From an optimization exercise on the open Yosys and OpenROAD flow, aimed at small area; shortcuts taken in it are not production practice. Function was checked by simulation only, so behaviour that the tests miss may differ from the original. The series may have gaps, and a smaller design here may also do less where the tests do not look.

File: flow/design.v
module IP_Iact_DATA_Spad_BRAM (
	input			clka,
	input			rsta,
	input			wea,
	input	[7:0]	addra,
	input	[12:0]	dina,
	output reg [12:0] douta
);
reg [12:0] mem [0:199];
always @(posedge clka) begin
	if (wea) mem[addra] <= dina;
end
always @(posedge clka) begin
	if (rsta)		douta <= 13'd0;
	else if (wea)	douta <= dina;
	else			douta <= mem[addra];
end
endmodule
module IP_Weight_DATA_Spad_BRAM (
	input			clka,
	input			rsta,
	input			wea,
	input	[6:0]	addra,
	input	[11:0]	dina,
	output reg [11:0] douta
);
reg [11:0] mem [0:126];
always @(posedge clka) begin
	if (wea) mem[addra] <= dina;
end
always @(posedge clka) begin
	if (rsta)		douta <= 12'd0;
	else if (wea)	douta <= dina;
	else			douta <= mem[addra];
end
endmodule
module IP_Psum_DATA_Spad_BRAM (
	input			clka,
	input			wea,
	input	[4:0]	addra,
	input	[20:0]	dina,
	input			clkb,
	input			rstb,
	input	[4:0]	addrb,
	output reg [20:0] doutb
);
reg [20:0] mem [0:31];
always @(posedge clka) begin
	if (wea) mem[addra] <= dina;
end
always @(posedge clkb) begin
	if (rstb)	doutb <= 21'd0;
	else		doutb <= mem[addrb];
end
endmodule
module PE_data_FIFO #(
	parameter DATA_IN_WIDTH = 4
	)
(
	input        				clock,
	input        				reset,
	output       				data_in_ready, 
	input        				data_in_valid,
	input  [DATA_IN_WIDTH-1:0] 	data_in,
	output       				data_out_valid, 
	output [DATA_IN_WIDTH-1:0] 	data_out
);
localparam BUFFER_DEPTH = 4;
reg [DATA_IN_WIDTH-1:0] buffer [0:BUFFER_DEPTH-1];
reg maybe_full;
reg [1:0] buffer_read_addr;
reg [1:0] buffer_write_addr;
wire [DATA_IN_WIDTH-1:0] buffer_data_out;
wire ptr_match 	= (buffer_write_addr == buffer_read_addr) ? 1'b1 : 1'b0;
wire empty 		= ptr_match & ~maybe_full;
wire write_en 	= empty ? 1'b0 : data_in_valid;
wire read_en  	= empty ? 1'b0 : data_out_valid;
assign buffer_data_out 	= buffer[buffer_read_addr];
assign data_in_ready 	= 1'b1;
assign data_out_valid 	= data_in_valid | (~empty);
assign data_out 		= empty ? data_in : buffer_data_out;
integer i;
always@(posedge clock) begin
	if(reset) begin
		for(i=0; i<BUFFER_DEPTH; i=i+1) begin
			buffer[i] <= 'd0;
		end
	end
	else if(~empty & data_in_valid) begin
		buffer[buffer_write_addr] <= data_in;
	end
end
always@(posedge clock) begin
	if(reset) begin
		buffer_write_addr <= 'd0;
	end 
	else if(write_en) begin
		buffer_write_addr <= buffer_write_addr + 'd1;
	end
end
always@(posedge clock) begin	
	if(reset) begin
		buffer_read_addr <= 'd0;
	end 
	else if(read_en) begin
		buffer_read_addr <= buffer_read_addr + 'd1;
	end
end
always@(posedge clock) begin
	if(reset) begin
		maybe_full <= 1'b0;
	end 
	else if(write_en != read_en) begin
		if(empty) begin
			maybe_full <= 1'b0;
		end 
		else begin
			maybe_full <= data_in_valid;
		end
	end
end
endmodule
module PE_psum_FIFO(
	input         			clock,
	input         			reset,
	output        			data_in_ready,
	input         			data_in_valid,
	input 	signed [20:0] 	data_in,
	input         			data_out_ready,
	output        			data_out_valid,
	output 	signed [20:0] 	data_out
);
localparam BUFFER_DEPTH = 4;
reg signed [20:0] buffer [0:BUFFER_DEPTH-1];
reg [1:0] buffer_read_addr;
reg [1:0] buffer_write_addr;
reg maybe_full;
wire ptr_match 		= (buffer_write_addr == buffer_read_addr) ? 1'b1 : 1'b0;
wire empty 			= 'd1;  
wire full  			= ptr_match &  maybe_full;
wire data_in_shake  = data_in_ready  & data_in_valid;
wire data_out_shake = data_out_ready & data_out_valid;
wire write_en 		= empty ? (~data_out_ready & data_in_shake) : data_in_shake;
wire read_en  		= empty ? 1'b0 : data_out_shake;
wire signed [20:0] buffer_data_out_wire = buffer[buffer_read_addr];
assign data_in_ready 	= data_out_ready | ~full;
assign data_out_valid 	= data_in_valid  | ~empty;
assign data_out 		= empty ? data_in : buffer_data_out_wire;
integer i;
always@(posedge clock) begin
	if(reset) begin
		for(i=0; i<BUFFER_DEPTH; i=i+1) begin
			buffer[i] <= 21'sd0;
		end
	end
    else if (write_en) begin
		buffer[buffer_write_addr] <= data_in;
    end
end
always@(posedge clock) begin
    if (reset) begin
		buffer_write_addr <= 2'd0;
    end 
	else if (write_en) begin
		buffer_write_addr <= buffer_write_addr + 2'd1;
    end
end	
always@(posedge clock) begin
    if (reset) begin
		buffer_read_addr <= 2'd0;
    end 
	else if (read_en) begin
		buffer_read_addr <= buffer_read_addr + 2'd1;
    end
end
always@(posedge clock) begin
    if (reset) begin
		maybe_full <= 1'b0;
    end 
	else if (write_en != read_en) begin
		if (empty) begin
			if (data_out_ready) begin
				maybe_full <= 1'b0;
			end 
			else begin
				maybe_full <= data_in_shake;
			end
		end 
		else begin
			maybe_full <= data_in_shake;
		end
    end
end
endmodule
module Former_Address_Spad(
	input        		clock,
	input        		reset,
	output       		data_in_ready,
	input        		data_in_valid,
	input  		[7:0] 	data_in,
	output 	 	[7:0] 	data_out,		 
	input        		write_en,
	output       		write_fin,
	input       		index_inc 		 
);
localparam SPAD_DEPTH = 12;
localparam SPAD_WIDTH = 8;
reg [SPAD_WIDTH-1:0] 	Iact_Address_Spad [0:SPAD_DEPTH-1];  
reg [3:0] 				data_write_addr;
reg [3:0] 				data_read_addr; 
wire  data_in_shake		= data_in_ready & data_in_valid & write_en; 
wire  read_fin 			= (data_out == 'd0) & index_inc; 
assign write_fin 		= (data_in == 'd0) & data_in_shake; 
assign data_in_ready 	= 1'b1; 
assign data_out 	 	= Iact_Address_Spad[data_read_addr]; 
integer i;
always@(posedge clock) begin
	if(reset) begin
		for(i=0; i<SPAD_DEPTH; i=i+1) begin
			Iact_Address_Spad[i] <= 'd0;
		end
	end
	else if(data_in_shake) begin
		Iact_Address_Spad[data_write_addr] <= data_in;
	end
end
always@(posedge clock) begin
	if(reset) begin 
		data_write_addr <= 'd0; 
	end 
	else if(data_in_shake) begin 
		if(write_fin) begin 
			data_write_addr <= 'd0;
		end 
		else begin
			data_write_addr <= data_write_addr + 'd1;
		end
	end
end
always@(posedge clock) begin  
	if(reset) begin
		data_read_addr <= 'd0; 
	end 
	else if(index_inc) begin 
		if(read_fin) begin 
			data_read_addr <= 'd0; 
		end 
		else begin
			data_read_addr <= data_read_addr + 'd1; 
		end
	end
end
endmodule
module Former_Data_Spad(
	input         		clock,
	input         		reset,
	output        		data_in_ready,
	input         		data_in_valid,
	input  		[12:0] 	data_in,
	output 		[12:0] 	data_out,		 
	output 		[7:0]  	column_num,		 
	input        		write_en,
	output        		write_fin,
	input         		index_inc 		 
);
localparam SPAD_DEPTH = 200;
localparam SPAD_WIDTH = 13;
reg [7:0] spad_write_addr;
reg [7:0] spad_read_addr; 
wire  data_in_shake = data_in_ready & data_in_valid & write_en; 
wire  read_fin 	 	= (data_out == 'd0) & index_inc; 
wire [7:0] next_data_read_addr = index_inc ? (read_fin ? 'd0 : (spad_read_addr + 'd1)) : spad_read_addr;
assign write_fin 	= (data_in  == 'd0) & data_in_shake; 
assign data_in_ready= 1'b1; 
assign column_num 	= spad_read_addr; 
always @(posedge clock) begin
	if (reset) begin
		spad_write_addr <= 'd0;
	end 
	else if (data_in_shake) begin 
		if (write_fin) begin 
			spad_write_addr <= 'd0;
		end 
		else begin
			spad_write_addr <= spad_write_addr + 'd1; 
		end
	end
end
always @(posedge clock) begin
	if (reset) begin 
		spad_read_addr <= 'd0; 
	end 
	else begin 
		spad_read_addr <= next_data_read_addr;
	end
end
wire 			IP_BRAM_write_en	= data_in_shake;
wire			IP_BRAM_read_en		= 'd1;
wire 	[7:0]	IP_BRAM_write_addr	= spad_write_addr;
wire 	[7:0]	IP_BRAM_read_addr	= next_data_read_addr;
wire	[12:0]	IP_BRAM_data_in		= data_in;
wire	[12:0]	IP_BRAM_data_out;
assign data_out	= IP_BRAM_data_out;
Iact_DATA_Spad_BRAM Iact_DATA_Spad_BRAM_inst (
    .clk			(clock					),
	.reset			(reset					),
	.write_en       (IP_BRAM_write_en       ),
	.read_en        (IP_BRAM_read_en        ),
	.write_addr     (IP_BRAM_write_addr     ),
	.read_addr      (IP_BRAM_read_addr      ),
	.data_in        (IP_BRAM_data_in        ),
	.data_out       (IP_BRAM_data_out       )
);
endmodule
module Iact_DATA_Spad_BRAM(
    input 			clk,
	input			reset,
	input 			write_en,
	input			read_en,
	input 	[7:0]	write_addr,
	input 	[7:0]	read_addr,
	input	[12:0]	data_in,
	output	[12:0]	data_out
);
wire		wr;
wire [7:0] 	addra;
wire [12:0] dina;
wire [12:0] douta;
IP_Iact_DATA_Spad_BRAM u0 (   	
  .clka		(clk	),    	
  .rsta		(reset	),
  .wea		(wr		),      	
  .addra	(addra	),  	
  .dina		(dina	),    	
  .douta	(douta	)  	
);
reg	[6:0]	clear_count;
reg 		clear_flag;
always @(posedge clk) begin
	if (reset) begin
		clear_flag <= 'd1; 
	end
	else if(clear_count == 'd99) begin
		clear_flag <= 'd0; 
	end
end
always @(posedge clk) begin
	if (reset) begin
		clear_count <= 'd0; 
	end
	else if(clear_flag) begin
		clear_count <= (clear_count == 'd99) ? 'd0 : (clear_count + 'd1); 
	end
end
assign wr		= write_en | clear_flag;
assign addra 	= write_en ? write_addr	: (clear_flag ? clear_count : read_addr);
assign dina 	= write_en ? data_in 	: 'd0;
assign data_out = ~write_en	? douta		: 'd0;
endmodule
module Later_Address_Spad(
	input        		clock,
	input        		reset,
	output       		data_in_ready,
	input        		data_in_valid,
	input  		[6:0] 	data_in,
	output 		[6:0]	data_out,			 
	input        		write_en,
	output       		write_fin,
	input  		[4:0] 	read_idx,
	input        		read_idx_en,
	input        		addr_read_inc
);
localparam SPAD_DEPTH = 32;
localparam SPAD_WIDTH = 7;
reg [SPAD_WIDTH-1:0] 	Weight_Address_Spad [0:SPAD_DEPTH-1];  
reg [4:0] 				spad_write_addr;
reg [4:0] 				spad_read_addr;
wire  data_in_shake = data_in_ready & data_in_valid & write_en;
wire  read_fin   	= (data_out == 'd0) & addr_read_inc;
assign write_fin 		= (data_in == 'd0) & data_in_shake;
assign data_in_ready	= 1'd1;
assign data_out  		= Weight_Address_Spad[spad_read_addr];
integer i;
always @(posedge clock) begin
	if (reset) begin
		for(i=0; i<SPAD_DEPTH; i=i+1) begin
			Weight_Address_Spad[i] <= 7'd127;
		end
	end
	else if(data_in_shake) begin
		Weight_Address_Spad[spad_write_addr] <= data_in;
	end
end
always @(posedge clock) begin
    if (reset) begin
		spad_write_addr <= 'd0;
    end 
	else if (data_in_shake) begin
		if (write_fin) begin
			spad_write_addr <= 'd0;
		end 
		else begin
			spad_write_addr <= spad_write_addr + 'd1;
		end
    end
end
always @(posedge clock) begin	
    if (reset) begin
		spad_read_addr <= 'd0;
    end 
	else if (read_idx_en) begin
		spad_read_addr <= read_idx;
    end 
	else if (addr_read_inc) begin
		if (read_fin) begin
			spad_read_addr <= 'd0;
		end 
		else begin
			spad_read_addr <= spad_read_addr + 'd1;
		end
    end
end
endmodule
module Later_Data_Spad(
	input         		clock,
	input         		reset,
	output        		data_in_ready,
	input         		data_in_valid,
	input  		[11:0] 	data_in,
	output 		[11:0] 	data_out,		 
	output reg 	[6:0]  	column_num,		 
	input         		write_en,
	output        		write_fin,
	input         		read_en,
	input  		[6:0]  	read_idx,
	input         		index_inc,
	input         		read_idx_en
);
localparam SPAD_DEPTH = 100;
localparam SPAD_WIDTH = 12;
reg [6:0] spad_write_addr;
reg [6:0] spad_read_addr;
wire  data_in_shake = data_in_ready & data_in_valid & write_en;
wire  read_fin   	= (data_out == 'd0) & index_inc;
wire [6:0] next_data_read_addr = read_en ? column_num : spad_read_addr;
assign write_fin 		= (data_in == 'd0) & data_in_shake;
assign data_in_ready 	= 1'd1;
always @(posedge clock) begin
	if(reset) begin
		spad_read_addr <= 'd0;
	end
	else begin 
		spad_read_addr <= next_data_read_addr;
	end
end
always @(posedge clock) begin
	if (reset) begin
		spad_write_addr <= 'd0;
	end 
	else if (data_in_shake) begin
		if (write_fin) begin
			spad_write_addr <= 'd0;
		end 
		else begin
			spad_write_addr <= spad_write_addr + 'd1;
		end
	end
end
always @(posedge clock) begin	
	if (reset) begin
		column_num <= 'd0;
	end 
	else if (read_idx_en) begin
		column_num <= read_idx;
	end 
	else if (index_inc) begin
		if (read_fin) begin
			column_num <= 'd0;
		end 
		else begin
			column_num <= column_num + 'd1;
		end
	end
end
wire 			IP_BRAM_write_en	= data_in_shake;
wire			IP_BRAM_read_en		= 'd1;
wire 	[6:0]	IP_BRAM_write_addr	= spad_write_addr;
wire 	[6:0]	IP_BRAM_read_addr	= next_data_read_addr;
wire	[11:0]	IP_BRAM_data_in		= data_in;
wire	[11:0]	IP_BRAM_data_out;
assign data_out	= IP_BRAM_data_out;
Weight_DATA_Spad_BRAM Weight_DATA_Spad_BRAM_inst (
    .clk			(clock					),
	.reset			(reset					),
	.write_en       (IP_BRAM_write_en       ),
	.read_en        (IP_BRAM_read_en        ),
	.write_addr     (IP_BRAM_write_addr     ),
	.read_addr      (IP_BRAM_read_addr      ),
	.data_in        (IP_BRAM_data_in        ),
	.data_out       (IP_BRAM_data_out       )
);
endmodule
module Weight_DATA_Spad_BRAM (
    input 			clk,
	input			reset,
	input 			write_en,
	input			read_en,
	input 	[6:0]	write_addr,
	input 	[6:0]	read_addr,
	input	[11:0]	data_in,
	output	[11:0]	data_out
);
wire		wr;
wire [6:0] 	addra;
wire [11:0] dina;
wire [11:0] douta;
IP_Weight_DATA_Spad_BRAM u0 (   	
  .clka		(clk	),    	
  .rsta		(reset	),
  .wea		(wr		),      	
  .addra	(addra	),  	
  .dina		(dina	),    	
  .douta	(douta	)  	
);
reg	[6:0]	clear_count;
reg 		clear_flag;
always @(posedge clk) begin
	if (reset) begin
		clear_flag <= 'd1; 
	end
	else if(clear_count == 'd99) begin
		clear_flag <= 'd0; 
	end
end
always @(posedge clk) begin
	if (reset) begin
		clear_count <= 'd0; 
	end
	else if(clear_flag) begin
		clear_count <= (clear_count == 'd99) ? 'd0 : (clear_count + 'd1); 
	end
end
assign wr		= write_en | clear_flag;
assign addra 	= wr ? (clear_flag ? clear_count : write_addr) : read_addr;
assign dina 	= clear_flag ? 'd0 : data_in;
assign data_out = douta;
endmodule
module Psum_Spad (
	input         			clock,
	input         			reset,
	output        			psum_in_ready,
	input         			psum_in_valid,
	input 	signed 	[20:0] 	psum_in,
	input         			psum_out_ready,
	output        			psum_out_vaild,
	output 	signed 	[20:0] 	psum_out,
	input  			[4:0]  	read_idx,
	input  			[4:0]  	write_idx,
	input					psum_spad_clear	
);
localparam SPAD_DEPTH = 32;  
localparam SPAD_WIDTH = 21;
wire  data_in_shake = psum_in_ready & psum_in_valid;
assign psum_in_ready 	= ~psum_out_ready; 
assign psum_out_vaild 	= ~psum_in_valid; 
wire					IP_BRAM_reset		= reset | psum_spad_clear;
wire 					IP_BRAM_write_en	= data_in_shake;
wire 			[4:0]	IP_BRAM_write_addr	= write_idx;
wire 			[4:0]	IP_BRAM_read_addr	= read_idx;
wire	signed	[20:0]	IP_BRAM_data_in		= psum_in;
wire	signed	[20:0]	IP_BRAM_data_out;
assign psum_out	= IP_BRAM_data_out;
Psum_DATA_Spad_BRAM Psum_DATA_Spad_BRAM_inst (
    .clk			(clock					),
	.reset			(IP_BRAM_reset			),
	.write_en       (IP_BRAM_write_en       ),
	.write_addr     (IP_BRAM_write_addr     ),
	.read_addr      (IP_BRAM_read_addr      ),
	.data_in        (IP_BRAM_data_in        ),
	.data_out       (IP_BRAM_data_out       )
);
endmodule
module Psum_DATA_Spad_BRAM (
    input 					clk,
	input					reset,
	input 					write_en,
	input 			[4:0]	write_addr,
	input 			[4:0]	read_addr,
	input	signed	[20:0]	data_in,
	output	signed	[20:0]	data_out
);
wire					wr;
wire 			[4:0] 	addra;
wire	signed	[20:0] 	dina;
wire 			[4:0] 	addrb;
wire	signed	[20:0] 	doutb;
IP_Psum_DATA_Spad_BRAM u0 (   	
  .clka		(clk	),  
  .wea		(wr		),     	
  .addra	(addra	),  	
  .dina		(dina	),  
  .clkb		(clk	),  
  .rstb		(reset	),     
  .addrb	(addrb	),  	  
  .doutb	(doutb	)  	
);
reg			[4:0] 	clear_count;
reg 				clear_flag;
reg					wr_reg;
reg	signed	[20:0] 	data_out_reg;
always @(posedge clk) begin
	if (reset) begin
		clear_flag <= 'd1; 
	end
	else if(clear_count == 'd31) begin
		clear_flag <= 'd0; 
	end
end
always @(posedge clk) begin
	if (reset) begin
		clear_count <= 'd0; 
	end
	else if(clear_flag) begin
		clear_count <= clear_count + 'd1; 
	end
end
always @(posedge clk) begin
	if (reset) begin
		wr_reg <= 'd0; 
	end
	else begin
		wr_reg <= wr; 
	end
end
always @(posedge clk) begin
	if (reset) begin
		data_out_reg <= 'd0; 
	end
	else begin
		data_out_reg <= doutb; 
	end
end
assign addra 	= clear_flag ? clear_count : write_addr;
assign addrb 	= read_addr;
assign dina 	= clear_flag ? 'd0 : data_in;
assign wr		= write_en | clear_flag;
assign data_out = wr_reg ? data_out_reg : doutb;
endmodule
module Processing_Element_Controller (
	input   clock,
	input   reset,
	output  mac_en,
	output  from_top_psum_enq_en,
	output  from_top_do_load_en,
	input   from_top_cal_fin,
	input   top_psum_enq_en,
	input   top_do_load_en,
	output  top_cal_fin,
	input   top_write_fin
);
localparam IDLE = 2'b00;
localparam LOAD = 2'b01;
localparam CAL  = 2'b10;
reg [1:0] PE_state, next_PE_state;
assign mac_en 				= (PE_state == CAL) ? 1'b1 : 1'b0;
assign from_top_psum_enq_en = top_psum_enq_en;
assign from_top_do_load_en  = top_do_load_en;
assign top_cal_fin 			= from_top_cal_fin & (PE_state == CAL);
always@(*) begin
	case(PE_state)
		IDLE    : next_PE_state = top_do_load_en 	? LOAD : IDLE;
		LOAD    : next_PE_state = top_write_fin 	? CAL  : LOAD;
		CAL     : next_PE_state = from_top_cal_fin 	? IDLE : CAL;
		default : next_PE_state = IDLE;
	endcase
end
always@(posedge clock) begin
    if(reset) begin
		PE_state <= IDLE;
	end
	else begin
		PE_state <= next_PE_state;
	end
end
endmodule
module Processing_Element_core (
	input         			clock,
	input         			reset,
	output        			psum_in_ready,	
	input         			psum_in_valid,
	input 	signed 	[20:0] 	psum_in,
	input  			       	psum_out_ready,
	output 			       	psum_out_valid,
	output 	signed	[20:0] 	psum_out,
	input  			       	former_address_in_valid,
	input  			[7:0]  	former_address_in,
	input  			       	former_data_in_valid,
	input  			[12:0] 	former_data_in,
	input  			       	later_address_in_valid,
	input  			[6:0]  	later_address_in,
	input  			       	later_data_in_valid,
	input  			[11:0] 	later_data_in,
	input         			mac_en,
	input         			psum_enq_en,
	input         			load_en,
	output        			cal_fin,
	output 			       	former_address_write_fin,
	output 			       	former_data_write_fin,
	output 			       	later_address_write_fin,
	output 			       	later_data_write_fin,
	output 			       	psum_acc_fin,
	input			[4:0]	PSUM_DEPTH,
	input					psum_spad_clear
);
wire					Psum_Spad_psum_in_ready; 
wire					Psum_Spad_psum_in_valid; 
wire	signed [20:0] 	Psum_Spad_psum_in; 
wire  					Psum_Spad_psum_out_ready; 
wire  					Psum_Spad_psum_out_valid; 
wire 	signed	[20:0] 	Psum_Spad_psum_out; 
wire 			[4:0] 	Psum_Spad_read_idx; 
wire 			[4:0] 	Psum_Spad_write_idx; 
wire 			[7:0] 	former_address_spad_data_out;
wire 			 		former_address_spad_data_in_ready; 
wire 			 		former_address_spad_data_in_valid; 
wire 			[7:0] 	former_address_spad_data_in; 
wire 			 		former_address_spad_write_en; 
wire 			 		former_address_spad_write_fin;
wire 			 		former_address_spad_idx_inc;
wire 			[7:0] 	former_data_spad_col_num; 
wire 			[12:0] 	former_data_spad_data_out;
wire 			 		former_data_spad_data_in_ready; 
wire 			 		former_data_spad_data_in_valid; 
wire 			[12:0] 	former_data_spad_data_in; 
wire 			 		former_data_spad_write_en; 
wire 			 		former_data_spad_write_fin;
wire 			 		former_data_spad_idx_inc;
wire 			[6:0] 	later_address_spad_data_out; 
wire 			 		later_address_spad_data_in_ready;
wire 			 		later_address_spad_data_in_valid;
wire 			[6:0] 	later_address_spad_data_in; 
wire 			 		later_address_spad_write_en; 
wire 			 		later_address_spad_write_fin;
wire 			[4:0] 	later_address_spad_read_idx;
wire 			 		later_address_spad_idx_inc; 
wire 			 		later_address_spad_read_idx_en; 
wire 			[6:0] 	later_data_spad_col_num;
wire 			[11:0] 	later_data_spad_data_out;
wire 			 		later_data_spad_data_in_ready; 
wire 			 		later_data_spad_data_in_valid; 
wire 			[11:0] 	later_data_spad_data_in; 
wire 			 		later_data_spad_write_en; 
wire 			 		later_data_spad_write_fin;
wire 			 		later_data_spad_read_en; 
wire 			[6:0] 	later_data_spad_read_idx; 
wire 			 		later_data_spad_read_idx_inc;
wire 			 		later_data_spad_read_idx_en;
Psum_Spad Psum_Spad_inst ( 
	.clock			(clock						),
	.reset			(reset						),
	.psum_in_ready	(Psum_Spad_psum_in_ready	),
	.psum_in_valid	(Psum_Spad_psum_in_valid	),
	.psum_in		(Psum_Spad_psum_in			),
	.psum_out_ready	(Psum_Spad_psum_out_ready	),
	.psum_out_vaild	(Psum_Spad_psum_out_valid	),
	.psum_out		(Psum_Spad_psum_out			),
	.read_idx		(Psum_Spad_read_idx			),
	.write_idx		(Psum_Spad_write_idx		),
	.psum_spad_clear(psum_spad_clear			)
);
Former_Address_Spad Former_Address_Spad_inst ( 
	.clock			(clock								),
	.reset			(reset								),
	.data_out		(former_address_spad_data_out		),
	.data_in_ready	(former_address_spad_data_in_ready	),
	.data_in_valid	(former_address_spad_data_in_valid	),
	.data_in		(former_address_spad_data_in		),
	.write_en		(former_address_spad_write_en		),
	.write_fin		(former_address_spad_write_fin		),
	.index_inc		(former_address_spad_idx_inc		)
);
Former_Data_Spad Former_Data_Spad_inst ( 
	.clock			(clock								),
	.reset			(reset								),
	.column_num		(former_data_spad_col_num			),
	.data_out		(former_data_spad_data_out			),
	.data_in_ready	(former_data_spad_data_in_ready		),
	.data_in_valid	(former_data_spad_data_in_valid		),
	.data_in		(former_data_spad_data_in			),
	.write_en		(former_data_spad_write_en			),
	.write_fin		(former_data_spad_write_fin			),
	.index_inc		(former_data_spad_idx_inc			)
);
Later_Address_Spad Later_Address_Spad_inst ( 
	.clock			(clock								),
	.reset			(reset								),
	.data_out		(later_address_spad_data_out		),
	.data_in_ready	(later_address_spad_data_in_ready	),
	.data_in_valid	(later_address_spad_data_in_valid	),
	.data_in		(later_address_spad_data_in			),
	.write_en		(later_address_spad_write_en		),
	.write_fin		(later_address_spad_write_fin		),
	.read_idx		(later_address_spad_read_idx		),
	.addr_read_inc	(later_address_spad_idx_inc			),
	.read_idx_en	(later_address_spad_read_idx_en		)
);
Later_Data_Spad Later_Data_Spad_inst (
	.clock			(clock							),
	.reset			(reset							),
	.column_num		(later_data_spad_col_num		),
	.data_out		(later_data_spad_data_out		),
	.data_in_ready	(later_data_spad_data_in_ready	),
	.data_in_valid	(later_data_spad_data_in_valid	),
	.data_in		(later_data_spad_data_in		),
	.write_en		(later_data_spad_write_en		),
	.write_fin		(later_data_spad_write_fin		),
	.read_en		(later_data_spad_read_en		),
	.read_idx		(later_data_spad_read_idx		),
	.index_inc		(later_data_spad_read_idx_inc	),
	.read_idx_en	(later_data_spad_read_idx_en	)
);
parameter WEIGHT_MATRIX_ROW = 4;
localparam IDLE 				= 3'd0;			 
localparam READ_FORMER_ADDRESS 	= 3'd1;			 
localparam READ_FORMER_DATA 	= 3'd2;			 
localparam READ_LATER_ADDRESS 	= 3'd3;			 
localparam READ_LATER_DATA_1 	= 3'd4;			 
localparam READ_LATER_DATA_2 	= 3'd5;			 
localparam DO_MAC 				= 3'd6;			 
localparam WRITE_BACK 			= 3'd7;			 
reg 		[2:0]	PE_state, next_PE_state;	 
reg 		[3:0] 	former_matrix_col_reg; 
reg 				former_matrix_inc_reg;
reg  				former_data_first_read_reg; 
reg 				later_data_first_read_reg; 
reg signed 	[20:0]	product_reg;    						 
reg signed 	[20:0] 	psum_load_reg;							 
reg  				psum_load_state;						 
reg 		[4:0] 	psum_read_idx_reg, next_psum_read_idx;	 
wire IDLE_wire 					= PE_state == IDLE;
wire READ_FORMER_ADDRESS_wire 	= PE_state == READ_FORMER_ADDRESS;
wire READ_FORMER_DATA_wire 		= PE_state == READ_FORMER_DATA;
wire READ_LATER_ADDRESS_wire 	= PE_state == READ_LATER_ADDRESS;
wire READ_LATER_DATA_1_wire 	= PE_state == READ_LATER_DATA_1;
wire READ_LATER_DATA_2_wire 	= PE_state == READ_LATER_DATA_2;
wire DO_MAC_wire 				= PE_state == DO_MAC;			
wire WRITE_BACK_wire 			= PE_state == WRITE_BACK;		
wire 		[4:0] 	former_matrix_row_wire	= former_data_spad_data_out	[4:0];
wire signed [7:0] 	former_matrix_data_wire	= former_data_spad_data_out	[12:5];
wire 		[3:0] 	later_matrix_row_wire	= later_data_spad_data_out	[3:0];  
wire signed [7:0] 	later_matrix_data_wire	= later_data_spad_data_out	[11:4];
wire former_zero_col_wire  					= former_address_spad_data_out 	== 8'd255;
wire later_zero_col_wire					= later_address_spad_data_out	== 7'd127;
wire read_later_zero_col_wire 				= former_matrix_row_wire == later_address_spad_data_out;
wire later_matrix_read_first_col_wire 		= former_matrix_row_wire == 5'd0; 
wire signed [20:0]	product_wire 			= (later_matrix_row_wire == 'd15) ? 'sd0 : (later_matrix_data_wire * former_matrix_data_wire);   
wire signed [20:0] 	psum_load_wire 		 	= Psum_Spad_psum_out;
wire signed [20:0] 	psum_acc_result_wire 	= psum_load_state ? (psum_load_wire + psum_in) : (psum_load_reg + product_reg);
wire 		[4:0]  	psum_write_idx_wire  	= later_matrix_row_wire + (former_matrix_col_reg-1) * WEIGHT_MATRIX_ROW; 
wire				psum_read_fin_wire		= psum_read_idx_reg == PSUM_DEPTH;
wire former_data_spad_idx_inc_wire 			= former_address_spad_data_out == (former_data_spad_col_num + 'd1);
wire Iact_Data_Spad_read_fin_wire			= (former_matrix_data_wire == 'd0) & (~former_data_first_read_reg);
wire later_data_spad_read_fin_wire   		= (later_matrix_data_wire == 'd0); 
wire later_data_spad_idx_inc_wire   		= (later_address_spad_data_out == (later_data_spad_col_num + 'd1)) | later_data_spad_read_fin_wire;
wire later_address_spad_read_fin_wire 		= (later_address_spad_data_out == 'd0) ? 1'b1 : 1'b0;
wire Psum_Spad_read_valid_wire 				= psum_in_valid & psum_load_state;
wire Psum_Spad_read_idx_inc_wire 			= psum_out_ready & psum_out_valid;
wire Psum_Spad_read_fin_wire 				= (READ_FORMER_DATA_wire 	& Iact_Data_Spad_read_fin_wire)	|
											  (WRITE_BACK_wire 			& Iact_Data_Spad_read_fin_wire) | 
											  (psum_read_fin_wire 		& Psum_Spad_read_idx_inc_wire);
assign cal_fin 						= Iact_Data_Spad_read_fin_wire & ~IDLE_wire;
assign psum_in_ready 				= psum_out_ready & psum_load_state;
assign psum_out_valid 				= Psum_Spad_psum_out_ready & Psum_Spad_psum_out_valid & Psum_Spad_read_valid_wire;
assign psum_out 					= psum_acc_result_wire;
assign psum_acc_fin 				= Psum_Spad_read_fin_wire & psum_load_state;
assign former_address_write_fin		= former_address_spad_write_fin;
assign former_data_write_fin 		= former_data_spad_write_fin;
assign later_address_write_fin 		= later_address_spad_write_fin;
assign later_data_write_fin 		= later_data_spad_write_fin;
assign Psum_Spad_psum_in_valid 				= WRITE_BACK_wire;
assign Psum_Spad_psum_in 					= WRITE_BACK_wire ? psum_acc_result_wire : 21'sd0;
assign Psum_Spad_psum_out_ready 			= DO_MAC_wire | Psum_Spad_read_valid_wire;
assign Psum_Spad_read_idx 					= next_psum_read_idx;
assign Psum_Spad_write_idx 					= psum_write_idx_wire;
assign former_address_spad_data_in_valid	= former_address_in_valid;
assign former_address_spad_data_in 			= former_address_in;
assign former_address_spad_write_en 		= load_en;
assign former_address_spad_idx_inc 			= (READ_FORMER_ADDRESS_wire && former_zero_col_wire) 												|| 
											  (READ_LATER_ADDRESS_wire 	&& former_data_spad_idx_inc_wire	&& later_zero_col_wire) 			|| 
											  (WRITE_BACK_wire 			&& former_data_spad_idx_inc_wire	&& later_data_spad_idx_inc_wire) 	|| 
											  (~IDLE_wire 				&& cal_fin);
assign former_data_spad_data_in_valid 		= former_data_in_valid;
assign former_data_spad_data_in 			= former_data_in;
assign former_data_spad_write_en 			= load_en;	
assign former_data_spad_idx_inc 			= (READ_FORMER_ADDRESS_wire && (~former_zero_col_wire | ~former_data_spad_idx_inc_wire) && (~former_data_first_read_reg)) 	|| 
											  (READ_LATER_ADDRESS_wire 	&& later_zero_col_wire && (~former_data_spad_idx_inc_wire)) 									|| 
											  (WRITE_BACK_wire 			&& later_data_spad_idx_inc_wire && (~former_data_spad_idx_inc_wire)) 							|| 
											  (~IDLE_wire 				&& Iact_Data_Spad_read_fin_wire);
assign later_address_spad_data_in_valid		= later_address_in_valid;
assign later_address_spad_data_in 			= later_address_in;
assign later_address_spad_write_en 			= load_en;
assign later_address_spad_read_idx 			= (READ_FORMER_DATA_wire & later_data_first_read_reg 	& (~later_matrix_read_first_col_wire)) ? (former_matrix_row_wire - 4'd1) : former_matrix_row_wire;
assign later_address_spad_read_idx_en 		= (READ_FORMER_DATA_wire 	| READ_LATER_ADDRESS_wire) 	& later_data_first_read_reg;
assign later_address_spad_idx_inc 			= (READ_LATER_DATA_1_wire 	| DO_MAC_wire) 				& later_zero_col_wire;
assign later_data_spad_data_in_valid 		= later_data_in_valid;
assign later_data_spad_data_in 				= later_data_in;
assign later_data_spad_write_en 			= load_en;
assign later_data_spad_read_en 				= READ_LATER_DATA_1_wire;
assign later_data_spad_read_idx 			= later_matrix_read_first_col_wire ? 'd0 : later_address_spad_data_out;
assign later_data_spad_read_idx_en 			= (READ_LATER_ADDRESS_wire) & later_data_first_read_reg 	& (~later_zero_col_wire);
assign later_data_spad_read_idx_inc 		= (READ_LATER_ADDRESS_wire 	& (~later_zero_col_wire) 		& (~later_data_first_read_reg)) | 
											  (WRITE_BACK_wire 			& (~later_data_spad_idx_inc_wire));
wire former_address_read_done_wire	= ~(former_data_spad_idx_inc_wire & former_zero_col_wire);
wire former_data_read_done_wire 	= Iact_Data_Spad_read_fin_wire;
wire later_data_read_done 			= later_data_spad_idx_inc_wire 	| later_address_spad_read_fin_wire;
wire former_one_col_read_done		= former_data_spad_idx_inc_wire | later_address_spad_read_fin_wire;
always@(*) begin
	case(PE_state)
		IDLE 				: next_PE_state = mac_en 						? READ_FORMER_ADDRESS 	: IDLE;
		READ_FORMER_ADDRESS : next_PE_state = former_address_read_done_wire ? READ_FORMER_DATA 		: READ_FORMER_ADDRESS;
		READ_FORMER_DATA 	: next_PE_state = former_data_read_done_wire 	? IDLE 					: READ_LATER_ADDRESS;
		READ_LATER_ADDRESS 	: next_PE_state = ~later_zero_col_wire 			? READ_LATER_DATA_1 	: 
											  former_data_spad_idx_inc_wire ? READ_FORMER_ADDRESS 	: READ_FORMER_DATA;
		READ_LATER_DATA_1 	: next_PE_state = READ_LATER_DATA_2;
		READ_LATER_DATA_2 	: next_PE_state = DO_MAC;
		DO_MAC 				: next_PE_state = WRITE_BACK;
		WRITE_BACK 	        : next_PE_state = former_data_read_done_wire 	? IDLE 					: 
											  ~later_data_read_done 		? READ_LATER_DATA_1 	: 
											  former_one_col_read_done 		? READ_FORMER_ADDRESS 	: READ_FORMER_DATA;
		default				: next_PE_state = IDLE;
	endcase
end
always@(posedge clock) begin
	if(reset) begin
		PE_state <= IDLE;
	end
	else begin
		PE_state <= next_PE_state;
	end
end	
always@(posedge clock) begin
	if(reset) begin
		former_matrix_inc_reg <= 1'b0;
	end
	else if(READ_FORMER_ADDRESS_wire)begin
		former_matrix_inc_reg <= former_zero_col_wire;
	end
end
always@(posedge clock) begin
	if(reset) begin
		former_matrix_col_reg <= 'd0;
	end
	else if(psum_enq_en)begin
		former_matrix_col_reg <= 'd0;
	end
	else if(READ_FORMER_ADDRESS_wire)begin
		former_matrix_col_reg <= former_matrix_col_reg + former_matrix_inc_reg + 'd1;
	end
end
always@(posedge clock) begin
	if(reset) begin
		former_data_first_read_reg <= 1'b1;
	end 
	else begin
		if(READ_FORMER_DATA_wire | WRITE_BACK_wire) begin
			former_data_first_read_reg <= Iact_Data_Spad_read_fin_wire | former_data_first_read_reg;
		end
		else if(READ_LATER_ADDRESS_wire) begin
			former_data_first_read_reg <= 1'b0;
		end
	end
end	
always@(posedge clock) begin
	if(reset) begin
		later_data_first_read_reg <= 1'b1;
	end 
	else begin
	    if(IDLE_wire) begin
			later_data_first_read_reg <= mac_en | later_data_first_read_reg;
		end
		else if(READ_LATER_ADDRESS_wire) begin
			later_data_first_read_reg <= later_zero_col_wire | later_data_first_read_reg;
		end
		else if(WRITE_BACK_wire && !Iact_Data_Spad_read_fin_wire) begin
			later_data_first_read_reg <= later_data_spad_idx_inc_wire | later_address_spad_read_fin_wire;
		end
	end
end
always@(posedge clock) begin	
	if(reset) begin
		product_reg <= 21'sd0;
	end 
	else begin
		if(DO_MAC_wire) begin
			product_reg <= product_wire;	 
		end
	end
end
always@(posedge clock) begin
	if(reset) begin
		psum_load_reg <= 21'sd0;
	end 
	else begin
		psum_load_reg <= psum_load_wire;
	end
end
always@(posedge clock) begin
	if(reset) begin
		psum_load_state <= 1'b0; 
	end 
	else if(psum_acc_fin) begin
		psum_load_state <= 1'b0;
	end 
	else begin
		psum_load_state <= psum_enq_en | psum_load_state;
	end
end
always@(posedge clock) begin	
	if(reset) begin 
		psum_read_idx_reg <= 5'd0; 
	end 
	else begin 
		psum_read_idx_reg <= next_psum_read_idx;
	end 
end
always@(*) begin	
	if(READ_LATER_DATA_2_wire) begin 
		next_psum_read_idx <= Psum_Spad_write_idx;
	end 
	else if (Psum_Spad_read_fin_wire) begin 
		next_psum_read_idx <= 5'd0;
	end 
	else if (Psum_Spad_read_idx_inc_wire) begin 
		next_psum_read_idx <= psum_read_idx_reg + 5'd1;
	end
	else begin
		next_psum_read_idx <= psum_read_idx_reg;
	end
end
endmodule
module ProcessingElement (
	input         			clock,
	input         			reset,
	output        			psum_in_ready,
	input         			psum_in_valid,
	input 	signed 	[20:0] 	psum_in,
	input         			psum_out_ready,
	output        			psum_out_valid,
	output 	signed 	[20:0] 	psum_out,
	input         			iact_address_in_valid,
	input  			[7:0]  	iact_address_in,
	input  			       	iact_data_in_valid,
	input  			[12:0] 	iact_data_in,
	input  			       	weight_address_in_valid,
	input  			[6:0]  	weight_address_in,
	input  			       	weight_data_in_valid,
	input  			[11:0] 	weight_data_in,
	output 			       	iact_address_write_fin,
	output 			       	iact_data_write_fin,
	output 			       	psum_add_fin,
	input  			       	psum_enq_en,
	input  			       	do_load_en,
	output 			       	cal_fin,
	input					iact_write_fin_clear,
	input					weight_write_fin_clear,
	output 					all_write_fin,
	input			[4:0]	PSUM_DEPTH,
	input					psum_spad_clear
);
wire  				PE_ctrl_do_mac_en; 
wire  				PE_ctrl_fromTop_psum_enq_en; 
wire  				PE_ctrl_fromTop_do_load_en; 
wire  				PE_ctrl_fromTop_cal_fin; 
wire  				PE_ctrl_Top_psum_enq_en; 
wire  				PE_ctrl_Top_do_load_en; 
wire  				PE_ctrl_Top_cal_fin; 
wire  				PE_ctrl_Top_write_fin; 
wire  				PE_pad_do_mac_en; 
wire  				PE_pad_psum_enq_en; 
wire  				PE_pad_do_load_en; 
wire  				PE_pad_cal_fin; 
wire  				PE_pad_psum_in_ready; 
wire  				PE_pad_psum_in_valid; 
wire signed [20:0] 	PE_pad_psum_in; 
wire  				PE_pad_psum_out_ready; 
wire  				PE_pad_psum_out_valid; 
wire signed [20:0] 	PE_pad_psum_out; 
wire		 		PE_pad_former_address_in_valid; 
wire		[7:0] 	PE_pad_former_address_in; 
wire		 		PE_pad_former_data_in_valid; 
wire		[12:0] 	PE_pad_former_data_in; 
wire		 		PE_pad_later_address_in_valid; 
wire		[6:0] 	PE_pad_later_address_in; 
wire		 		PE_pad_later_data_in_valid; 
wire		[11:0] 	PE_pad_later_data_in;
wire		 		PE_pad_former_address_write_fin; 
wire		 		PE_pad_former_data_write_fin; 
wire		 		PE_pad_later_address_write_fin; 
wire		 		PE_pad_later_data_write_fin; 
wire		 		PE_pad_psum_add_fin; 
wire 				FIFO_former_address_in_ready; 
wire 				FIFO_former_address_in_valid; 
wire 		[7:0] 	FIFO_former_address_in; 
wire 		 		FIFO_former_address_out_valid; 
wire 		[7:0] 	FIFO_former_address_out; 
wire 		 		FIFO_former_data_in_ready; 
wire 		 		FIFO_former_data_in_valid; 
wire 		[12:0] 	FIFO_former_data_in;
wire 		 		FIFO_former_data_out_valid; 
wire 		[12:0] 	FIFO_former_data_out;
wire 		 		FIFO_later_address_in_ready; 
wire 		 		FIFO_later_address_in_valid; 
wire 		[6:0] 	FIFO_later_address_in; 
wire 		 		FIFO_later_address_out_valid; 
wire 		[6:0] 	FIFO_later_address_out; 
wire 		 		FIFO_later_data_in_ready; 
wire 		 		FIFO_later_data_in_valid; 
wire 		[11:0] 	FIFO_later_data_in;
wire 		 		FIFO_later_data_out_valid; 
wire 		[11:0] 	FIFO_later_data_out;
wire  				FIFO_in_psum_in_ready; 
wire  				FIFO_in_psum_in_valid; 
wire signed [20:0] 	FIFO_in_psum_in; 
wire  				FIFO_in_psum_out_ready; 
wire  				FIFO_in_psum_out_valid; 
wire signed [20:0] 	FIFO_in_psum_out; 
wire  				FIFO_out_psum_in_ready; 
wire  				FIFO_out_psum_in_valid; 
wire signed [20:0] 	FIFO_out_psum_in;
wire  				FIFO_out_psum_out_ready; 
wire  				FIFO_out_psum_out_valid; 
wire signed [20:0] 	FIFO_out_psum_out;
Processing_Element_Controller Processing_Element_Controller_inst ( 
	.clock					(clock						),
	.reset					(reset						),
	.mac_en					(PE_ctrl_do_mac_en			),
	.from_top_psum_enq_en	(PE_ctrl_fromTop_psum_enq_en),  
	.from_top_do_load_en	(PE_ctrl_fromTop_do_load_en	),    
	.from_top_cal_fin		(PE_ctrl_fromTop_cal_fin	),          
	.top_psum_enq_en		(PE_ctrl_Top_psum_enq_en	),          
	.top_do_load_en			(PE_ctrl_Top_do_load_en		),            
	.top_cal_fin			(PE_ctrl_Top_cal_fin		),                  
	.top_write_fin			(PE_ctrl_Top_write_fin		)
);
Processing_Element_core Processing_Element_core_inst (
	.clock						(clock),                                           
	.reset						(reset							),                                           
	.mac_en						(PE_pad_do_mac_en				),                            
	.psum_enq_en				(PE_pad_psum_enq_en				),                        
	.load_en					(PE_pad_do_load_en				),                             
	.cal_fin					(PE_pad_cal_fin					),                                
	.psum_in_ready				(PE_pad_psum_in_ready			),                    
	.psum_in_valid				(PE_pad_psum_in_valid			),                    
	.psum_in					(PE_pad_psum_in					),                                
	.psum_out_ready				(PE_pad_psum_out_ready			),                  
	.psum_out_valid				(PE_pad_psum_out_valid			),                  
	.psum_out					(PE_pad_psum_out				),                              
	.former_address_in_valid	(PE_pad_former_address_in_valid	), 
	.former_address_in			(PE_pad_former_address_in		),             
	.former_data_in_valid		(PE_pad_former_data_in_valid	),       
	.former_data_in				(PE_pad_former_data_in			),                   
	.later_address_in_valid		(PE_pad_later_address_in_valid	),      
	.later_address_in			(PE_pad_later_address_in		),           
	.later_data_in_valid		(PE_pad_later_data_in_valid		),     
	.later_data_in				(PE_pad_later_data_in			),
	.former_address_write_fin	(PE_pad_former_address_write_fin), 
	.former_data_write_fin		(PE_pad_former_data_write_fin	),       
	.later_address_write_fin	(PE_pad_later_address_write_fin	),            
	.later_data_write_fin		(PE_pad_later_data_write_fin	),              
	.psum_acc_fin				(PE_pad_psum_add_fin			),
	.PSUM_DEPTH					(PSUM_DEPTH						),
	.psum_spad_clear			(psum_spad_clear				)
);                                                                                  
parameter FORMER_ADDR_DATA_WIDTH 	= 8;	 
parameter FORMER_DATA_DATA_WIDTH 	= 13;	 
parameter LATER_ADDR_DATA_WIDTH 	= 7;	 
parameter LATER_DATA_DATA_WIDTH 	= 12;	 
PE_data_FIFO #(
	.DATA_IN_WIDTH (FORMER_ADDR_DATA_WIDTH)
	)
former_addr_FIFO (                          
  .clock			(clock							),                                                                  
  .reset			(reset							),                                                                  
  .data_in_ready	(FIFO_former_address_in_ready	),      
  .data_in_valid	(FIFO_former_address_in_valid	),      
  .data_in			(FIFO_former_address_in			),             
  .data_out_valid	(FIFO_former_address_out_valid	),     
  .data_out			(FIFO_former_address_out		)             
);                                             
PE_data_FIFO #(
	.DATA_IN_WIDTH(FORMER_DATA_DATA_WIDTH)
	)
former_data_FIFO (
  .clock			(clock						),
  .reset			(reset						),
  .data_in_ready	(FIFO_former_data_in_ready	),
  .data_in_valid	(FIFO_former_data_in_valid	),
  .data_in			(FIFO_former_data_in		),
  .data_out_valid	(FIFO_former_data_out_valid	),
  .data_out			(FIFO_former_data_out		)
);
PE_data_FIFO #(
	.DATA_IN_WIDTH(LATER_ADDR_DATA_WIDTH)
	)
later_addr_FIFO ( 
  .clock			(clock							),
  .reset			(reset							),
  .data_in_ready	(FIFO_later_address_in_ready	),
  .data_in_valid	(FIFO_later_address_in_valid	),
  .data_in			(FIFO_later_address_in			),
  .data_out_valid	(FIFO_later_address_out_valid	),
  .data_out			(FIFO_later_address_out			)
);
PE_data_FIFO #(
	.DATA_IN_WIDTH(LATER_DATA_DATA_WIDTH)
	)
later_data_FIFO ( 
  .clock			(clock						),
  .reset			(reset						),
  .data_in_ready	(FIFO_later_data_in_ready	),
  .data_in_valid	(FIFO_later_data_in_valid	),
  .data_in			(FIFO_later_data_in			),
  .data_out_valid	(FIFO_later_data_out_valid	),
  .data_out			(FIFO_later_data_out		)
);
PE_psum_FIFO psum_in_FIFO ( 
  .clock			(clock					),                                
  .reset			(reset					),                                
  .data_in_ready	(FIFO_in_psum_in_ready	),            
  .data_in_valid	(FIFO_in_psum_in_valid	),            
  .data_in			(FIFO_in_psum_in		),                      
  .data_out_ready	(FIFO_in_psum_out_ready	),              
  .data_out_valid	(FIFO_in_psum_out_valid	),              
  .data_out			(FIFO_in_psum_out		)                      
);                                                      
PE_psum_FIFO psum_out_FIFO ( 
  .clock			(clock					),
  .reset			(reset					),
  .data_in_ready	(FIFO_out_psum_in_ready	),
  .data_in_valid	(FIFO_out_psum_in_valid	),
  .data_in			(FIFO_out_psum_in		),
  .data_out_ready	(FIFO_out_psum_out_ready),
  .data_out_valid	(FIFO_out_psum_out_valid),
  .data_out			(FIFO_out_psum_out		)
);
reg  former_addr_write_fin_reg; 
reg  former_data_write_fin_reg; 
reg  later_addr_write_fin_reg; 
reg  later_data_write_fin_reg; 
assign all_write_fin 					= former_addr_write_fin_reg & former_data_write_fin_reg & later_addr_write_fin_reg & later_data_write_fin_reg;
assign psum_in_ready 					= FIFO_in_psum_in_ready;
assign psum_out_valid 					= FIFO_out_psum_out_valid;
assign psum_out 						= FIFO_out_psum_out;
assign iact_address_write_fin 			= PE_pad_former_address_write_fin;
assign iact_data_write_fin 				= PE_pad_former_data_write_fin;
assign psum_add_fin 					= PE_pad_psum_add_fin;
assign cal_fin 							= PE_ctrl_Top_cal_fin;
assign PE_ctrl_fromTop_cal_fin 			= PE_pad_cal_fin;
assign PE_ctrl_Top_psum_enq_en 			= psum_enq_en;
assign PE_ctrl_Top_do_load_en 			= do_load_en;
assign PE_ctrl_Top_write_fin 			= former_addr_write_fin_reg & former_data_write_fin_reg & later_addr_write_fin_reg & later_data_write_fin_reg;
assign PE_pad_do_mac_en 				= PE_ctrl_do_mac_en;
assign PE_pad_psum_enq_en 				= PE_ctrl_fromTop_psum_enq_en;
assign PE_pad_do_load_en 				= PE_ctrl_fromTop_do_load_en;
assign PE_pad_psum_in_valid 			= FIFO_in_psum_out_valid;
assign PE_pad_psum_in 					= FIFO_in_psum_out;
assign PE_pad_psum_out_ready 			= FIFO_out_psum_in_ready;
assign PE_pad_former_address_in_valid 	= FIFO_former_address_out_valid;
assign PE_pad_former_address_in 		= FIFO_former_address_out;
assign PE_pad_former_data_in_valid 		= FIFO_former_data_out_valid;
assign PE_pad_former_data_in 			= FIFO_former_data_out;
assign PE_pad_later_address_in_valid 	= FIFO_later_address_out_valid;
assign PE_pad_later_address_in 			= FIFO_later_address_out;
assign PE_pad_later_data_in_valid 		= FIFO_later_data_out_valid;
assign PE_pad_later_data_in 			= FIFO_later_data_out;
assign FIFO_former_address_in_valid 	= iact_address_in_valid;
assign FIFO_former_address_in 			= iact_address_in;
assign FIFO_former_data_in_valid 		= iact_data_in_valid;
assign FIFO_former_data_in 				= iact_data_in;
assign FIFO_later_address_in_valid 		= weight_address_in_valid;
assign FIFO_later_address_in 			= weight_address_in;
assign FIFO_later_data_in_valid 		= weight_data_in_valid;
assign FIFO_later_data_in 				= weight_data_in;
assign FIFO_in_psum_in_valid 			= psum_in_valid;
assign FIFO_in_psum_in 					= psum_in;
assign FIFO_in_psum_out_ready 			= PE_pad_psum_in_ready;
assign FIFO_out_psum_in_valid 			= PE_pad_psum_out_valid;
assign FIFO_out_psum_in 				= PE_pad_psum_out;
assign FIFO_out_psum_out_ready 			= psum_out_ready;
always@(posedge clock) begin
	if (reset) begin 
		former_addr_write_fin_reg <= 1'b0; 
		former_data_write_fin_reg <= 1'b0; 
	end 
	else if (iact_write_fin_clear) begin 
		former_addr_write_fin_reg <= 1'b0;
		former_data_write_fin_reg <= 1'b0;
	end 
	else begin
		former_addr_write_fin_reg <= PE_pad_former_address_write_fin | former_addr_write_fin_reg;
		former_data_write_fin_reg <= PE_pad_former_data_write_fin 	 | former_data_write_fin_reg;
	end
end
always@(posedge clock) begin	
	if (reset) begin 
		later_addr_write_fin_reg <= 1'b0; 
		later_data_write_fin_reg <= 1'b0; 
	end 
	else if (all_write_fin & weight_write_fin_clear) begin 
		later_addr_write_fin_reg <= 1'b0;
		later_data_write_fin_reg <= 1'b0;
	end 
	else begin
		later_addr_write_fin_reg <= PE_pad_later_address_write_fin	| later_addr_write_fin_reg;
		later_data_write_fin_reg <= PE_pad_later_data_write_fin 	| later_data_write_fin_reg;
	end
end
endmodule
File: flow/run.sh
#!/bin/bash
# synth_recipe.tcl (not shown) runs the flow's synth.tcl, then flattens the netlist and writes it again
# the make line also repeats each setting of config.mk as NAME=value (left out here)
make -C /OpenROAD-flow-scripts/flow DESIGN_CONFIG=/design/flow/config.mk WORK_HOME=/design/flow/orfs CLKGATE_MAP_FILE= SYNTH_SCRIPT=/design/flow/synth_recipe.tcl finish
File: flow/config.mk
export PLATFORM = sky130hd
export DESIGN_NAME = ProcessingElement
export DESIGN_NICKNAME = ProcessingElement
export VERILOG_FILES = /design/flow/design.v
export SDC_FILE = /design/flow/constraint.sdc
export NUM_CORES = 4
export LEC_CHECK = 0
export CAP_MARGIN = 20
export CELL_PAD_IN_SITES_DETAIL_PLACEMENT = 1
export CELL_PAD_IN_SITES_GLOBAL_PLACEMENT = 2
export CORE_MARGIN = 2
export CORE_UTILIZATION = 25
export PLACE_DENSITY = 0.35
export SLEW_MARGIN = 20
File: flow/constraint.sdc
create_clock -name core_clock -period 12.0 [get_ports {clock}]
set_input_delay 2.4000 -clock core_clock [delete_from_list [all_inputs] [get_ports {clock}]]
set_output_delay 2.4000 -clock core_clock [all_outputs]
set_load 0.01 [all_outputs]
==> summary.txt, run 1 <==
status - no timing/DRC/antenna violations
Most Used Layer, Global Route - met2
Post-Route WL - 1,010,000 um
drt drc - 0
Yosys cell types - 106
Max Used Layer - met5
sequential cell count - 5,554
Buffers, non-clock - 988
Synth Area in Compound Gates - 8.73%
mux share of post-synthesis cell area - 3.66%
placed inst area - 0.246 sq mm
async set or reset register ratio after synthesis - 0%
final setup violation count - 0
# Taps - 11,934
multi-input combinational area share - 21.4%
Inverters, non-clock - 196
setup slack after layout - 2130 ps
pre-CTS setup slack - 1290 ps
Layout clock buffers - 902
GR Util met1 - 31.1%
RePlAce Congestion - 0.779
Seq/total area - 61.2%
clk root buf - clkbuf_16
ranking of synthesized cells by area - edfxtp_1 (71%), nand2_1 (5.1%), mux2i_1 (2.3%)
chip height - 954 um
Seq/Total Area, Yosys - 72.8%
FILL cells - 94,467
CTS buffer count - 691
grt total ovfl - 0
Syn Area/Cell - 13.9 sq um
initial antenna violation count - 134
Non-clock buffering overhead - 3.22%
CP bufs+invs - 3
worst rel slew slack - 7.55%
routed wl met3 - 36,900 um
worst slew pin tran - 1390 ps
Yosys warnings - 18
Post-CTS Setup Repair Bufs - 0
Syn Nets - 16,489
Fmax - 0.101 GHz
setup TNS - 0 ps
reg2reg path depth - 18
hold slack - 457 ps
crit end category - register
critical path, cell by cell - buf_4 -> mux4_2 -> a221oi_1 -> a31oi_1 -> nand4b_1 -> nor4_4 -> o21ai_2 -> a41oi_2 -> nand3_4 -> buf_12 -> buf_12 -> a21oi_1 -> a211oi_1 -> a22o_1 -> a211oi_1 -> o22ai_1 -> o31ai_1 -> a31oi_1
Crit Path Class - reg2reg
top-count cell post-synth - edfxtp_1
final hold vios - 0
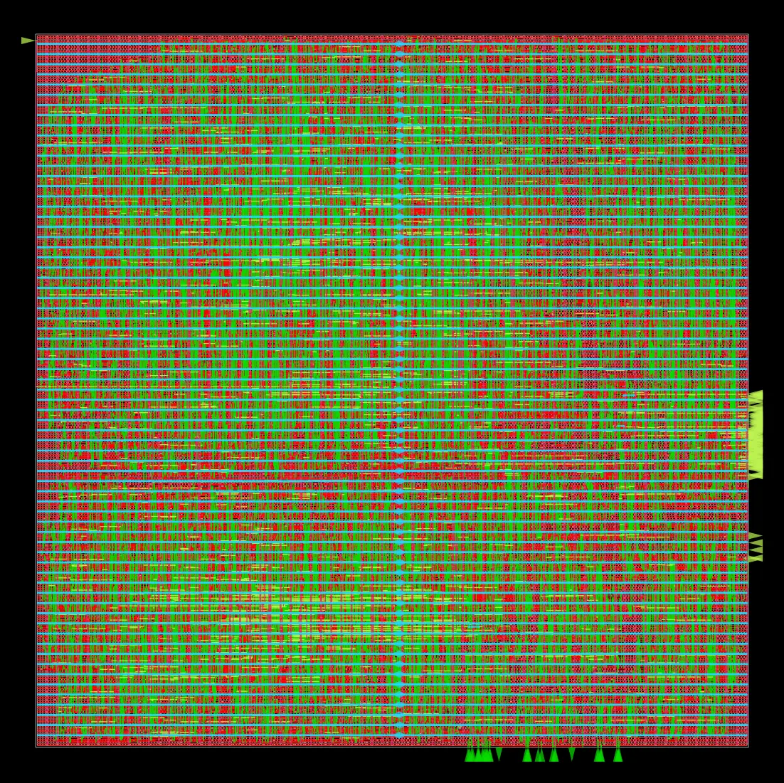
*Full-chip view from the flow's report step, run 1*
num ports: 107
num rows: 349
post-route cell area: 0.268 sq mm

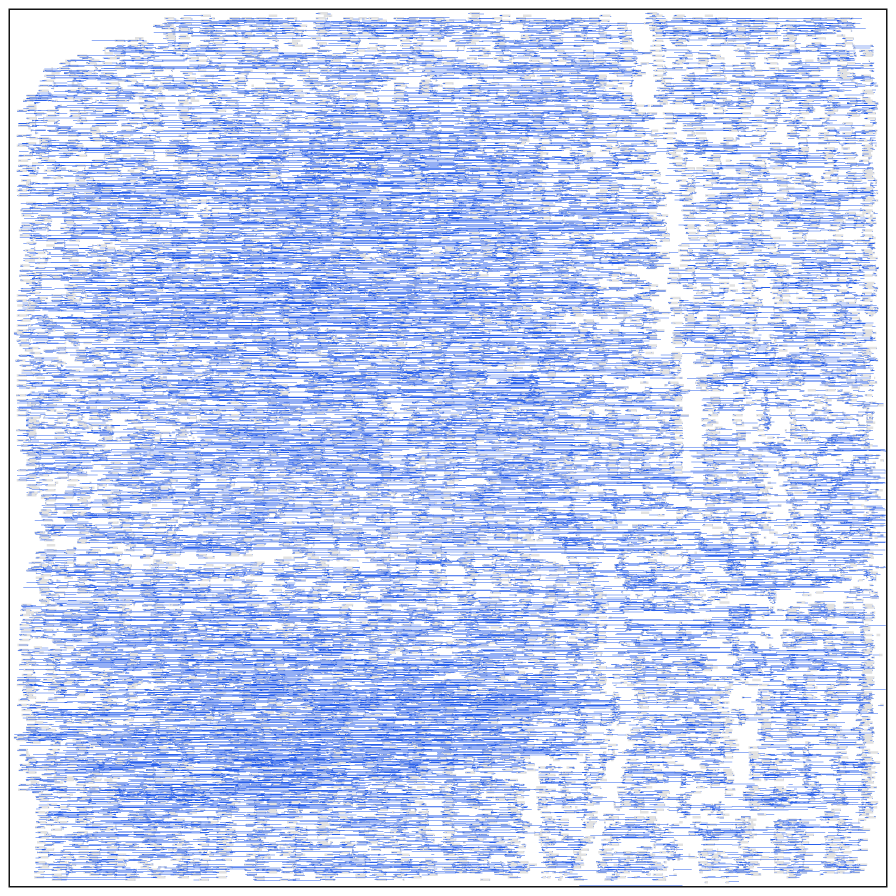
*The metal 1 layer, run 1*
Cells faint in the background.
share of all routed wire: 47%
main direction: horizontal
wire length on this layer: 482 mm
longest straight run: 203 um
nets with wire on the layer: 16,465

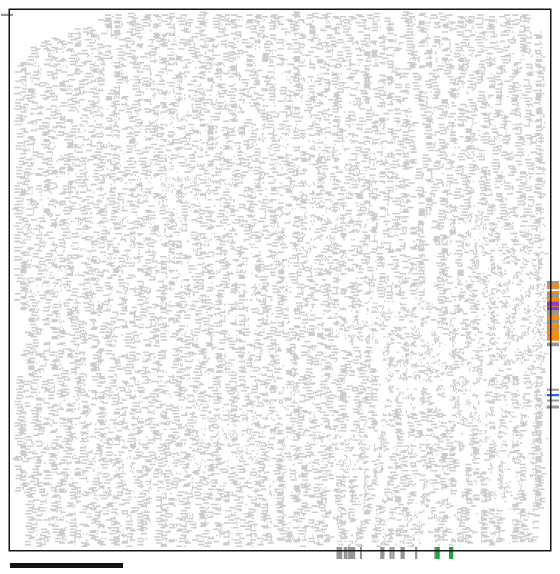
*Pin map, run 1*
Bar = 200 um. Pins as bars across the die edge, other pins in grey.
legend:
  orange:
    port: psum_in
    pins: 21
    direction: input
    edge: east
  green:
    port: weight_address_in
    pins: 7
    direction: input
    edge: south
  blue:
    port: reset
    pins: 1
    direction: input
    edge: east
  purple:
    port: PSUM_DEPTH
    pins: 5
    direction: input
    edge: east
all pins by edge: 73 east, 33 south, 1 west

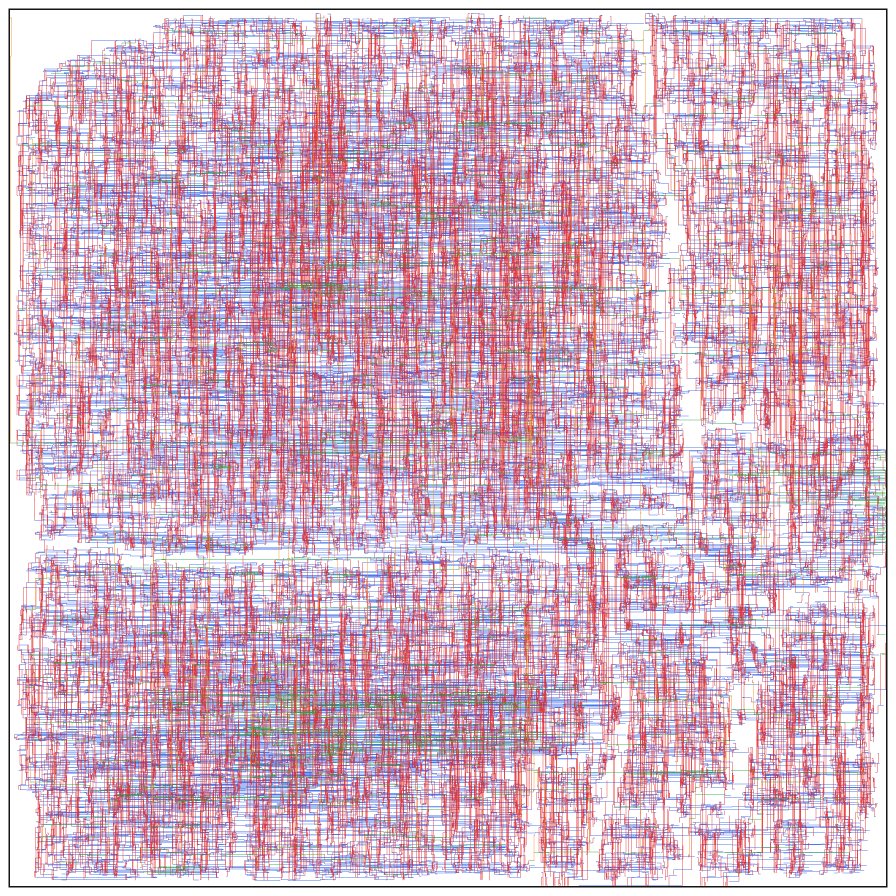
*Signal wires by layer, run 1*
legend:
  green:
    layer: metal 3
    wire_length: 36.9 mm
  purple:
    layer: metal 5
    wire_length: 35.0 um
  blue:
    layer: metal 1
    wire_length: 482 mm
  red:
    layer: metal 2
    wire_length: 478 mm
  orange:
    layer: metal 4
    wire_length: 18,000 um

## Run 2: files that changed since run 1, shown whole
==> flow/design.v <==
module ProcessingElement (
	input         			clock,
	input         			reset,
	output        			psum_in_ready,
	input         			psum_in_valid,
	input 	signed 	[20:0] 	psum_in,
	input         			psum_out_ready,
	output        			psum_out_valid,
	output 	signed 	[20:0] 	psum_out,
	input         			iact_address_in_valid,
	input  			[7:0]  	iact_address_in,
	input  			       	iact_data_in_valid,
	input  			[12:0] 	iact_data_in,
	input  			       	weight_address_in_valid,
	input  			[6:0]  	weight_address_in,
	input  			       	weight_data_in_valid,
	input  			[11:0] 	weight_data_in,
	output 			       	iact_address_write_fin,
	output 			       	iact_data_write_fin,
	output 			       	psum_add_fin,
	input  			       	psum_enq_en,
	input  			       	do_load_en,
	output 			       	cal_fin,
	input					iact_write_fin_clear,
	input					weight_write_fin_clear,
	output 					all_write_fin,
	input			[4:0]	PSUM_DEPTH,
	input					psum_spad_clear
);
localparam IDLE 				= 3'd0;
localparam READ_FORMER_ADDRESS 	= 3'd1;
localparam READ_FORMER_DATA 	= 3'd2;
localparam READ_LATER_ADDRESS 	= 3'd3;
localparam READ_LATER_DATA_1 	= 3'd4;
localparam READ_LATER_DATA_2 	= 3'd5;
localparam DO_MAC 				= 3'd6;
localparam WRITE_BACK 			= 3'd7;
reg [2:0] PE_state;
wire st_idle = PE_state == IDLE;
wire st_rfa  = PE_state == READ_FORMER_ADDRESS;
wire st_rfd  = PE_state == READ_FORMER_DATA;
wire st_rla  = PE_state == READ_LATER_ADDRESS;
wire st_rld1 = PE_state == READ_LATER_DATA_1;
wire st_rld2 = PE_state == READ_LATER_DATA_2;
wire st_do_mac = PE_state == DO_MAC;
wire st_wb   = PE_state == WRITE_BACK;
wire fa_shake = iact_address_in_valid   & do_load_en;
wire fd_shake = iact_data_in_valid      & do_load_en;
wire la_shake = weight_address_in_valid & do_load_en;
wire ld_shake = weight_data_in_valid    & do_load_en;
wire fa_wfin  = fa_shake & (iact_address_in   == 8'd0);
wire fd_wfin  = fd_shake & (iact_data_in      == 13'd0);
wire la_wfin  = la_shake & (weight_address_in == 7'd0);
wire ld_wfin  = ld_shake & (weight_data_in    == 12'd0);
assign iact_address_write_fin = fa_wfin;
assign iact_data_write_fin    = fd_wfin;
reg fa_fin_r, fd_fin_r, la_fin_r, ld_fin_r;
assign all_write_fin = fa_fin_r & fd_fin_r & la_fin_r & ld_fin_r;
always @(posedge clock) begin
	if (reset | iact_write_fin_clear) begin
		fa_fin_r <= 1'b0;
		fd_fin_r <= 1'b0;
	end
	else begin
		fa_fin_r <= fa_wfin | fa_fin_r;
		fd_fin_r <= fd_wfin | fd_fin_r;
	end
end
always @(posedge clock) begin
	if (reset | (all_write_fin & weight_write_fin_clear)) begin
		la_fin_r <= 1'b0;
		ld_fin_r <= 1'b0;
	end
	else begin
		la_fin_r <= la_wfin | la_fin_r;
		ld_fin_r <= ld_wfin | ld_fin_r;
	end
end
reg [1:0] ctrl_state;
wire mac_en = ctrl_state == 2'd2;
wire core_cal_fin;
assign cal_fin = core_cal_fin & mac_en;
always @(posedge clock) begin
	if (reset) ctrl_state <= 2'd0;
	else case (ctrl_state)
		2'd0    : ctrl_state <= do_load_en    ? 2'd1 : 2'd0;
		2'd1    : ctrl_state <= all_write_fin ? 2'd2 : 2'd1;
		2'd2    : ctrl_state <= core_cal_fin  ? 2'd0 : 2'd2;
		default : ctrl_state <= 2'd0;
	endcase
end
reg [7:0] fa_mem [0:7];
reg [2:0] fa_wa, fa_ra;
wire      fa_idx_inc;
wire [7:0] fa_out = fa_mem[fa_ra];
genvar ga;
generate
	for (ga = 0; ga < 8; ga = ga + 1) begin : g_fa
		always @(posedge clock) begin
			if (reset | (fa_shake & (fa_wa == ga)))
				fa_mem[ga] <= reset ? 8'd0 : iact_address_in;
		end
	end
endgenerate
always @(posedge clock) begin
	if (reset) fa_wa <= 3'd0;
	else if (fa_shake) fa_wa <= fa_wfin ? 3'd0 : fa_wa + 3'd1;
end
always @(posedge clock) begin
	if (reset) fa_ra <= 3'd0;
	else if (fa_idx_inc) fa_ra <= (fa_out == 8'd0) ? 3'd0 : fa_ra + 3'd1;
end
reg  [12:0] fd_mem [0:198];
reg  [12:0] fd_douta;
reg  [7:0]  fd_wa, fd_ra;
wire        fd_idx_inc;
wire [12:0] fd_out   = fd_shake ? 13'd0 : fd_douta;
wire        fd_rfin  = (fd_out == 13'd0) & fd_idx_inc;
wire [7:0]  fd_nra   = fd_idx_inc ? (fd_rfin ? 8'd0 : fd_ra + 8'd1) : fd_ra;
wire [12:0] fd_rdata = (fd_nra > 8'd198) ? 13'd0 : fd_mem[fd_nra];
always @(posedge clock) begin
	if (fd_shake) fd_mem[fd_wa] <= iact_data_in;
end
always @(posedge clock) begin
	if (reset) fd_douta <= 13'd0;
	else if (fd_shake) fd_douta <= iact_data_in;
	else fd_douta <= fd_rdata;
end
always @(posedge clock) begin
	if (reset) fd_wa <= 8'd0;
	else if (fd_shake) fd_wa <= fd_wfin ? 8'd0 : fd_wa + 8'd1;
end
always @(posedge clock) begin
	if (reset) fd_ra <= 8'd0;
	else fd_ra <= fd_nra;
end
reg [6:0] la_mem [0:24];
reg [4:0] la_wa, la_ra;
wire [6:0] la_out = (la_ra > 5'd24) ? 7'd127 : la_mem[la_ra];
genvar gl;
generate
	for (gl = 0; gl < 25; gl = gl + 1) begin : g_la
		always @(posedge clock) begin
			if (reset | (la_shake & (la_wa == gl)))
				la_mem[gl] <= reset ? 7'd127 : weight_address_in;
		end
	end
endgenerate
always @(posedge clock) begin
	if (reset) la_wa <= 5'd0;
	else if (la_shake) la_wa <= la_wfin ? 5'd0 : la_wa + 5'd1;
end
reg  [9:0] ld_mem [0:100];
reg  [9:0] ld_douta;
reg  [6:0] ld_wa, ld_ra, ld_col;
wire [9:0] ld_din   = {weight_data_in[3] ? 8'd0 : weight_data_in[11:4], weight_data_in[1:0]};
wire       ld_read_en;
wire [6:0] ld_nra   = ld_read_en ? ld_col : ld_ra;
wire [9:0] ld_rdata = (ld_nra > 7'd100) ? 10'd0 : ld_mem[ld_nra];
always @(posedge clock) begin
	if (ld_shake) ld_mem[ld_wa] <= ld_din;
end
always @(posedge clock) begin
	if (reset) ld_douta <= 10'd0;
	else if (ld_shake) ld_douta <= ld_din;
	else ld_douta <= ld_rdata;
end
always @(posedge clock) begin
	if (reset) ld_wa <= 7'd0;
	else if (ld_shake) ld_wa <= ld_wfin ? 7'd0 : ld_wa + 7'd1;
end
always @(posedge clock) begin
	if (reset) ld_ra <= 7'd0;
	else ld_ra <= ld_nra;
end
wire [7:0]  ld_val  = ld_douta[9:2];
wire [11:0] ld_out  = (ld_val != 8'd0) ? {ld_val, 2'b00, ld_douta[1:0]} :
					  ld_douta[0] ? {8'd1, 4'd15} : 12'd0;
reg [3:0]  former_matrix_col_reg;
reg        former_data_first_read_reg;
reg        later_data_first_read_reg;
reg        psum_load_state;
reg [4:0]  psum_read_idx_reg;
reg [15:0] product_reg;
reg [20:0] psum_load_reg;
wire [4:0] former_row   = fd_out[4:0];
wire [7:0] former_val   = fd_out[12:5];
wire [3:0] later_row    = ld_out[3:0];
wire fdsi               = ({1'b0, fa_out} == ({1'b0, fd_ra} + 9'd1));
wire iact_fin           = (former_val == 8'd0) & ~former_data_first_read_reg;
wire ld_rfin_w          = ld_out[11:4] == 8'd0;
wire ldsi               = ({1'b0, la_out} == ({1'b0, ld_col} + 8'd1)) | ld_rfin_w;
wire la_rfin_w          = la_out == 7'd0;
wire lzc                = la_out == 7'd127;	 
wire later_data_read_done     = ldsi | la_rfin_w;
wire former_one_col_read_done = fdsi | la_rfin_w;
wire later_first_col    = former_row == 5'd0;
assign core_cal_fin     = iact_fin & ~st_idle;
assign fa_idx_inc       = (st_rla & fdsi & lzc) | (st_wb & fdsi & ldsi) | core_cal_fin;
assign fd_idx_inc       = (st_rfa & ~former_data_first_read_reg) | (st_rla & lzc & ~fdsi) | (st_wb & ldsi & ~fdsi) | core_cal_fin;
wire [4:0] la_read_idx  = (st_rfd & later_data_first_read_reg & ~later_first_col) ? (former_row - 5'd1) : former_row;
wire       la_read_idx_en = (st_rfd | st_rla) & later_data_first_read_reg;
wire       la_idx_inc   = (st_rld1 | st_do_mac) & lzc;
wire [6:0] ld_read_idx  = later_first_col ? 7'd0 : la_out;
wire       ld_read_idx_en = st_rla & later_data_first_read_reg & ~lzc;
wire       ld_idx_inc   = (st_rla & ~lzc & ~later_data_first_read_reg) | (st_wb & ~ldsi);
assign     ld_read_en   = st_rld1;
reg [2:0] next_PE_state;
always @(*) begin
	case (PE_state)
		IDLE 				: next_PE_state = mac_en   ? READ_FORMER_ADDRESS : IDLE;
		READ_FORMER_ADDRESS : next_PE_state = READ_FORMER_DATA;
		READ_FORMER_DATA 	: next_PE_state = iact_fin ? IDLE : READ_LATER_ADDRESS;
		READ_LATER_ADDRESS 	: next_PE_state = ~lzc ? READ_LATER_DATA_1 : fdsi ? READ_FORMER_ADDRESS : READ_FORMER_DATA;
		READ_LATER_DATA_1 	: next_PE_state = READ_LATER_DATA_2;
		READ_LATER_DATA_2 	: next_PE_state = DO_MAC;
		DO_MAC 				: next_PE_state = WRITE_BACK;
		default 	        : next_PE_state = iact_fin                  ? IDLE :
											  ~later_data_read_done     ? READ_LATER_DATA_1 :
											  former_one_col_read_done  ? READ_FORMER_ADDRESS : READ_FORMER_DATA;
	endcase
end
always @(posedge clock) begin
	if (reset) PE_state <= IDLE;
	else       PE_state <= next_PE_state;
end
always @(posedge clock) begin
	if (reset | psum_enq_en) former_matrix_col_reg <= 4'd0;
	else if (st_rfa) former_matrix_col_reg <= former_matrix_col_reg + 4'd1;
end
always @(posedge clock) begin
	if (reset) former_data_first_read_reg <= 1'b1;
	else if (st_rfd | st_wb) former_data_first_read_reg <= iact_fin | former_data_first_read_reg;
	else if (st_rla) former_data_first_read_reg <= 1'b0;
end
always @(posedge clock) begin
	if (reset) later_data_first_read_reg <= 1'b1;
	else if (st_idle) later_data_first_read_reg <= mac_en | later_data_first_read_reg;
	else if (st_rla) later_data_first_read_reg <= lzc | later_data_first_read_reg;
	else if (st_wb & ~iact_fin) later_data_first_read_reg <= later_data_read_done;
end
always @(posedge clock) begin
	if (reset) la_ra <= 5'd0;
	else if (la_read_idx_en) la_ra <= la_read_idx;
	else if (la_idx_inc) la_ra <= (la_out == 7'd0) ? 5'd0 : la_ra + 5'd1;
end
always @(posedge clock) begin
	if (reset) ld_col <= 7'd0;
	else if (ld_read_idx_en) ld_col <= ld_read_idx;
	else if (ld_idx_inc) ld_col <= (ld_out == 12'd0) ? 7'd0 : ld_col + 7'd1;
end
reg  [1:0]  fin_wa, fout_wa;		 
reg         fin_mf, fout_mf;		 
wire        fin_full  = (fin_wa  == 2'd0) & fin_mf;
wire        fout_full = (fout_wa == 2'd0) & fout_mf;
wire        core_out_ready = psum_out_ready | ~fout_full;
wire        core_in_ready  = core_out_ready & psum_load_state;
wire        rd_valid       = psum_in_valid & psum_load_state;
wire        core_out_valid = rd_valid & ~st_wb;
wire        rd_idx_inc     = core_out_ready & core_out_valid;
wire        p_read_fin     = ((st_rfd | st_wb) & iact_fin) | ((psum_read_idx_reg == PSUM_DEPTH) & rd_idx_inc);
wire        p_acc_fin      = p_read_fin & psum_load_state;
assign psum_in_ready  = core_in_ready | ~fin_full;
assign psum_out_valid = core_out_valid;
assign psum_add_fin   = p_acc_fin;
reg  [20:0] pm [0:31];
reg  [20:0] p_doutb, p_dout_reg;
reg         p_wr_reg;
reg         pclr;
reg  [4:0]  pclr_cnt;
wire        p_rst   = reset | psum_spad_clear;
wire signed [7:0]  mul_a = ld_val;
wire signed [7:0]  mul_b = former_val;
wire signed [15:0] product_w = mul_a * mul_b;
wire signed [20:0] psum_load_w = p_wr_reg ? p_dout_reg : p_doutb;
wire signed [20:0] acc = psum_load_state ? (psum_load_w + psum_in)
										 : (psum_load_reg + {{5{product_reg[15]}}, product_reg});
assign psum_out = acc;
wire [4:0] psum_write_idx = later_row + (former_matrix_col_reg - 4'd1) * 5'd4;
reg  [4:0] next_psum_read_idx;
always @(*) begin
	if (st_rld2)          next_psum_read_idx = psum_write_idx;
	else if (p_read_fin)  next_psum_read_idx = 5'd0;
	else if (rd_idx_inc)  next_psum_read_idx = psum_read_idx_reg + 5'd1;
	else                  next_psum_read_idx = psum_read_idx_reg;
end
wire        p_wen = st_wb & ~(st_do_mac | rd_valid);
wire        p_wr  = p_wen | pclr;
wire [4:0]  p_wa  = pclr ? pclr_cnt : psum_write_idx;
wire [20:0] p_wd  = pclr ? 21'd0 : acc;
always @(posedge clock) begin
	if (p_wr) pm[p_wa] <= p_wd;
end
always @(posedge clock) begin
	if (p_rst) begin
		p_doutb    <= 21'd0;
		p_dout_reg <= 21'd0;
		p_wr_reg   <= 1'b0;
	end
	else begin
		p_doutb    <= pm[next_psum_read_idx];
		p_dout_reg <= p_doutb;
		p_wr_reg   <= p_wr;
	end
end
always @(posedge clock) begin
	if (p_rst) pclr <= 1'b1;
	else if (pclr_cnt == 5'd31) pclr <= 1'b0;
end
always @(posedge clock) begin
	if (p_rst) pclr_cnt <= 5'd0;
	else if (pclr) pclr_cnt <= pclr_cnt + 5'd1;
end
always @(posedge clock) begin
	if (reset) product_reg <= 16'd0;
	else if (st_do_mac) product_reg <= (later_row == 4'd15) ? 16'd0 : product_w;
end
always @(posedge clock) begin
	if (reset) psum_load_reg <= 21'd0;
	else psum_load_reg <= psum_load_w;
end
always @(posedge clock) begin
	if (reset) psum_load_state <= 1'b0;
	else if (p_acc_fin) psum_load_state <= 1'b0;
	else psum_load_state <= psum_enq_en | psum_load_state;
end
always @(posedge clock) begin
	if (reset) psum_read_idx_reg <= 5'd0;
	else psum_read_idx_reg <= next_psum_read_idx;
end
wire fin_we  = ~core_in_ready  & psum_in_ready & psum_in_valid;
wire fout_we = ~psum_out_ready & core_out_ready & core_out_valid;
always @(posedge clock) begin
	if (reset) begin
		fin_wa <= 2'd0;
		fin_mf <= 1'b0;
	end
	else if (fin_we) begin
		fin_wa <= fin_wa + 2'd1;
		fin_mf <= 1'b1;
	end
end
always @(posedge clock) begin
	if (reset) begin
		fout_wa <= 2'd0;
		fout_mf <= 1'b0;
	end
	else if (fout_we) begin
		fout_wa <= fout_wa + 2'd1;
		fout_mf <= 1'b1;
	end
end
endmodule
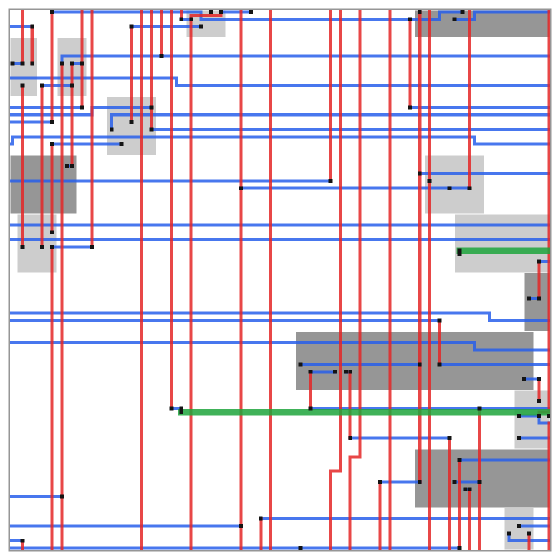
*Zoomed window, run 2*
Window x 427 to 452, y 251 to 276 um. Cells in grey, sequential cells in the stronger grey; small squares are vias.
legend:
  blue:
    layer: metal 1
  green:
    layer: metal 3
  red:
    layer: metal 2
netlist names of flops here include: fd_mem (2)
cells with their middle in the window: 9
sequential cells in the window: 2
most frequent: nand2_1 (3), edfxtp_1 (2)

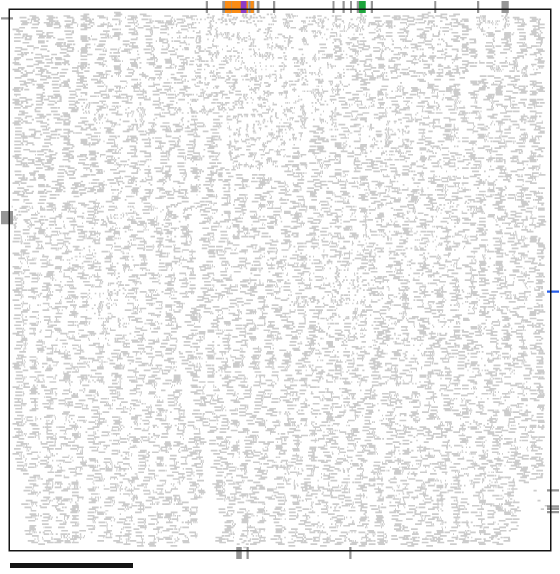
*Pin map, run 2*
Bar = 200 um. Pins as bars across the die edge, other pins in grey.
legend:
  orange:
    port: psum_in
    pins: 21
    direction: input
    edge: north
  blue:
    port: reset
    pins: 1
    direction: input
    edge: east
  green:
    port: weight_address_in
    pins: 7
    direction: input
    edge: north
  purple:
    port: PSUM_DEPTH
    pins: 5
    direction: input
    edge: north

==> summary.txt, run 2 <==
Most Used Layer, Global Route - met2
Seq/total area - 61.1%
FILL cells - 80,126
Syn Area/Cell - 13.8 sq um
largest net degree at the start of global routing - 130
# Taps - 10,174
Crit Path Class - reg2reg
status - no timing/DRC/antenna violations
Synth Area in Compound Gates - 6.91%
hold slack - 447 ps
cts repair resizes - 0
initial antenna violation count - 87
CP bufs+invs - 5
setup TNS - 0 ps
final hold vios - 0
critical path, cell by cell - buf_4 -> inv_2 -> ha_1 -> a2111oi_0 -> nor4bb_1 -> o2111a_1 -> xnor2_1 -> nand4_1 -> and3_1 -> o21ai_4 -> nand2_8 -> buf_12 -> buf_4 -> buf_4 -> mux2i_1 -> a32oi_1 -> a31oi_1 -> nor4_1 -> nand4_1 -> o211ai_1 -> or3_1
sequential cell count - 4,696
drt drc - 0
top-count cell post-synth - edfxtp_1
Post-CTS Setup Repair Bufs - 0
Max Used Layer - met5
num ports - 107
Non-clock buffering overhead - 3.28%
CTS buffer count - 599
worst rel slew slack - 18.5%
Buffers, non-clock - 837
Core Footprint - 0.764 sq mm
ranking of synthesized cells by area - edfxtp_1 (71%), nand2_1 (5.9%), mux2i_1 (2.6%)
Inverters, non-clock - 130
Layout clock buffers - 777
Seq/Total Area, Yosys - 72.7%
post-route cell area - 0.228 sq mm
pre-CTS setup slack - 1700 ps
worst hold path type - reg2reg
mux share of post-synthesis cell area - 4.13%
RePlAce Congestion - 0.772
Fmax - 0.104 GHz
Syn Nets - 14,094
placed inst area - 0.209 sq mm
Yosys warnings - 3
final setup violation count - 0
num rows - 321
Yosys cell types - 105
clk root buf - clkbuf_16
routed wl met3 - 26,100 um
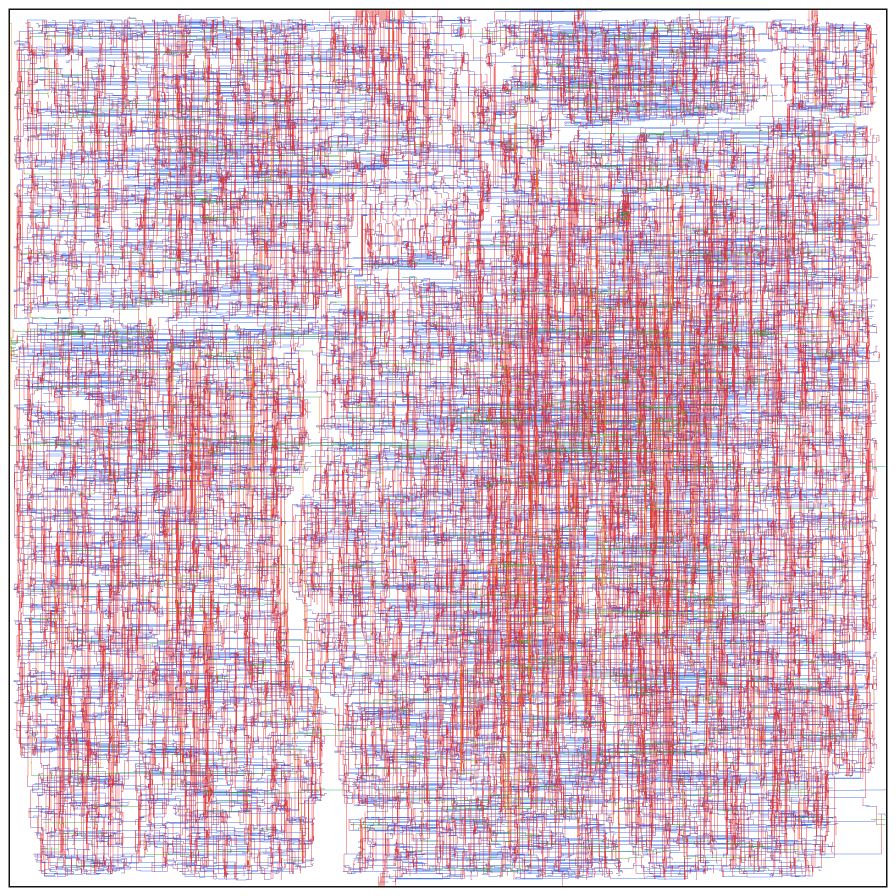
*Signal wires by layer, run 2*
Post-Route WL: 817,000 um
via count: 121,532

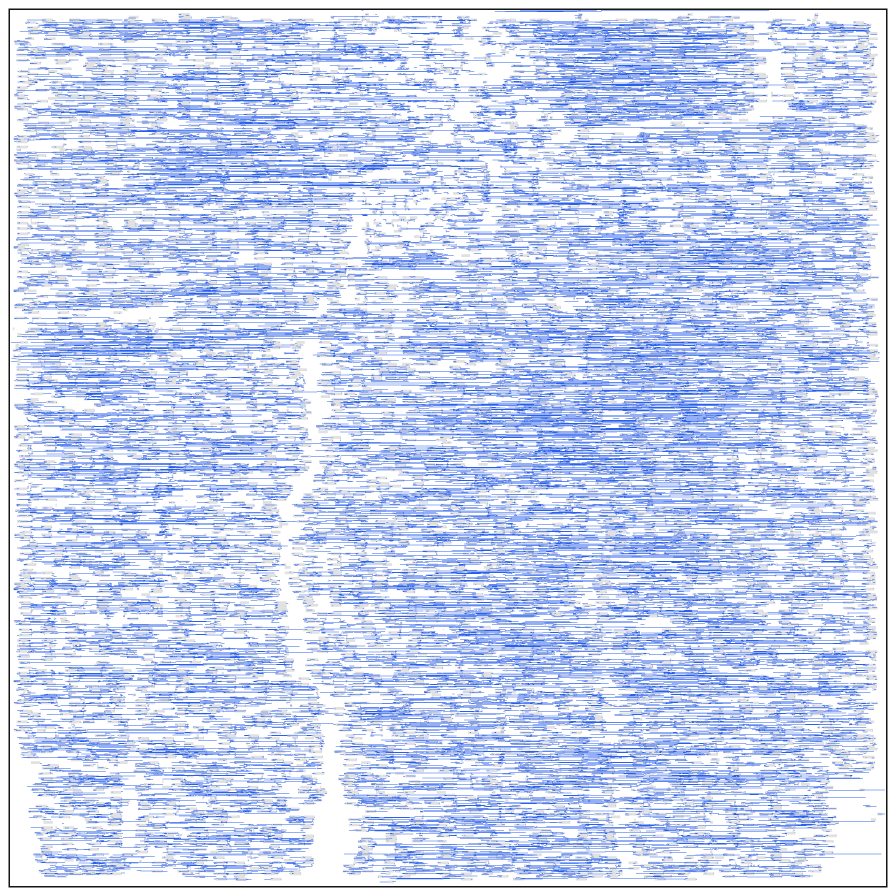
*The metal 1 layer, run 2*
Cells faint in the background.
share of all routed wire: 46%
longest straight run: 180 um
main direction: horizontal
GR Util met1: 28.4%

==> run 2 -> run 3 <==
--- a/flow/design.v
+++ b/flow/design.v
@@ -89,13 +89,19 @@
 		default : ctrl_state <= 2'd0;
 	endcase
 end
-reg [7:0] fa_mem [0:7];
+reg [7:0] fa_mem [0:6];
 reg [2:0] fa_wa, fa_ra;
 wire      fa_idx_inc;
-wire [7:0] fa_out = fa_mem[fa_ra];
+reg [7:0] fa_out;
+integer fi;
+always @(*) begin
+	fa_out = 8'd0;
+	for (fi = 0; fi < 7; fi = fi + 1)
+		fa_out = fa_out | ({8{fa_ra == fi}} & fa_mem[fi]);
+end
 genvar ga;
 generate
-	for (ga = 0; ga < 8; ga = ga + 1) begin : g_fa
+	for (ga = 0; ga < 7; ga = ga + 1) begin : g_fa
 		always @(posedge clock) begin
 			if (reset | (fa_shake & (fa_wa == ga)))
 				fa_mem[ga] <= reset ? 8'd0 : iact_address_in;
@@ -110,16 +116,22 @@
 	if (reset) fa_ra <= 3'd0;
 	else if (fa_idx_inc) fa_ra <= (fa_out == 8'd0) ? 3'd0 : fa_ra + 3'd1;
 end
-reg  [12:0] fd_mem [0:198];
+reg  [12:0] fd_mem [0:197];		 
 reg  [12:0] fd_douta;
 reg  [7:0]  fd_wa, fd_ra;
 wire        fd_idx_inc;
 wire [12:0] fd_out   = fd_shake ? 13'd0 : fd_douta;
 wire        fd_rfin  = (fd_out == 13'd0) & fd_idx_inc;
 wire [7:0]  fd_nra   = fd_idx_inc ? (fd_rfin ? 8'd0 : fd_ra + 8'd1) : fd_ra;
-wire [12:0] fd_rdata = (fd_nra > 8'd198) ? 13'd0 : fd_mem[fd_nra];
+reg  [12:0] fd_rdata;
+integer di;
+always @(*) begin
+	fd_rdata = 13'd0;
+	for (di = 0; di < 198; di = di + 1)
+		fd_rdata = fd_rdata | ({13{fd_nra == di}} & fd_mem[di]);
+end
 always @(posedge clock) begin
-	if (fd_shake) fd_mem[fd_wa] <= iact_data_in;
+	if (fd_shake & (fd_wa != 8'd198)) fd_mem[fd_wa] <= iact_data_in;
 end
 always @(posedge clock) begin
 	if (reset) fd_douta <= 13'd0;
@@ -134,12 +146,23 @@
 	if (reset) fd_ra <= 8'd0;
 	else fd_ra <= fd_nra;
 end
-reg [6:0] la_mem [0:24];
+reg [6:0] la_mem [0:23];
+reg       la_e24;					 
 reg [4:0] la_wa, la_ra;
-wire [6:0] la_out = (la_ra > 5'd24) ? 7'd127 : la_mem[la_ra];
+reg [6:0] la_out;
+integer li;
+always @(*) begin
+	la_out = ((la_ra == 5'd24) & la_e24) | (la_ra > 5'd24) ? 7'd127 : 7'd0;
+	for (li = 0; li < 24; li = li + 1)
+		la_out = la_out | ({7{la_ra == li}} & la_mem[li]);
+end
+always @(posedge clock) begin
+	if (reset) la_e24 <= 1'b1;
+	else if (la_shake & (la_wa == 5'd24)) la_e24 <= 1'b0;
+end
 genvar gl;
 generate
-	for (gl = 0; gl < 25; gl = gl + 1) begin : g_la
+	for (gl = 0; gl < 24; gl = gl + 1) begin : g_la
 		always @(posedge clock) begin
 			if (reset | (la_shake & (la_wa == gl)))
 				la_mem[gl] <= reset ? 7'd127 : weight_address_in;
@@ -150,15 +173,21 @@
 	if (reset) la_wa <= 5'd0;
 	else if (la_shake) la_wa <= la_wfin ? 5'd0 : la_wa + 5'd1;
 end
-reg  [9:0] ld_mem [0:100];
+reg  [9:0] ld_mem [0:99];			 
 reg  [9:0] ld_douta;
 reg  [6:0] ld_wa, ld_ra, ld_col;
 wire [9:0] ld_din   = {weight_data_in[3] ? 8'd0 : weight_data_in[11:4], weight_data_in[1:0]};
 wire       ld_read_en;
 wire [6:0] ld_nra   = ld_read_en ? ld_col : ld_ra;
-wire [9:0] ld_rdata = (ld_nra > 7'd100) ? 10'd0 : ld_mem[ld_nra];
+reg  [9:0] ld_rdata;
+integer wi;
+always @(*) begin
+	ld_rdata = 10'd0;
+	for (wi = 0; wi < 100; wi = wi + 1)
+		ld_rdata = ld_rdata | ({10{ld_nra == wi}} & ld_mem[wi]);
+end
 always @(posedge clock) begin
-	if (ld_shake) ld_mem[ld_wa] <= ld_din;
+	if (ld_shake & (ld_wa != 7'd100)) ld_mem[ld_wa] <= ld_din;
 end
 always @(posedge clock) begin
 	if (reset) ld_douta <= 10'd0;
@@ -273,8 +302,9 @@
 wire signed [7:0]  mul_b = former_val;
 wire signed [15:0] product_w = mul_a * mul_b;
 wire signed [20:0] psum_load_w = p_wr_reg ? p_dout_reg : p_doutb;
-wire signed [20:0] acc = psum_load_state ? (psum_load_w + psum_in)
-										 : (psum_load_reg + {{5{product_reg[15]}}, product_reg});
+wire [20:0] acc_a = psum_load_state ? psum_load_w : psum_load_reg;
+wire [20:0] acc_b = psum_load_state ? psum_in : {{5{product_reg[15]}}, product_reg};
+wire signed [20:0] acc = acc_a + acc_b;
 assign psum_out = acc;
 wire [4:0] psum_write_idx = later_row + (former_matrix_col_reg - 4'd1) * 5'd4;
 reg  [4:0] next_psum_read_idx;
@@ -291,6 +321,13 @@
 always @(posedge clock) begin
 	if (p_wr) pm[p_wa] <= p_wd;
 end
+reg [20:0] p_rdata;
+integer pi;
+always @(*) begin
+	p_rdata = 21'd0;
+	for (pi = 0; pi < 32; pi = pi + 1)
+		p_rdata = p_rdata | ({21{next_psum_read_idx == pi}} & pm[pi]);
+end
 always @(posedge clock) begin
 	if (p_rst) begin
 		p_doutb    <= 21'd0;
@@ -298,7 +335,7 @@
 		p_wr_reg   <= 1'b0;
 	end
 	else begin
-		p_doutb    <= pm[next_psum_read_idx];
+		p_doutb    <= p_rdata;
 		p_dout_reg <= p_doutb;
 		p_wr_reg   <= p_wr;
 	end
==> flow/flow/run.sh (new file) <==
#!/bin/bash
set -euo pipefail
export CTS_ARGS="-sink_clustering_enable -repair_clock_nets -sink_clustering_size 30 -sink_clustering_max_diameter 60 -dont_use_dummy_load"
bash standard.sh > standard_flow.log 2>&1
==> flow/standard.sh (new file) <==
#!/bin/bash
# synth_recipe.tcl (not shown) runs the flow's synth.tcl, then flattens the netlist and writes it again
# the make line also repeats each setting of config.mk as NAME=value (left out here)
make -C /OpenROAD-flow-scripts/flow DESIGN_CONFIG=/design/flow/config.mk WORK_HOME=/design/flow/orfs CLKGATE_MAP_FILE= SYNTH_SCRIPT=/design/flow/synth_recipe.tcl "${@:-finish}"
--- a/flow/config.mk
+++ b/flow/config.mk
@@ -9,6 +9,8 @@
 export CELL_PAD_IN_SITES_DETAIL_PLACEMENT = 1
 export CELL_PAD_IN_SITES_GLOBAL_PLACEMENT = 2
 export CORE_MARGIN = 2
-export CORE_UTILIZATION = 25
-export PLACE_DENSITY = 0.35
+export CORE_UTILIZATION = 40
+export CTS_CLUSTER_DIAMETER = 60
+export CTS_CLUSTER_SIZE = 30
+export PLACE_DENSITY = 0.5
 export SLEW_MARGIN = 20
removed: flow/run.sh
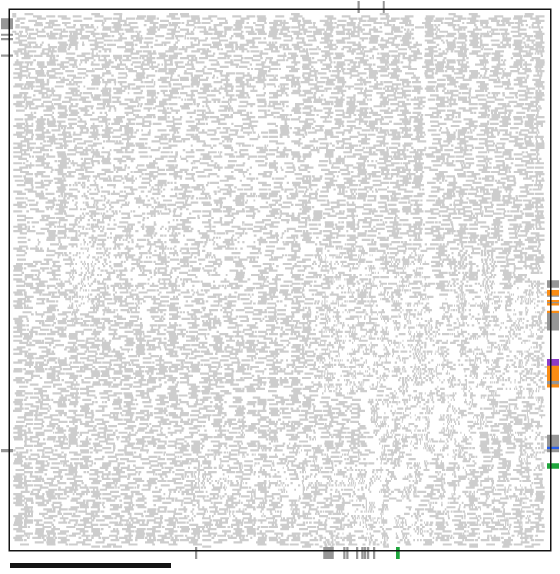
*Pin map, run 3*
Bar = 200 um. Pins as bars across the die edge, other pins in grey.
legend:
  purple:
    port: PSUM_DEPTH
    pins: 5
    direction: input
    edge: east
  orange:
    port: psum_in
    pins: 21
    direction: input
    edge: east
  blue:
    port: reset
    pins: 1
    direction: input
    edge: east
  green:
    port: weight_address_in
    pins: 7
    direction: input
    edge: 4 east, 3 south
DIE WIDTH: 670 um
chip height: 670 um
# port buffers: 106

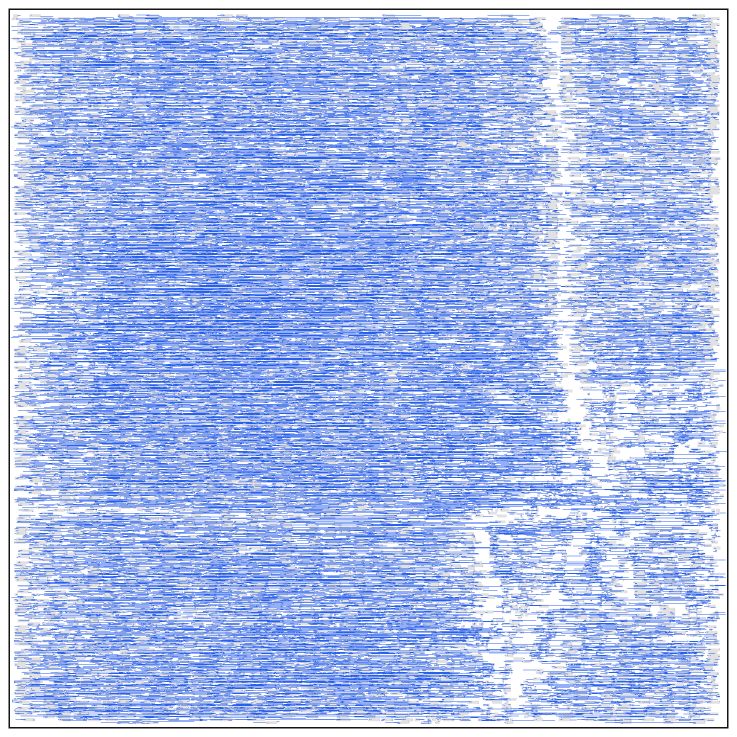
*The metal 1 layer, run 3*
Cells faint in the background.
share of all routed wire: 36%
nets with wire on the layer: 11,351
main direction: horizontal
GR Util met1: 60.2%
via count: 135,616
Post-Route WL: 1,100,000 um

==> summary.txt, run 3 <==
Syn Nets - 10,790
Layout Check Fails - capacitance limit, slew limit
worst rel slew slack - -4.02%
Layout clock buffers - 429
Max Used Layer - met5
crit end category - output port
top-count cell post-synth - edfxtp_1
Synth Area in Compound Gates - 11.6%
num ports - 107
routed wl met3 - 184,000 um
Post-CTS Setup Repair Bufs - 0
Most Used Layer, Global Route - met2
Max-cap violations - 1
CP bufs+invs - 2
Worst R2R Start - fa_ra[2]
final setup violation count - 0
ranking of synthesized cells by area - edfxtp_1 (76%), a221oi_1 (3.9%), a22o_1 (3.9%)
critical path, cell by cell - clkdlybuf4s50_1 -> mux2_2 -> ha_1 -> fa_1 -> a21oi_1 -> nor2_1 -> nor2_1 -> o21bai_1 -> a21oi_1 -> o21bai_1 -> a21oi_1 -> o21bai_1 -> a21oi_1 -> nor2b_1 -> o41a_1 -> a41o_1 -> o41ai_1 -> o21ai_0 -> xnor2_1 -> clkdlybuf4s50_1
hold slack - 434 ps
cts repair resizes - 0
status - finished with violations
FILL cells - 41,433
Fmax - 0.0977 GHz
Core Footprint - 0.442 sq mm
async set or reset register ratio after synthesis - 0%
Non-clock buffering overhead - 4.15%
largest net degree at the start of global routing - 147
Inverters, non-clock - 124
xor and xnor fraction of the mapped netlist area - 0.474%
CTS buffer count - 429
final hold vios - 0
Syn Area/Cell - 16.8 sq um
Multi-input gate area - 0.0411 sq mm
Yosys warnings - 3
# Taps - 5,904
Seq/total area - 66.7%
Slew Limit Fails - 2
sequential cell count - 4,659
worst slew pin tran - 1550 ps
initial antenna violation count - 204
Seq/Total Area, Yosys - 77.7%
Min Clock Period, post-route - 10,240 ps
multi-input combinational area share - 19.9%
top flop regs - fd_mem (2574), ld_mem (1000), pm (672)
drt drc - 0
Crit Path Class - in2out
setup TNS - 0 ps
placed inst area - 0.195 sq mm
Yosys cell types - 89
Buffers, non-clock - 1,052
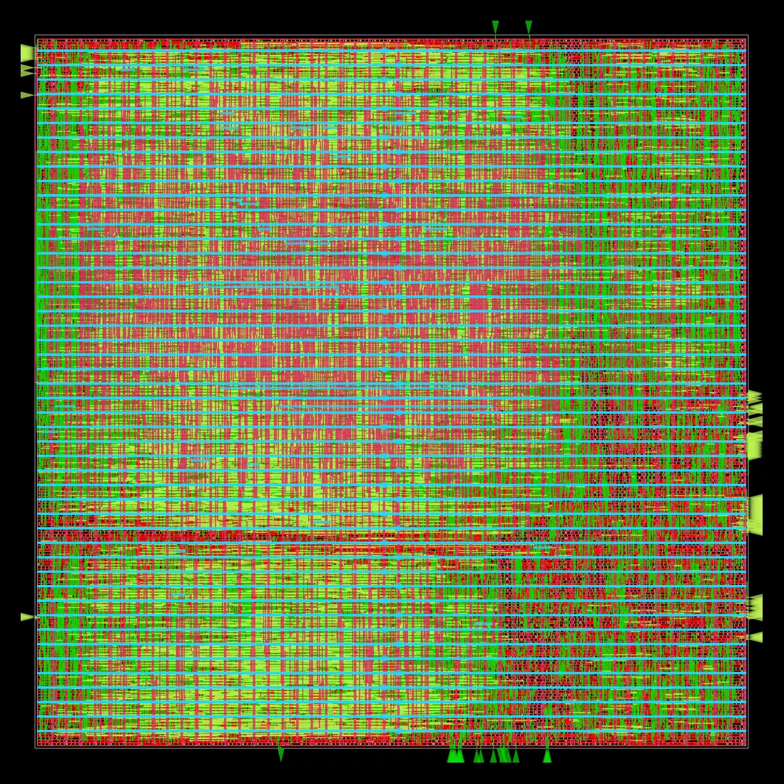
*Full-chip view from the flow's report step, run 3*
Layout Cells excl Fill: 17,632
post-route cell area: 0.207 sq mm
final core utilization: 46.8%
num rows: 244
die area: 0.449 sq mm

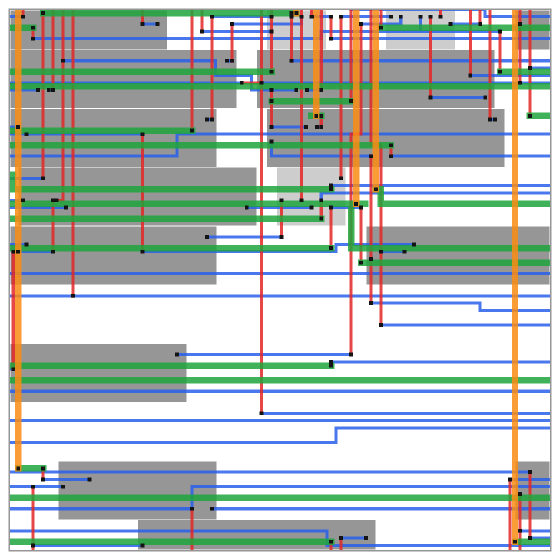
*Zoomed window, run 3*
Window x 323 to 348, y 189 to 214 um. Cells in grey, sequential cells in the stronger grey; small squares are vias.
legend:
  red:
    layer: metal 2
  green:
    layer: metal 3
  orange:
    layer: metal 4
  blue:
    layer: metal 1
sequential cells in the window: 11
cells with their middle in the window: 14
netlist names of flops here include: fd_mem (9)
most frequent: edfxtp_1 (10)

==> run 3 -> run 4 <==
==> flow/config.mk (replaced) <==
export PLATFORM = sky130hd
export DESIGN_NAME = ProcessingElement
export DESIGN_NICKNAME = ProcessingElement
export VERILOG_FILES = /design/flow/design.v
export SDC_FILE = /design/flow/constraint.sdc
export NUM_CORES = 4
export LEC_CHECK = 0
export CAP_MARGIN = 30
export CELL_PAD_IN_SITES_DETAIL_PLACEMENT = 1
export CELL_PAD_IN_SITES_GLOBAL_PLACEMENT = 2
export CORE_MARGIN = 2
export CORE_UTILIZATION = 25
export CTS_CLUSTER_DIAMETER = 60
export CTS_CLUSTER_SIZE = 30
export PLACE_DENSITY = 0.35
export SLEW_MARGIN = 30
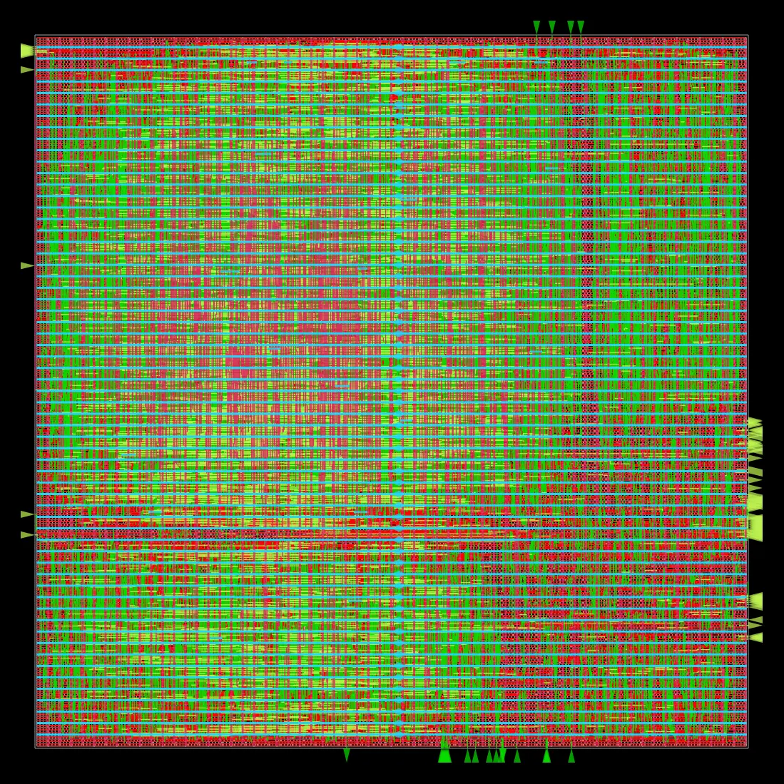
*Full-chip view from the flow's report step, run 4*
Post-Route WL: 1,340,000 um
final core utilization: 30.7%
DIE WIDTH: 847 um
Layout Cells excl Fill: 21,558

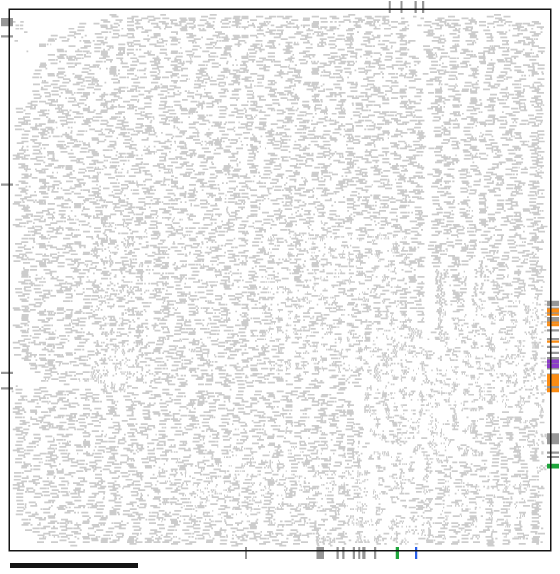
*Pin map, run 4*
Bar = 200 um. Pins as bars across the die edge, other pins in grey.
legend:
  green:
    port: weight_address_in
    pins: 7
    direction: input
    edge: 4 east, 3 south
  purple:
    port: PSUM_DEPTH
    pins: 5
    direction: input
    edge: east
  blue:
    port: reset
    pins: 1
    direction: input
    edge: south
  orange:
    port: psum_in
    pins: 21
    direction: input
    edge: east
all pins by edge: 68 east, 23 south, 12 west, 4 north

==> summary.txt, run 4 <==
clk root buf - clkbuf_16
async set or reset register ratio after synthesis - 0%
hold slack - 443 ps
initial antenna violation count - 361
ranking of synthesized cells by area - edfxtp_1 (76%), a221oi_1 (3.9%), a22o_1 (3.9%)
multi-input combinational area share - 19.3%
Seq/Total Area, Yosys - 77.7%
worst hold path type - reg2reg
worst slew pin tran - 1330 ps
routed wl met3 - 142,000 um
RePlAce Congestion - 0.978
pre-CTS setup slack - 1140 ps
Inverters, non-clock - 124
CP bufs+invs - 2
FILL cells - 71,961
mux share of post-synthesis cell area - 1.48%
Non-clock buffering overhead - 5.03%
cts repair resizes - 0
final setup violation count - 0
largest net degree at the start of global routing - 117
setup slack after layout - 1750 ps
xor and xnor fraction of the mapped netlist area - 0.474%
Worst R2R Start - la_ra[4]
reg2reg path depth - 20
critical path, cell by cell - clkdlybuf4s50_1 -> mux2_2 -> ha_1 -> fa_1 -> a21oi_1 -> nor2_1 -> nor2_1 -> o21bai_1 -> a21oi_1 -> o21bai_1 -> a21oi_1 -> o21bai_1 -> a21oi_1 -> nor2b_1 -> o41a_1 -> a41o_1 -> o41ai_1 -> o21ai_0 -> xnor2_1 -> clkdlybuf4s50_1
Syn Nets - 10,790
status - no timing/DRC/antenna violations
Seq/total area - 63.5%
placed inst area - 0.203 sq mm
Buffers, non-clock - 1,291
Min Clock Period, post-route - 10,250 ps
Max-cap violations - 0
num rows - 309
Fmax - 0.0975 GHz
setup TNS - 0 ps
die area - 0.717 sq mm
post-route cell area - 0.217 sq mm
Post-CTS Setup Repair Bufs - 0
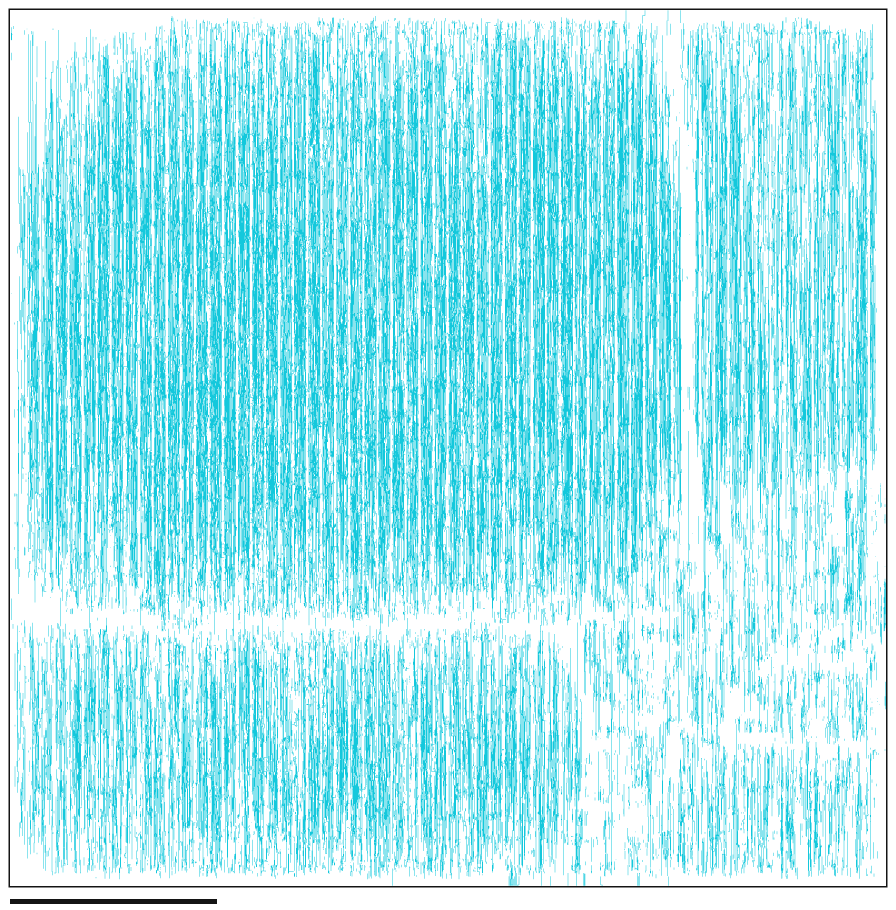
*The metal 2 layer, run 4*
Bar = 200 um.
wire length on this layer: 564 mm
main direction: vertical
longest straight run: 415 um

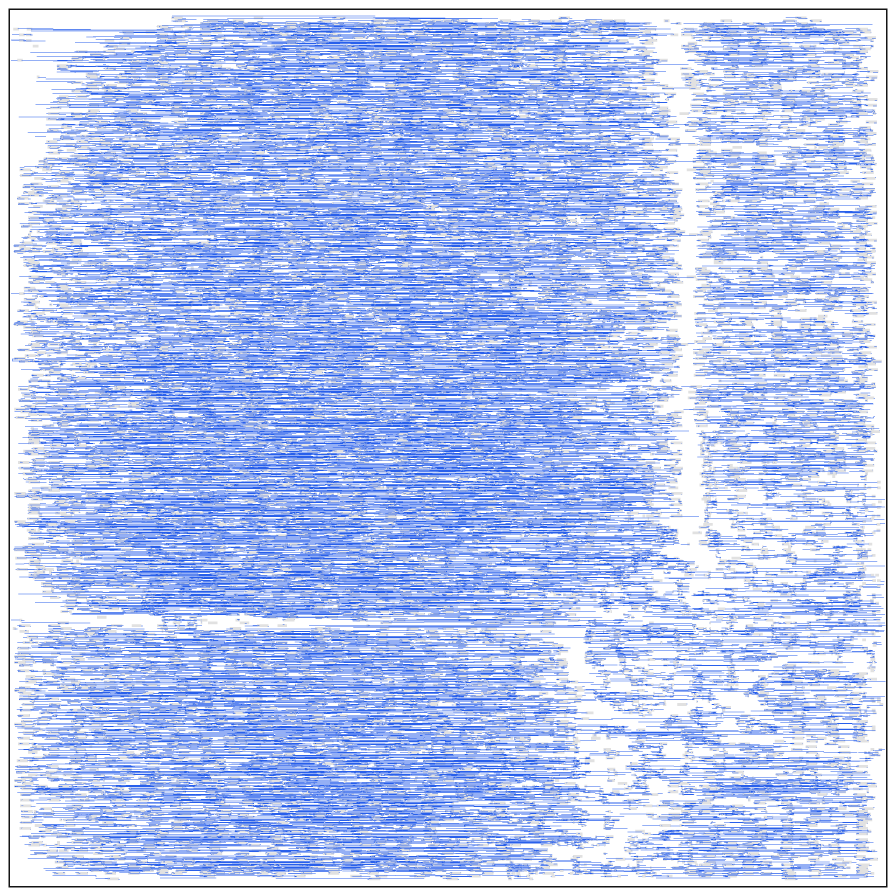
*The metal 1 layer, run 4*
Cells faint in the background.
nets with wire on the layer: 11,644
share of all routed wire: 41%
wire length on this layer: 553 mm
GR Util met1: 49.2%
via count: 133,663

==> run 4 -> run 5 <==
==> flow/flow/run.sh (replaced) <==
#!/bin/bash
set -euo pipefail
export CTS_ARGS="-sink_clustering_enable -repair_clock_nets -sink_clustering_size 30 -sink_clustering_max_diameter 80 -dont_use_dummy_load"
bash standard.sh > standard_flow.log 2>&1
--- a/flow/config.mk
+++ b/flow/config.mk
@@ -10,7 +10,7 @@
 export CELL_PAD_IN_SITES_GLOBAL_PLACEMENT = 2
 export CORE_MARGIN = 2
 export CORE_UTILIZATION = 25
-export CTS_CLUSTER_DIAMETER = 60
+export CTS_CLUSTER_DIAMETER = 80
 export CTS_CLUSTER_SIZE = 30
 export PLACE_DENSITY = 0.35
 export SLEW_MARGIN = 30
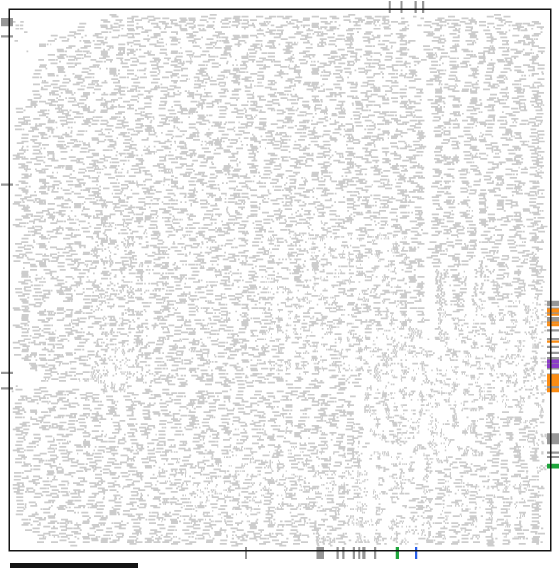
*Pin map, run 5*
Bar = 200 um. Pins as bars across the die edge, other pins in grey.
legend:
  green:
    port: weight_address_in
    pins: 7
    direction: input
    edge: 4 east, 3 south
  orange:
    port: psum_in
    pins: 21
    direction: input
    edge: east
  blue:
    port: reset
    pins: 1
    direction: input
    edge: south
  purple:
    port: PSUM_DEPTH
    pins: 5
    direction: input
    edge: east
all pins by edge: 68 east, 23 south, 12 west, 4 north
chip height: 847 um

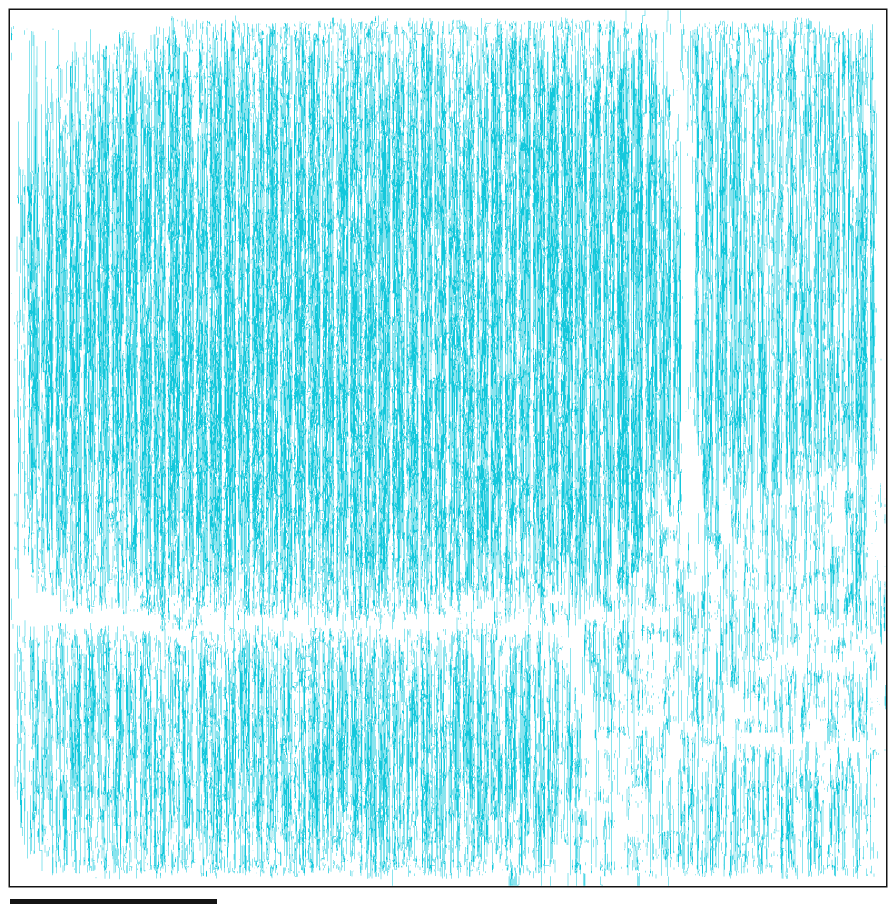
*The metal 2 layer, run 5*
Bar = 200 um.
share of all routed wire: 42%
main direction: vertical
met2 usage: 52.5%
via count: 131,619
Post-Route WL: 1,330,000 um

==> summary.txt, run 5 <==
post-route cell area - 0.213 sq mm
worst slew pin tran - 1280 ps
sequential cell count - 4,659
Most Used Layer, Global Route - met2
CP bufs+invs - 2
Yosys cell types - 89
pre-CTS setup slack - 1140 ps
placed inst area - 0.203 sq mm
Synth Area in Compound Gates - 11.6%
num rows - 309
drt drc - 0
top-count cell post-synth - edfxtp_1
Buffers, non-clock - 1,291
setup slack after layout - 1720 ps
CTS buffer count - 390
final hold vios - 0
Max Used Layer - met5
# Taps - 9,485
clk root buf - clkbuf_16
critical path, cell by cell - clkdlybuf4s50_1 -> mux2_2 -> ha_1 -> fa_1 -> a21oi_1 -> nor2_1 -> nor2_1 -> o21bai_1 -> a21oi_1 -> o21bai_1 -> a21oi_1 -> o21bai_1 -> a21oi_1 -> nor2b_1 -> o41a_1 -> a41o_1 -> o41ai_1 -> o21ai_0 -> xnor2_1 -> clkdlybuf4s50_1
Min Clock Period, post-route - 10,280 ps
mux share of post-synthesis cell area - 1.48%
Syn Area/Cell - 16.8 sq um
Syn Nets - 10,790
ranking of synthesized cells by area - edfxtp_1 (76%), a221oi_1 (3.9%), a22o_1 (3.9%)
Worst R2R Start - la_ra[4]
async set or reset register ratio after synthesis - 0%
Fmax - 0.0973 GHz
reg2reg path depth - 20
xor and xnor fraction of the mapped netlist area - 0.474%
worst rel slew slack - 14.2%
DIE WIDTH - 847 um
setup TNS - 0 ps
Inverters, non-clock - 124
die area - 0.717 sq mm
Non-clock buffering overhead - 5.12%
final core utilization - 30.1%
cts repair resizes - 0
Yosys warnings - 3
initial antenna violation count - 341
status - no timing/DRC/antenna violations
crit end category - output port
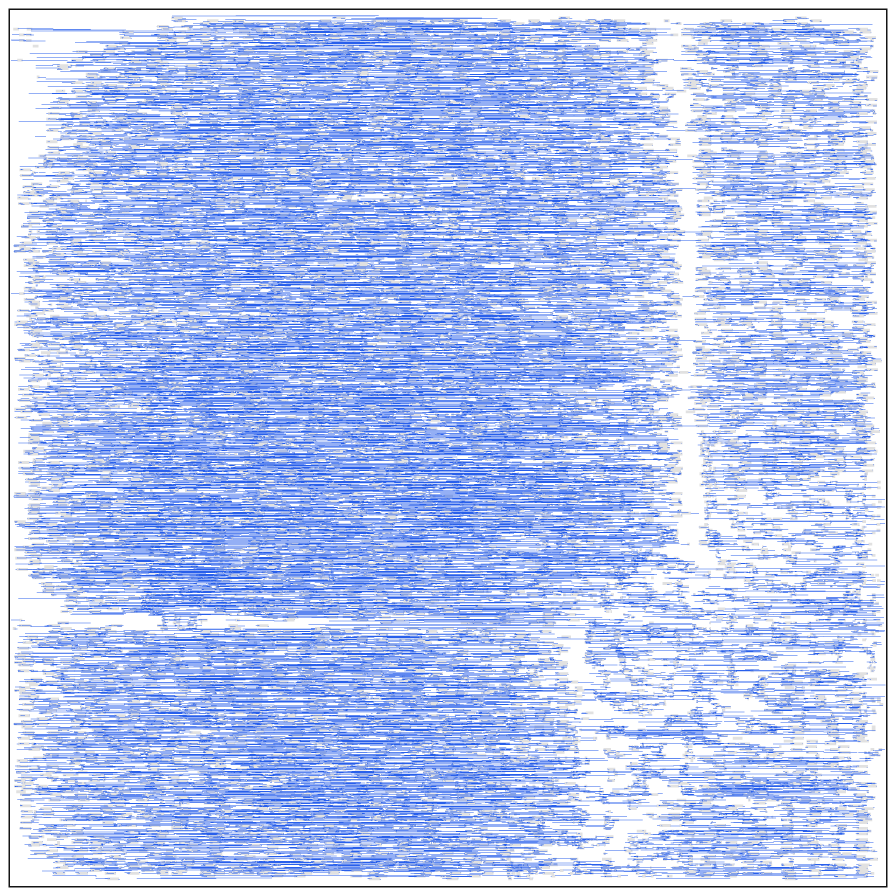
*The metal 1 layer, run 5*
Cells faint in the background.
wire length on this layer: 552 mm
longest straight run: 288 um
GR Util met1: 49.1%

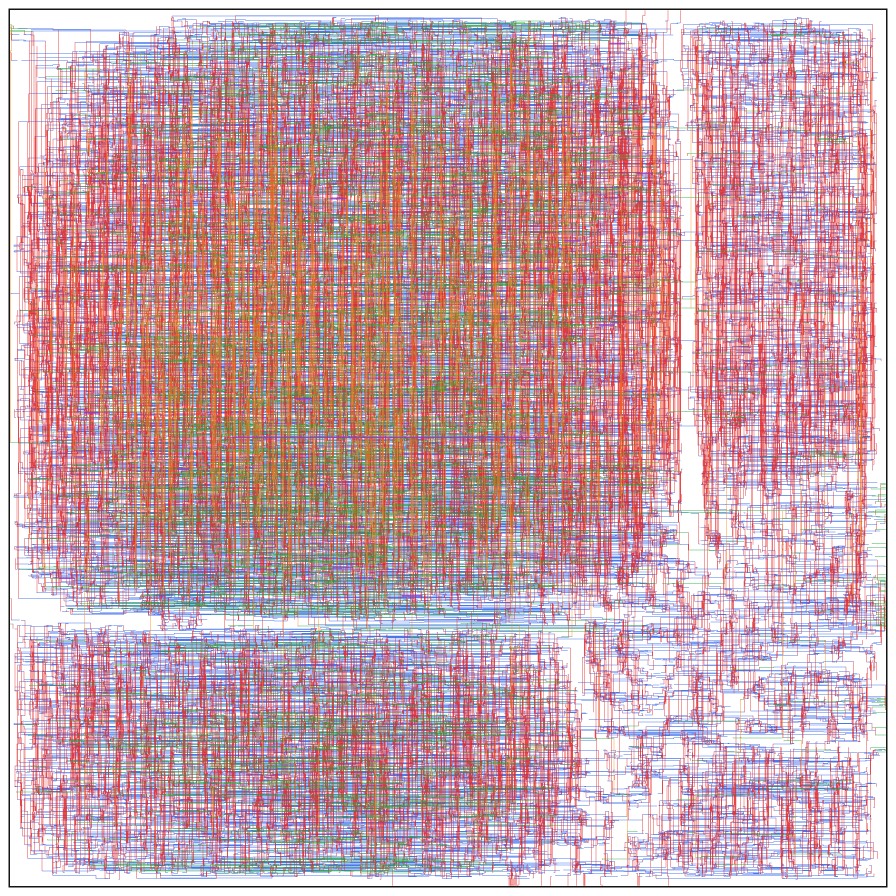
*Signal wires by layer, run 5*
legend:
  red:
    layer: metal 2
    wire_length: 562 mm
  blue:
    layer: metal 1
    wire_length: 552 mm
  orange:
    layer: metal 4
    wire_length: 79.2 mm
  purple:
    layer: metal 5
    wire_length: 582 um
  green:
    layer: metal 3
    wire_length: 140 mm
GRT Total Usage: 36.0%
WL/cell: 62.5 um

==> run 5 -> run 6 <==
==> flow/flow/run.sh (replaced) <==
#!/bin/bash
set -euo pipefail
export CTS_ARGS="-sink_clustering_enable -repair_clock_nets -sink_clustering_size 30 -sink_clustering_max_diameter 70 -dont_use_dummy_load"
bash standard.sh > standard_flow.log 2>&1
--- a/flow/config.mk
+++ b/flow/config.mk
@@ -9,8 +9,8 @@
 export CELL_PAD_IN_SITES_DETAIL_PLACEMENT = 1
 export CELL_PAD_IN_SITES_GLOBAL_PLACEMENT = 2
 export CORE_MARGIN = 2
-export CORE_UTILIZATION = 25
-export CTS_CLUSTER_DIAMETER = 80
+export CORE_UTILIZATION = 30
+export CTS_CLUSTER_DIAMETER = 70
 export CTS_CLUSTER_SIZE = 30
-export PLACE_DENSITY = 0.35
+export PLACE_DENSITY = 0.4
 export SLEW_MARGIN = 30
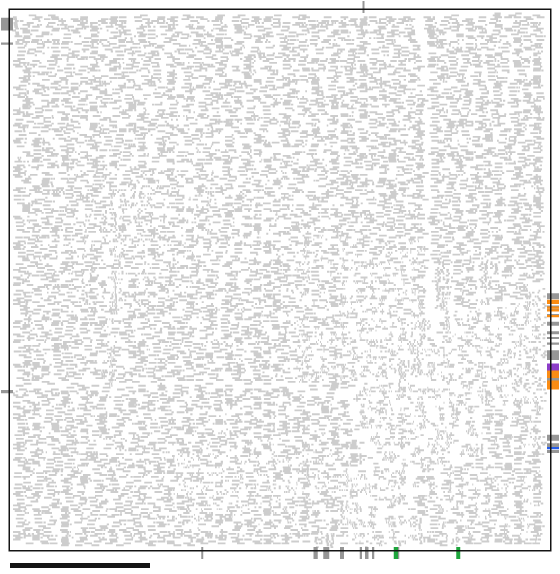
*Pin map, run 6*
Bar = 200 um. Pins as bars across the die edge, other pins in grey.
chip height: 773 um
DIE WIDTH: 773 um

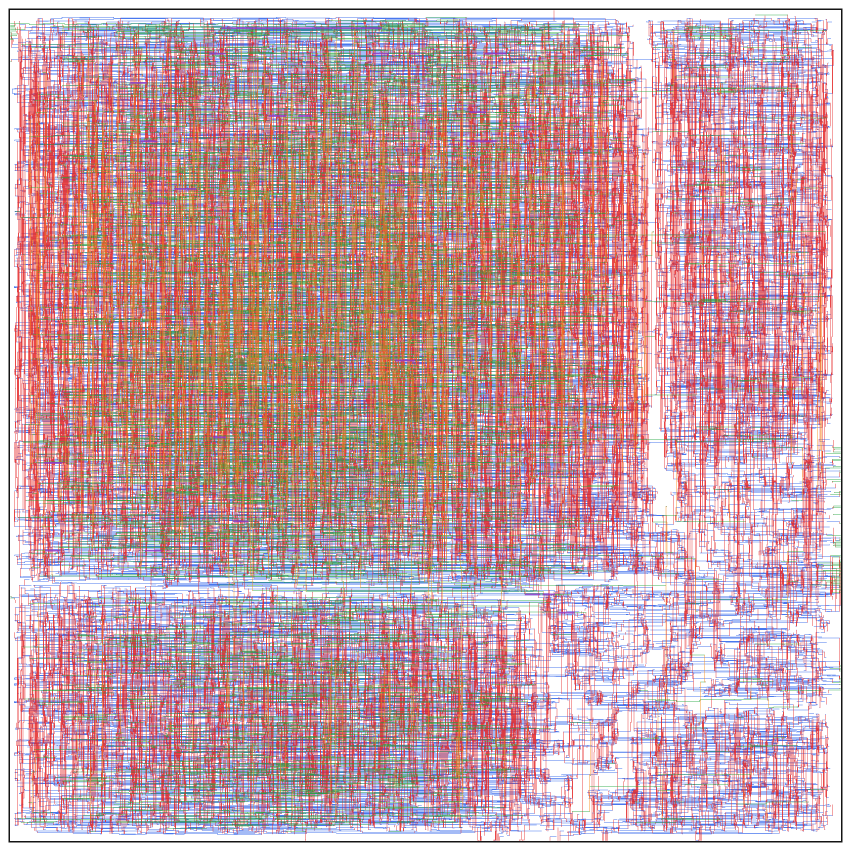
*Signal wires by layer, run 6*
legend:
  green:
    layer: metal 3
    wire_length: 147 mm
  orange:
    layer: metal 4
    wire_length: 72.2 mm
  blue:
    layer: metal 1
    wire_length: 486 mm
  red:
    layer: metal 2
    wire_length: 509 mm
  purple:
    layer: metal 5
    wire_length: 588 um
WL/cell: 62.0 um
GRT Total Usage: 39.3%
via count: 130,416
Post-Route WL: 1,210,000 um

==> summary.txt, run 6 <==
crit end category - output port
critical path, cell by cell - clkdlybuf4s50_1 -> mux2_2 -> ha_1 -> fa_1 -> a21oi_1 -> nor2_1 -> nor2_1 -> o21bai_1 -> a21oi_1 -> o21bai_1 -> a21oi_1 -> o21bai_1 -> a21oi_1 -> nor2b_1 -> o41a_1 -> a41o_1 -> o41ai_1 -> o21ai_0 -> xnor2_1 -> clkdlybuf4s50_1
status - no timing/DRC/antenna violations
initial antenna violation count - 278
met2 usage - 56.8%
ranking of synthesized cells by area - edfxtp_1 (76%), a221oi_1 (3.9%), a22o_1 (3.9%)
Seq/total area - 65.7%
Max Used Layer - met5
placed inst area - 0.199 sq mm
hold slack - 452 ps
num rows - 282
cts repair resizes - 0
final setup violation count - 0
setup slack after layout - 1860 ps
post-DR vias/cell - 6.66
drt drc - 0
Core Footprint - 0.590 sq mm
CTS buffer count - 416
Crit Path Class - in2out
FILL cells - 58,385
top-count cell post-synth - edfxtp_1
Most Used Layer, Global Route - met2
xor and xnor fraction of the mapped netlist area - 0.474%
sequential cell count - 4,659
Min Clock Period, post-route - 10,140 ps
Layout Cells excl Fill - 19,570
worst rel slew slack - 17.0%
RePlAce Congestion - 1.01
clk root buf - clkbuf_16
Slew Limit Fails - 0
routed wl met3 - 147,000 um
setup TNS - 0 ps
top flop regs - fd_mem (2574), ld_mem (1000), pm (672)
worst slew pin tran - 1240 ps
Buffers, non-clock - 1,153
Yosys warnings - 3
Syn Nets - 10,790
worst hold path type - reg2reg
Post-CTS Setup Repair Bufs - 0
# Taps - 7,810
Yosys cell types - 89
num ports - 107
reg2reg path depth - 20
mux share of post-synthesis cell area - 1.48%
GR Util met1 - 53.1%
pre-CTS setup slack - 1790 ps
Syn Area/Cell - 16.8 sq um
Worst R2R Start - la_ra[4]
Non-clock buffering overhead - 4.52%
Inverters, non-clock - 124
# port buffers - 106
Max-cap violations - 0
Fmax - 0.0986 GHz
grt total ovfl - 0
async set or reset register ratio after synthesis - 0%
Seq/Total Area, Yosys - 77.7%
Layout area overhead - 18.3%
multi-input combinational area share - 19.8%
largest net degree at the start of global routing - 107
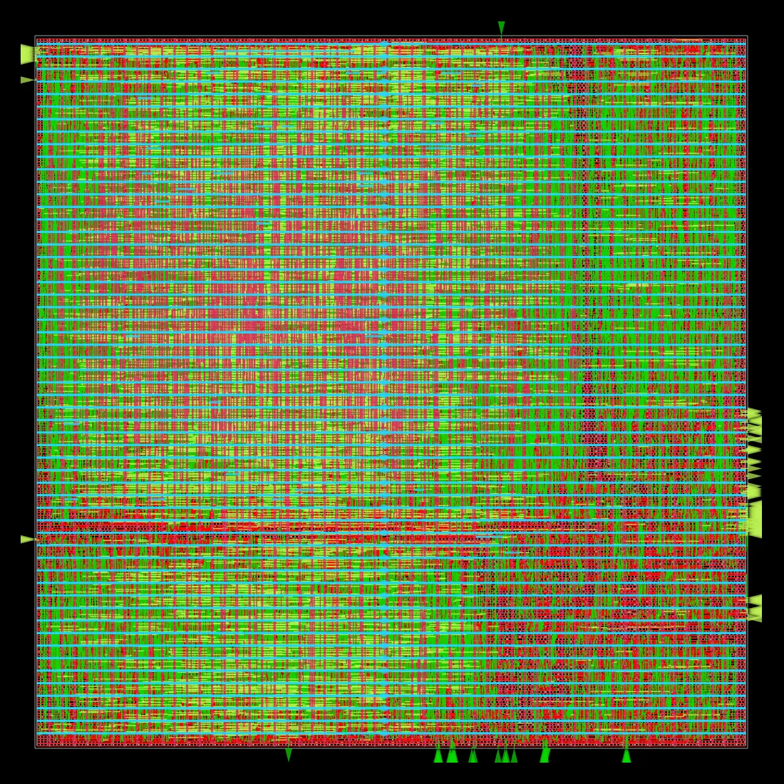
*Full-chip view from the flow's report step, run 6*
post-route cell area: 0.210 sq mm
final core utilization: 35.6%

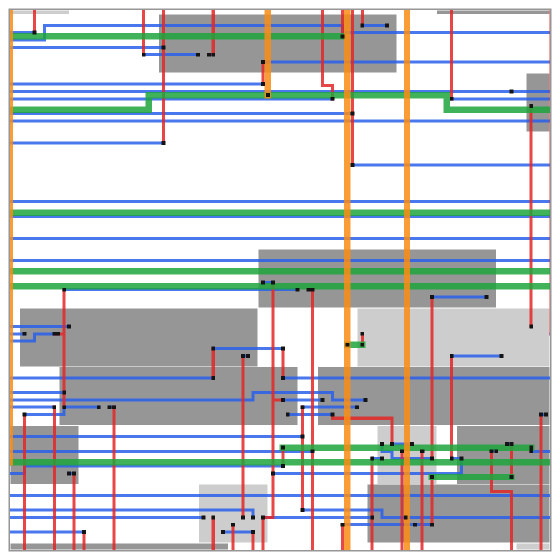
*Zoomed window, run 6*
Window x 374 to 399, y 220 to 245 um. Cells in grey, sequential cells in the stronger grey; small squares are vias.
legend:
  red:
    layer: metal 2
  orange:
    layer: metal 4
  blue:
    layer: metal 1
  green:
    layer: metal 3
most frequent: edfxtp_1 (6)
cells with their middle in the window: 9
netlist names of flops here include: ld_mem (5), fd_mem (1)
sequential cells in the window: 6

==> port drivers added, routing unchanged <==
The results above use ideal ports. As a check the final layouts listed here were re-extracted and re-timed, cells and wires unchanged.
Step 1 (the two cells are an assumption about what drives the block):
set clk [get_ports {clock}]
set_driving_cell -lib_cell sky130_fd_sc_hd__clkbuf_16 $clk
set_driving_cell -lib_cell sky130_fd_sc_hd__buf_2 [delete_from_list [all_inputs] $clk]
Step 2, shift: input delay + t, output delay - t, t = (earliest + latest rising clock arrival at the registers) / 2. This alone moves slack from input paths to output paths.
a / b / c = ideal ports / drivers / drivers and shift; a / b = the first two.
| run | t, ns | setup slack, ns | worst data-port slew with drivers (ns) | cell pins on the clock port's net |
|---|---|---|---|---|
| run 1 | 1.271 | 2.129 / 2.129 / 1.379 | 0.18 | 1 |
| run 2 | 1.214 | 2.351 / 2.351 / 1.831 | 0.19 | 1 |
| run 3 | 1.135 | 1.762 / 1.733 / 1.012 | 0.06 | 1 |
| run 4 | 1.218 | 1.746 / 1.708 / 0.753 | 0.07 | 1 |
| run 5 | 1.180 | 1.724 / 1.684 / 0.812 | 0.07 | 1 |
| run 6 | 1.162 | 1.856 / 1.816 / 1.738 | 0.07 | 1 |
For run 4, which loses most, drivers alone change the setup slack by -0.038 ns; drivers and shift together by -0.993 ns.
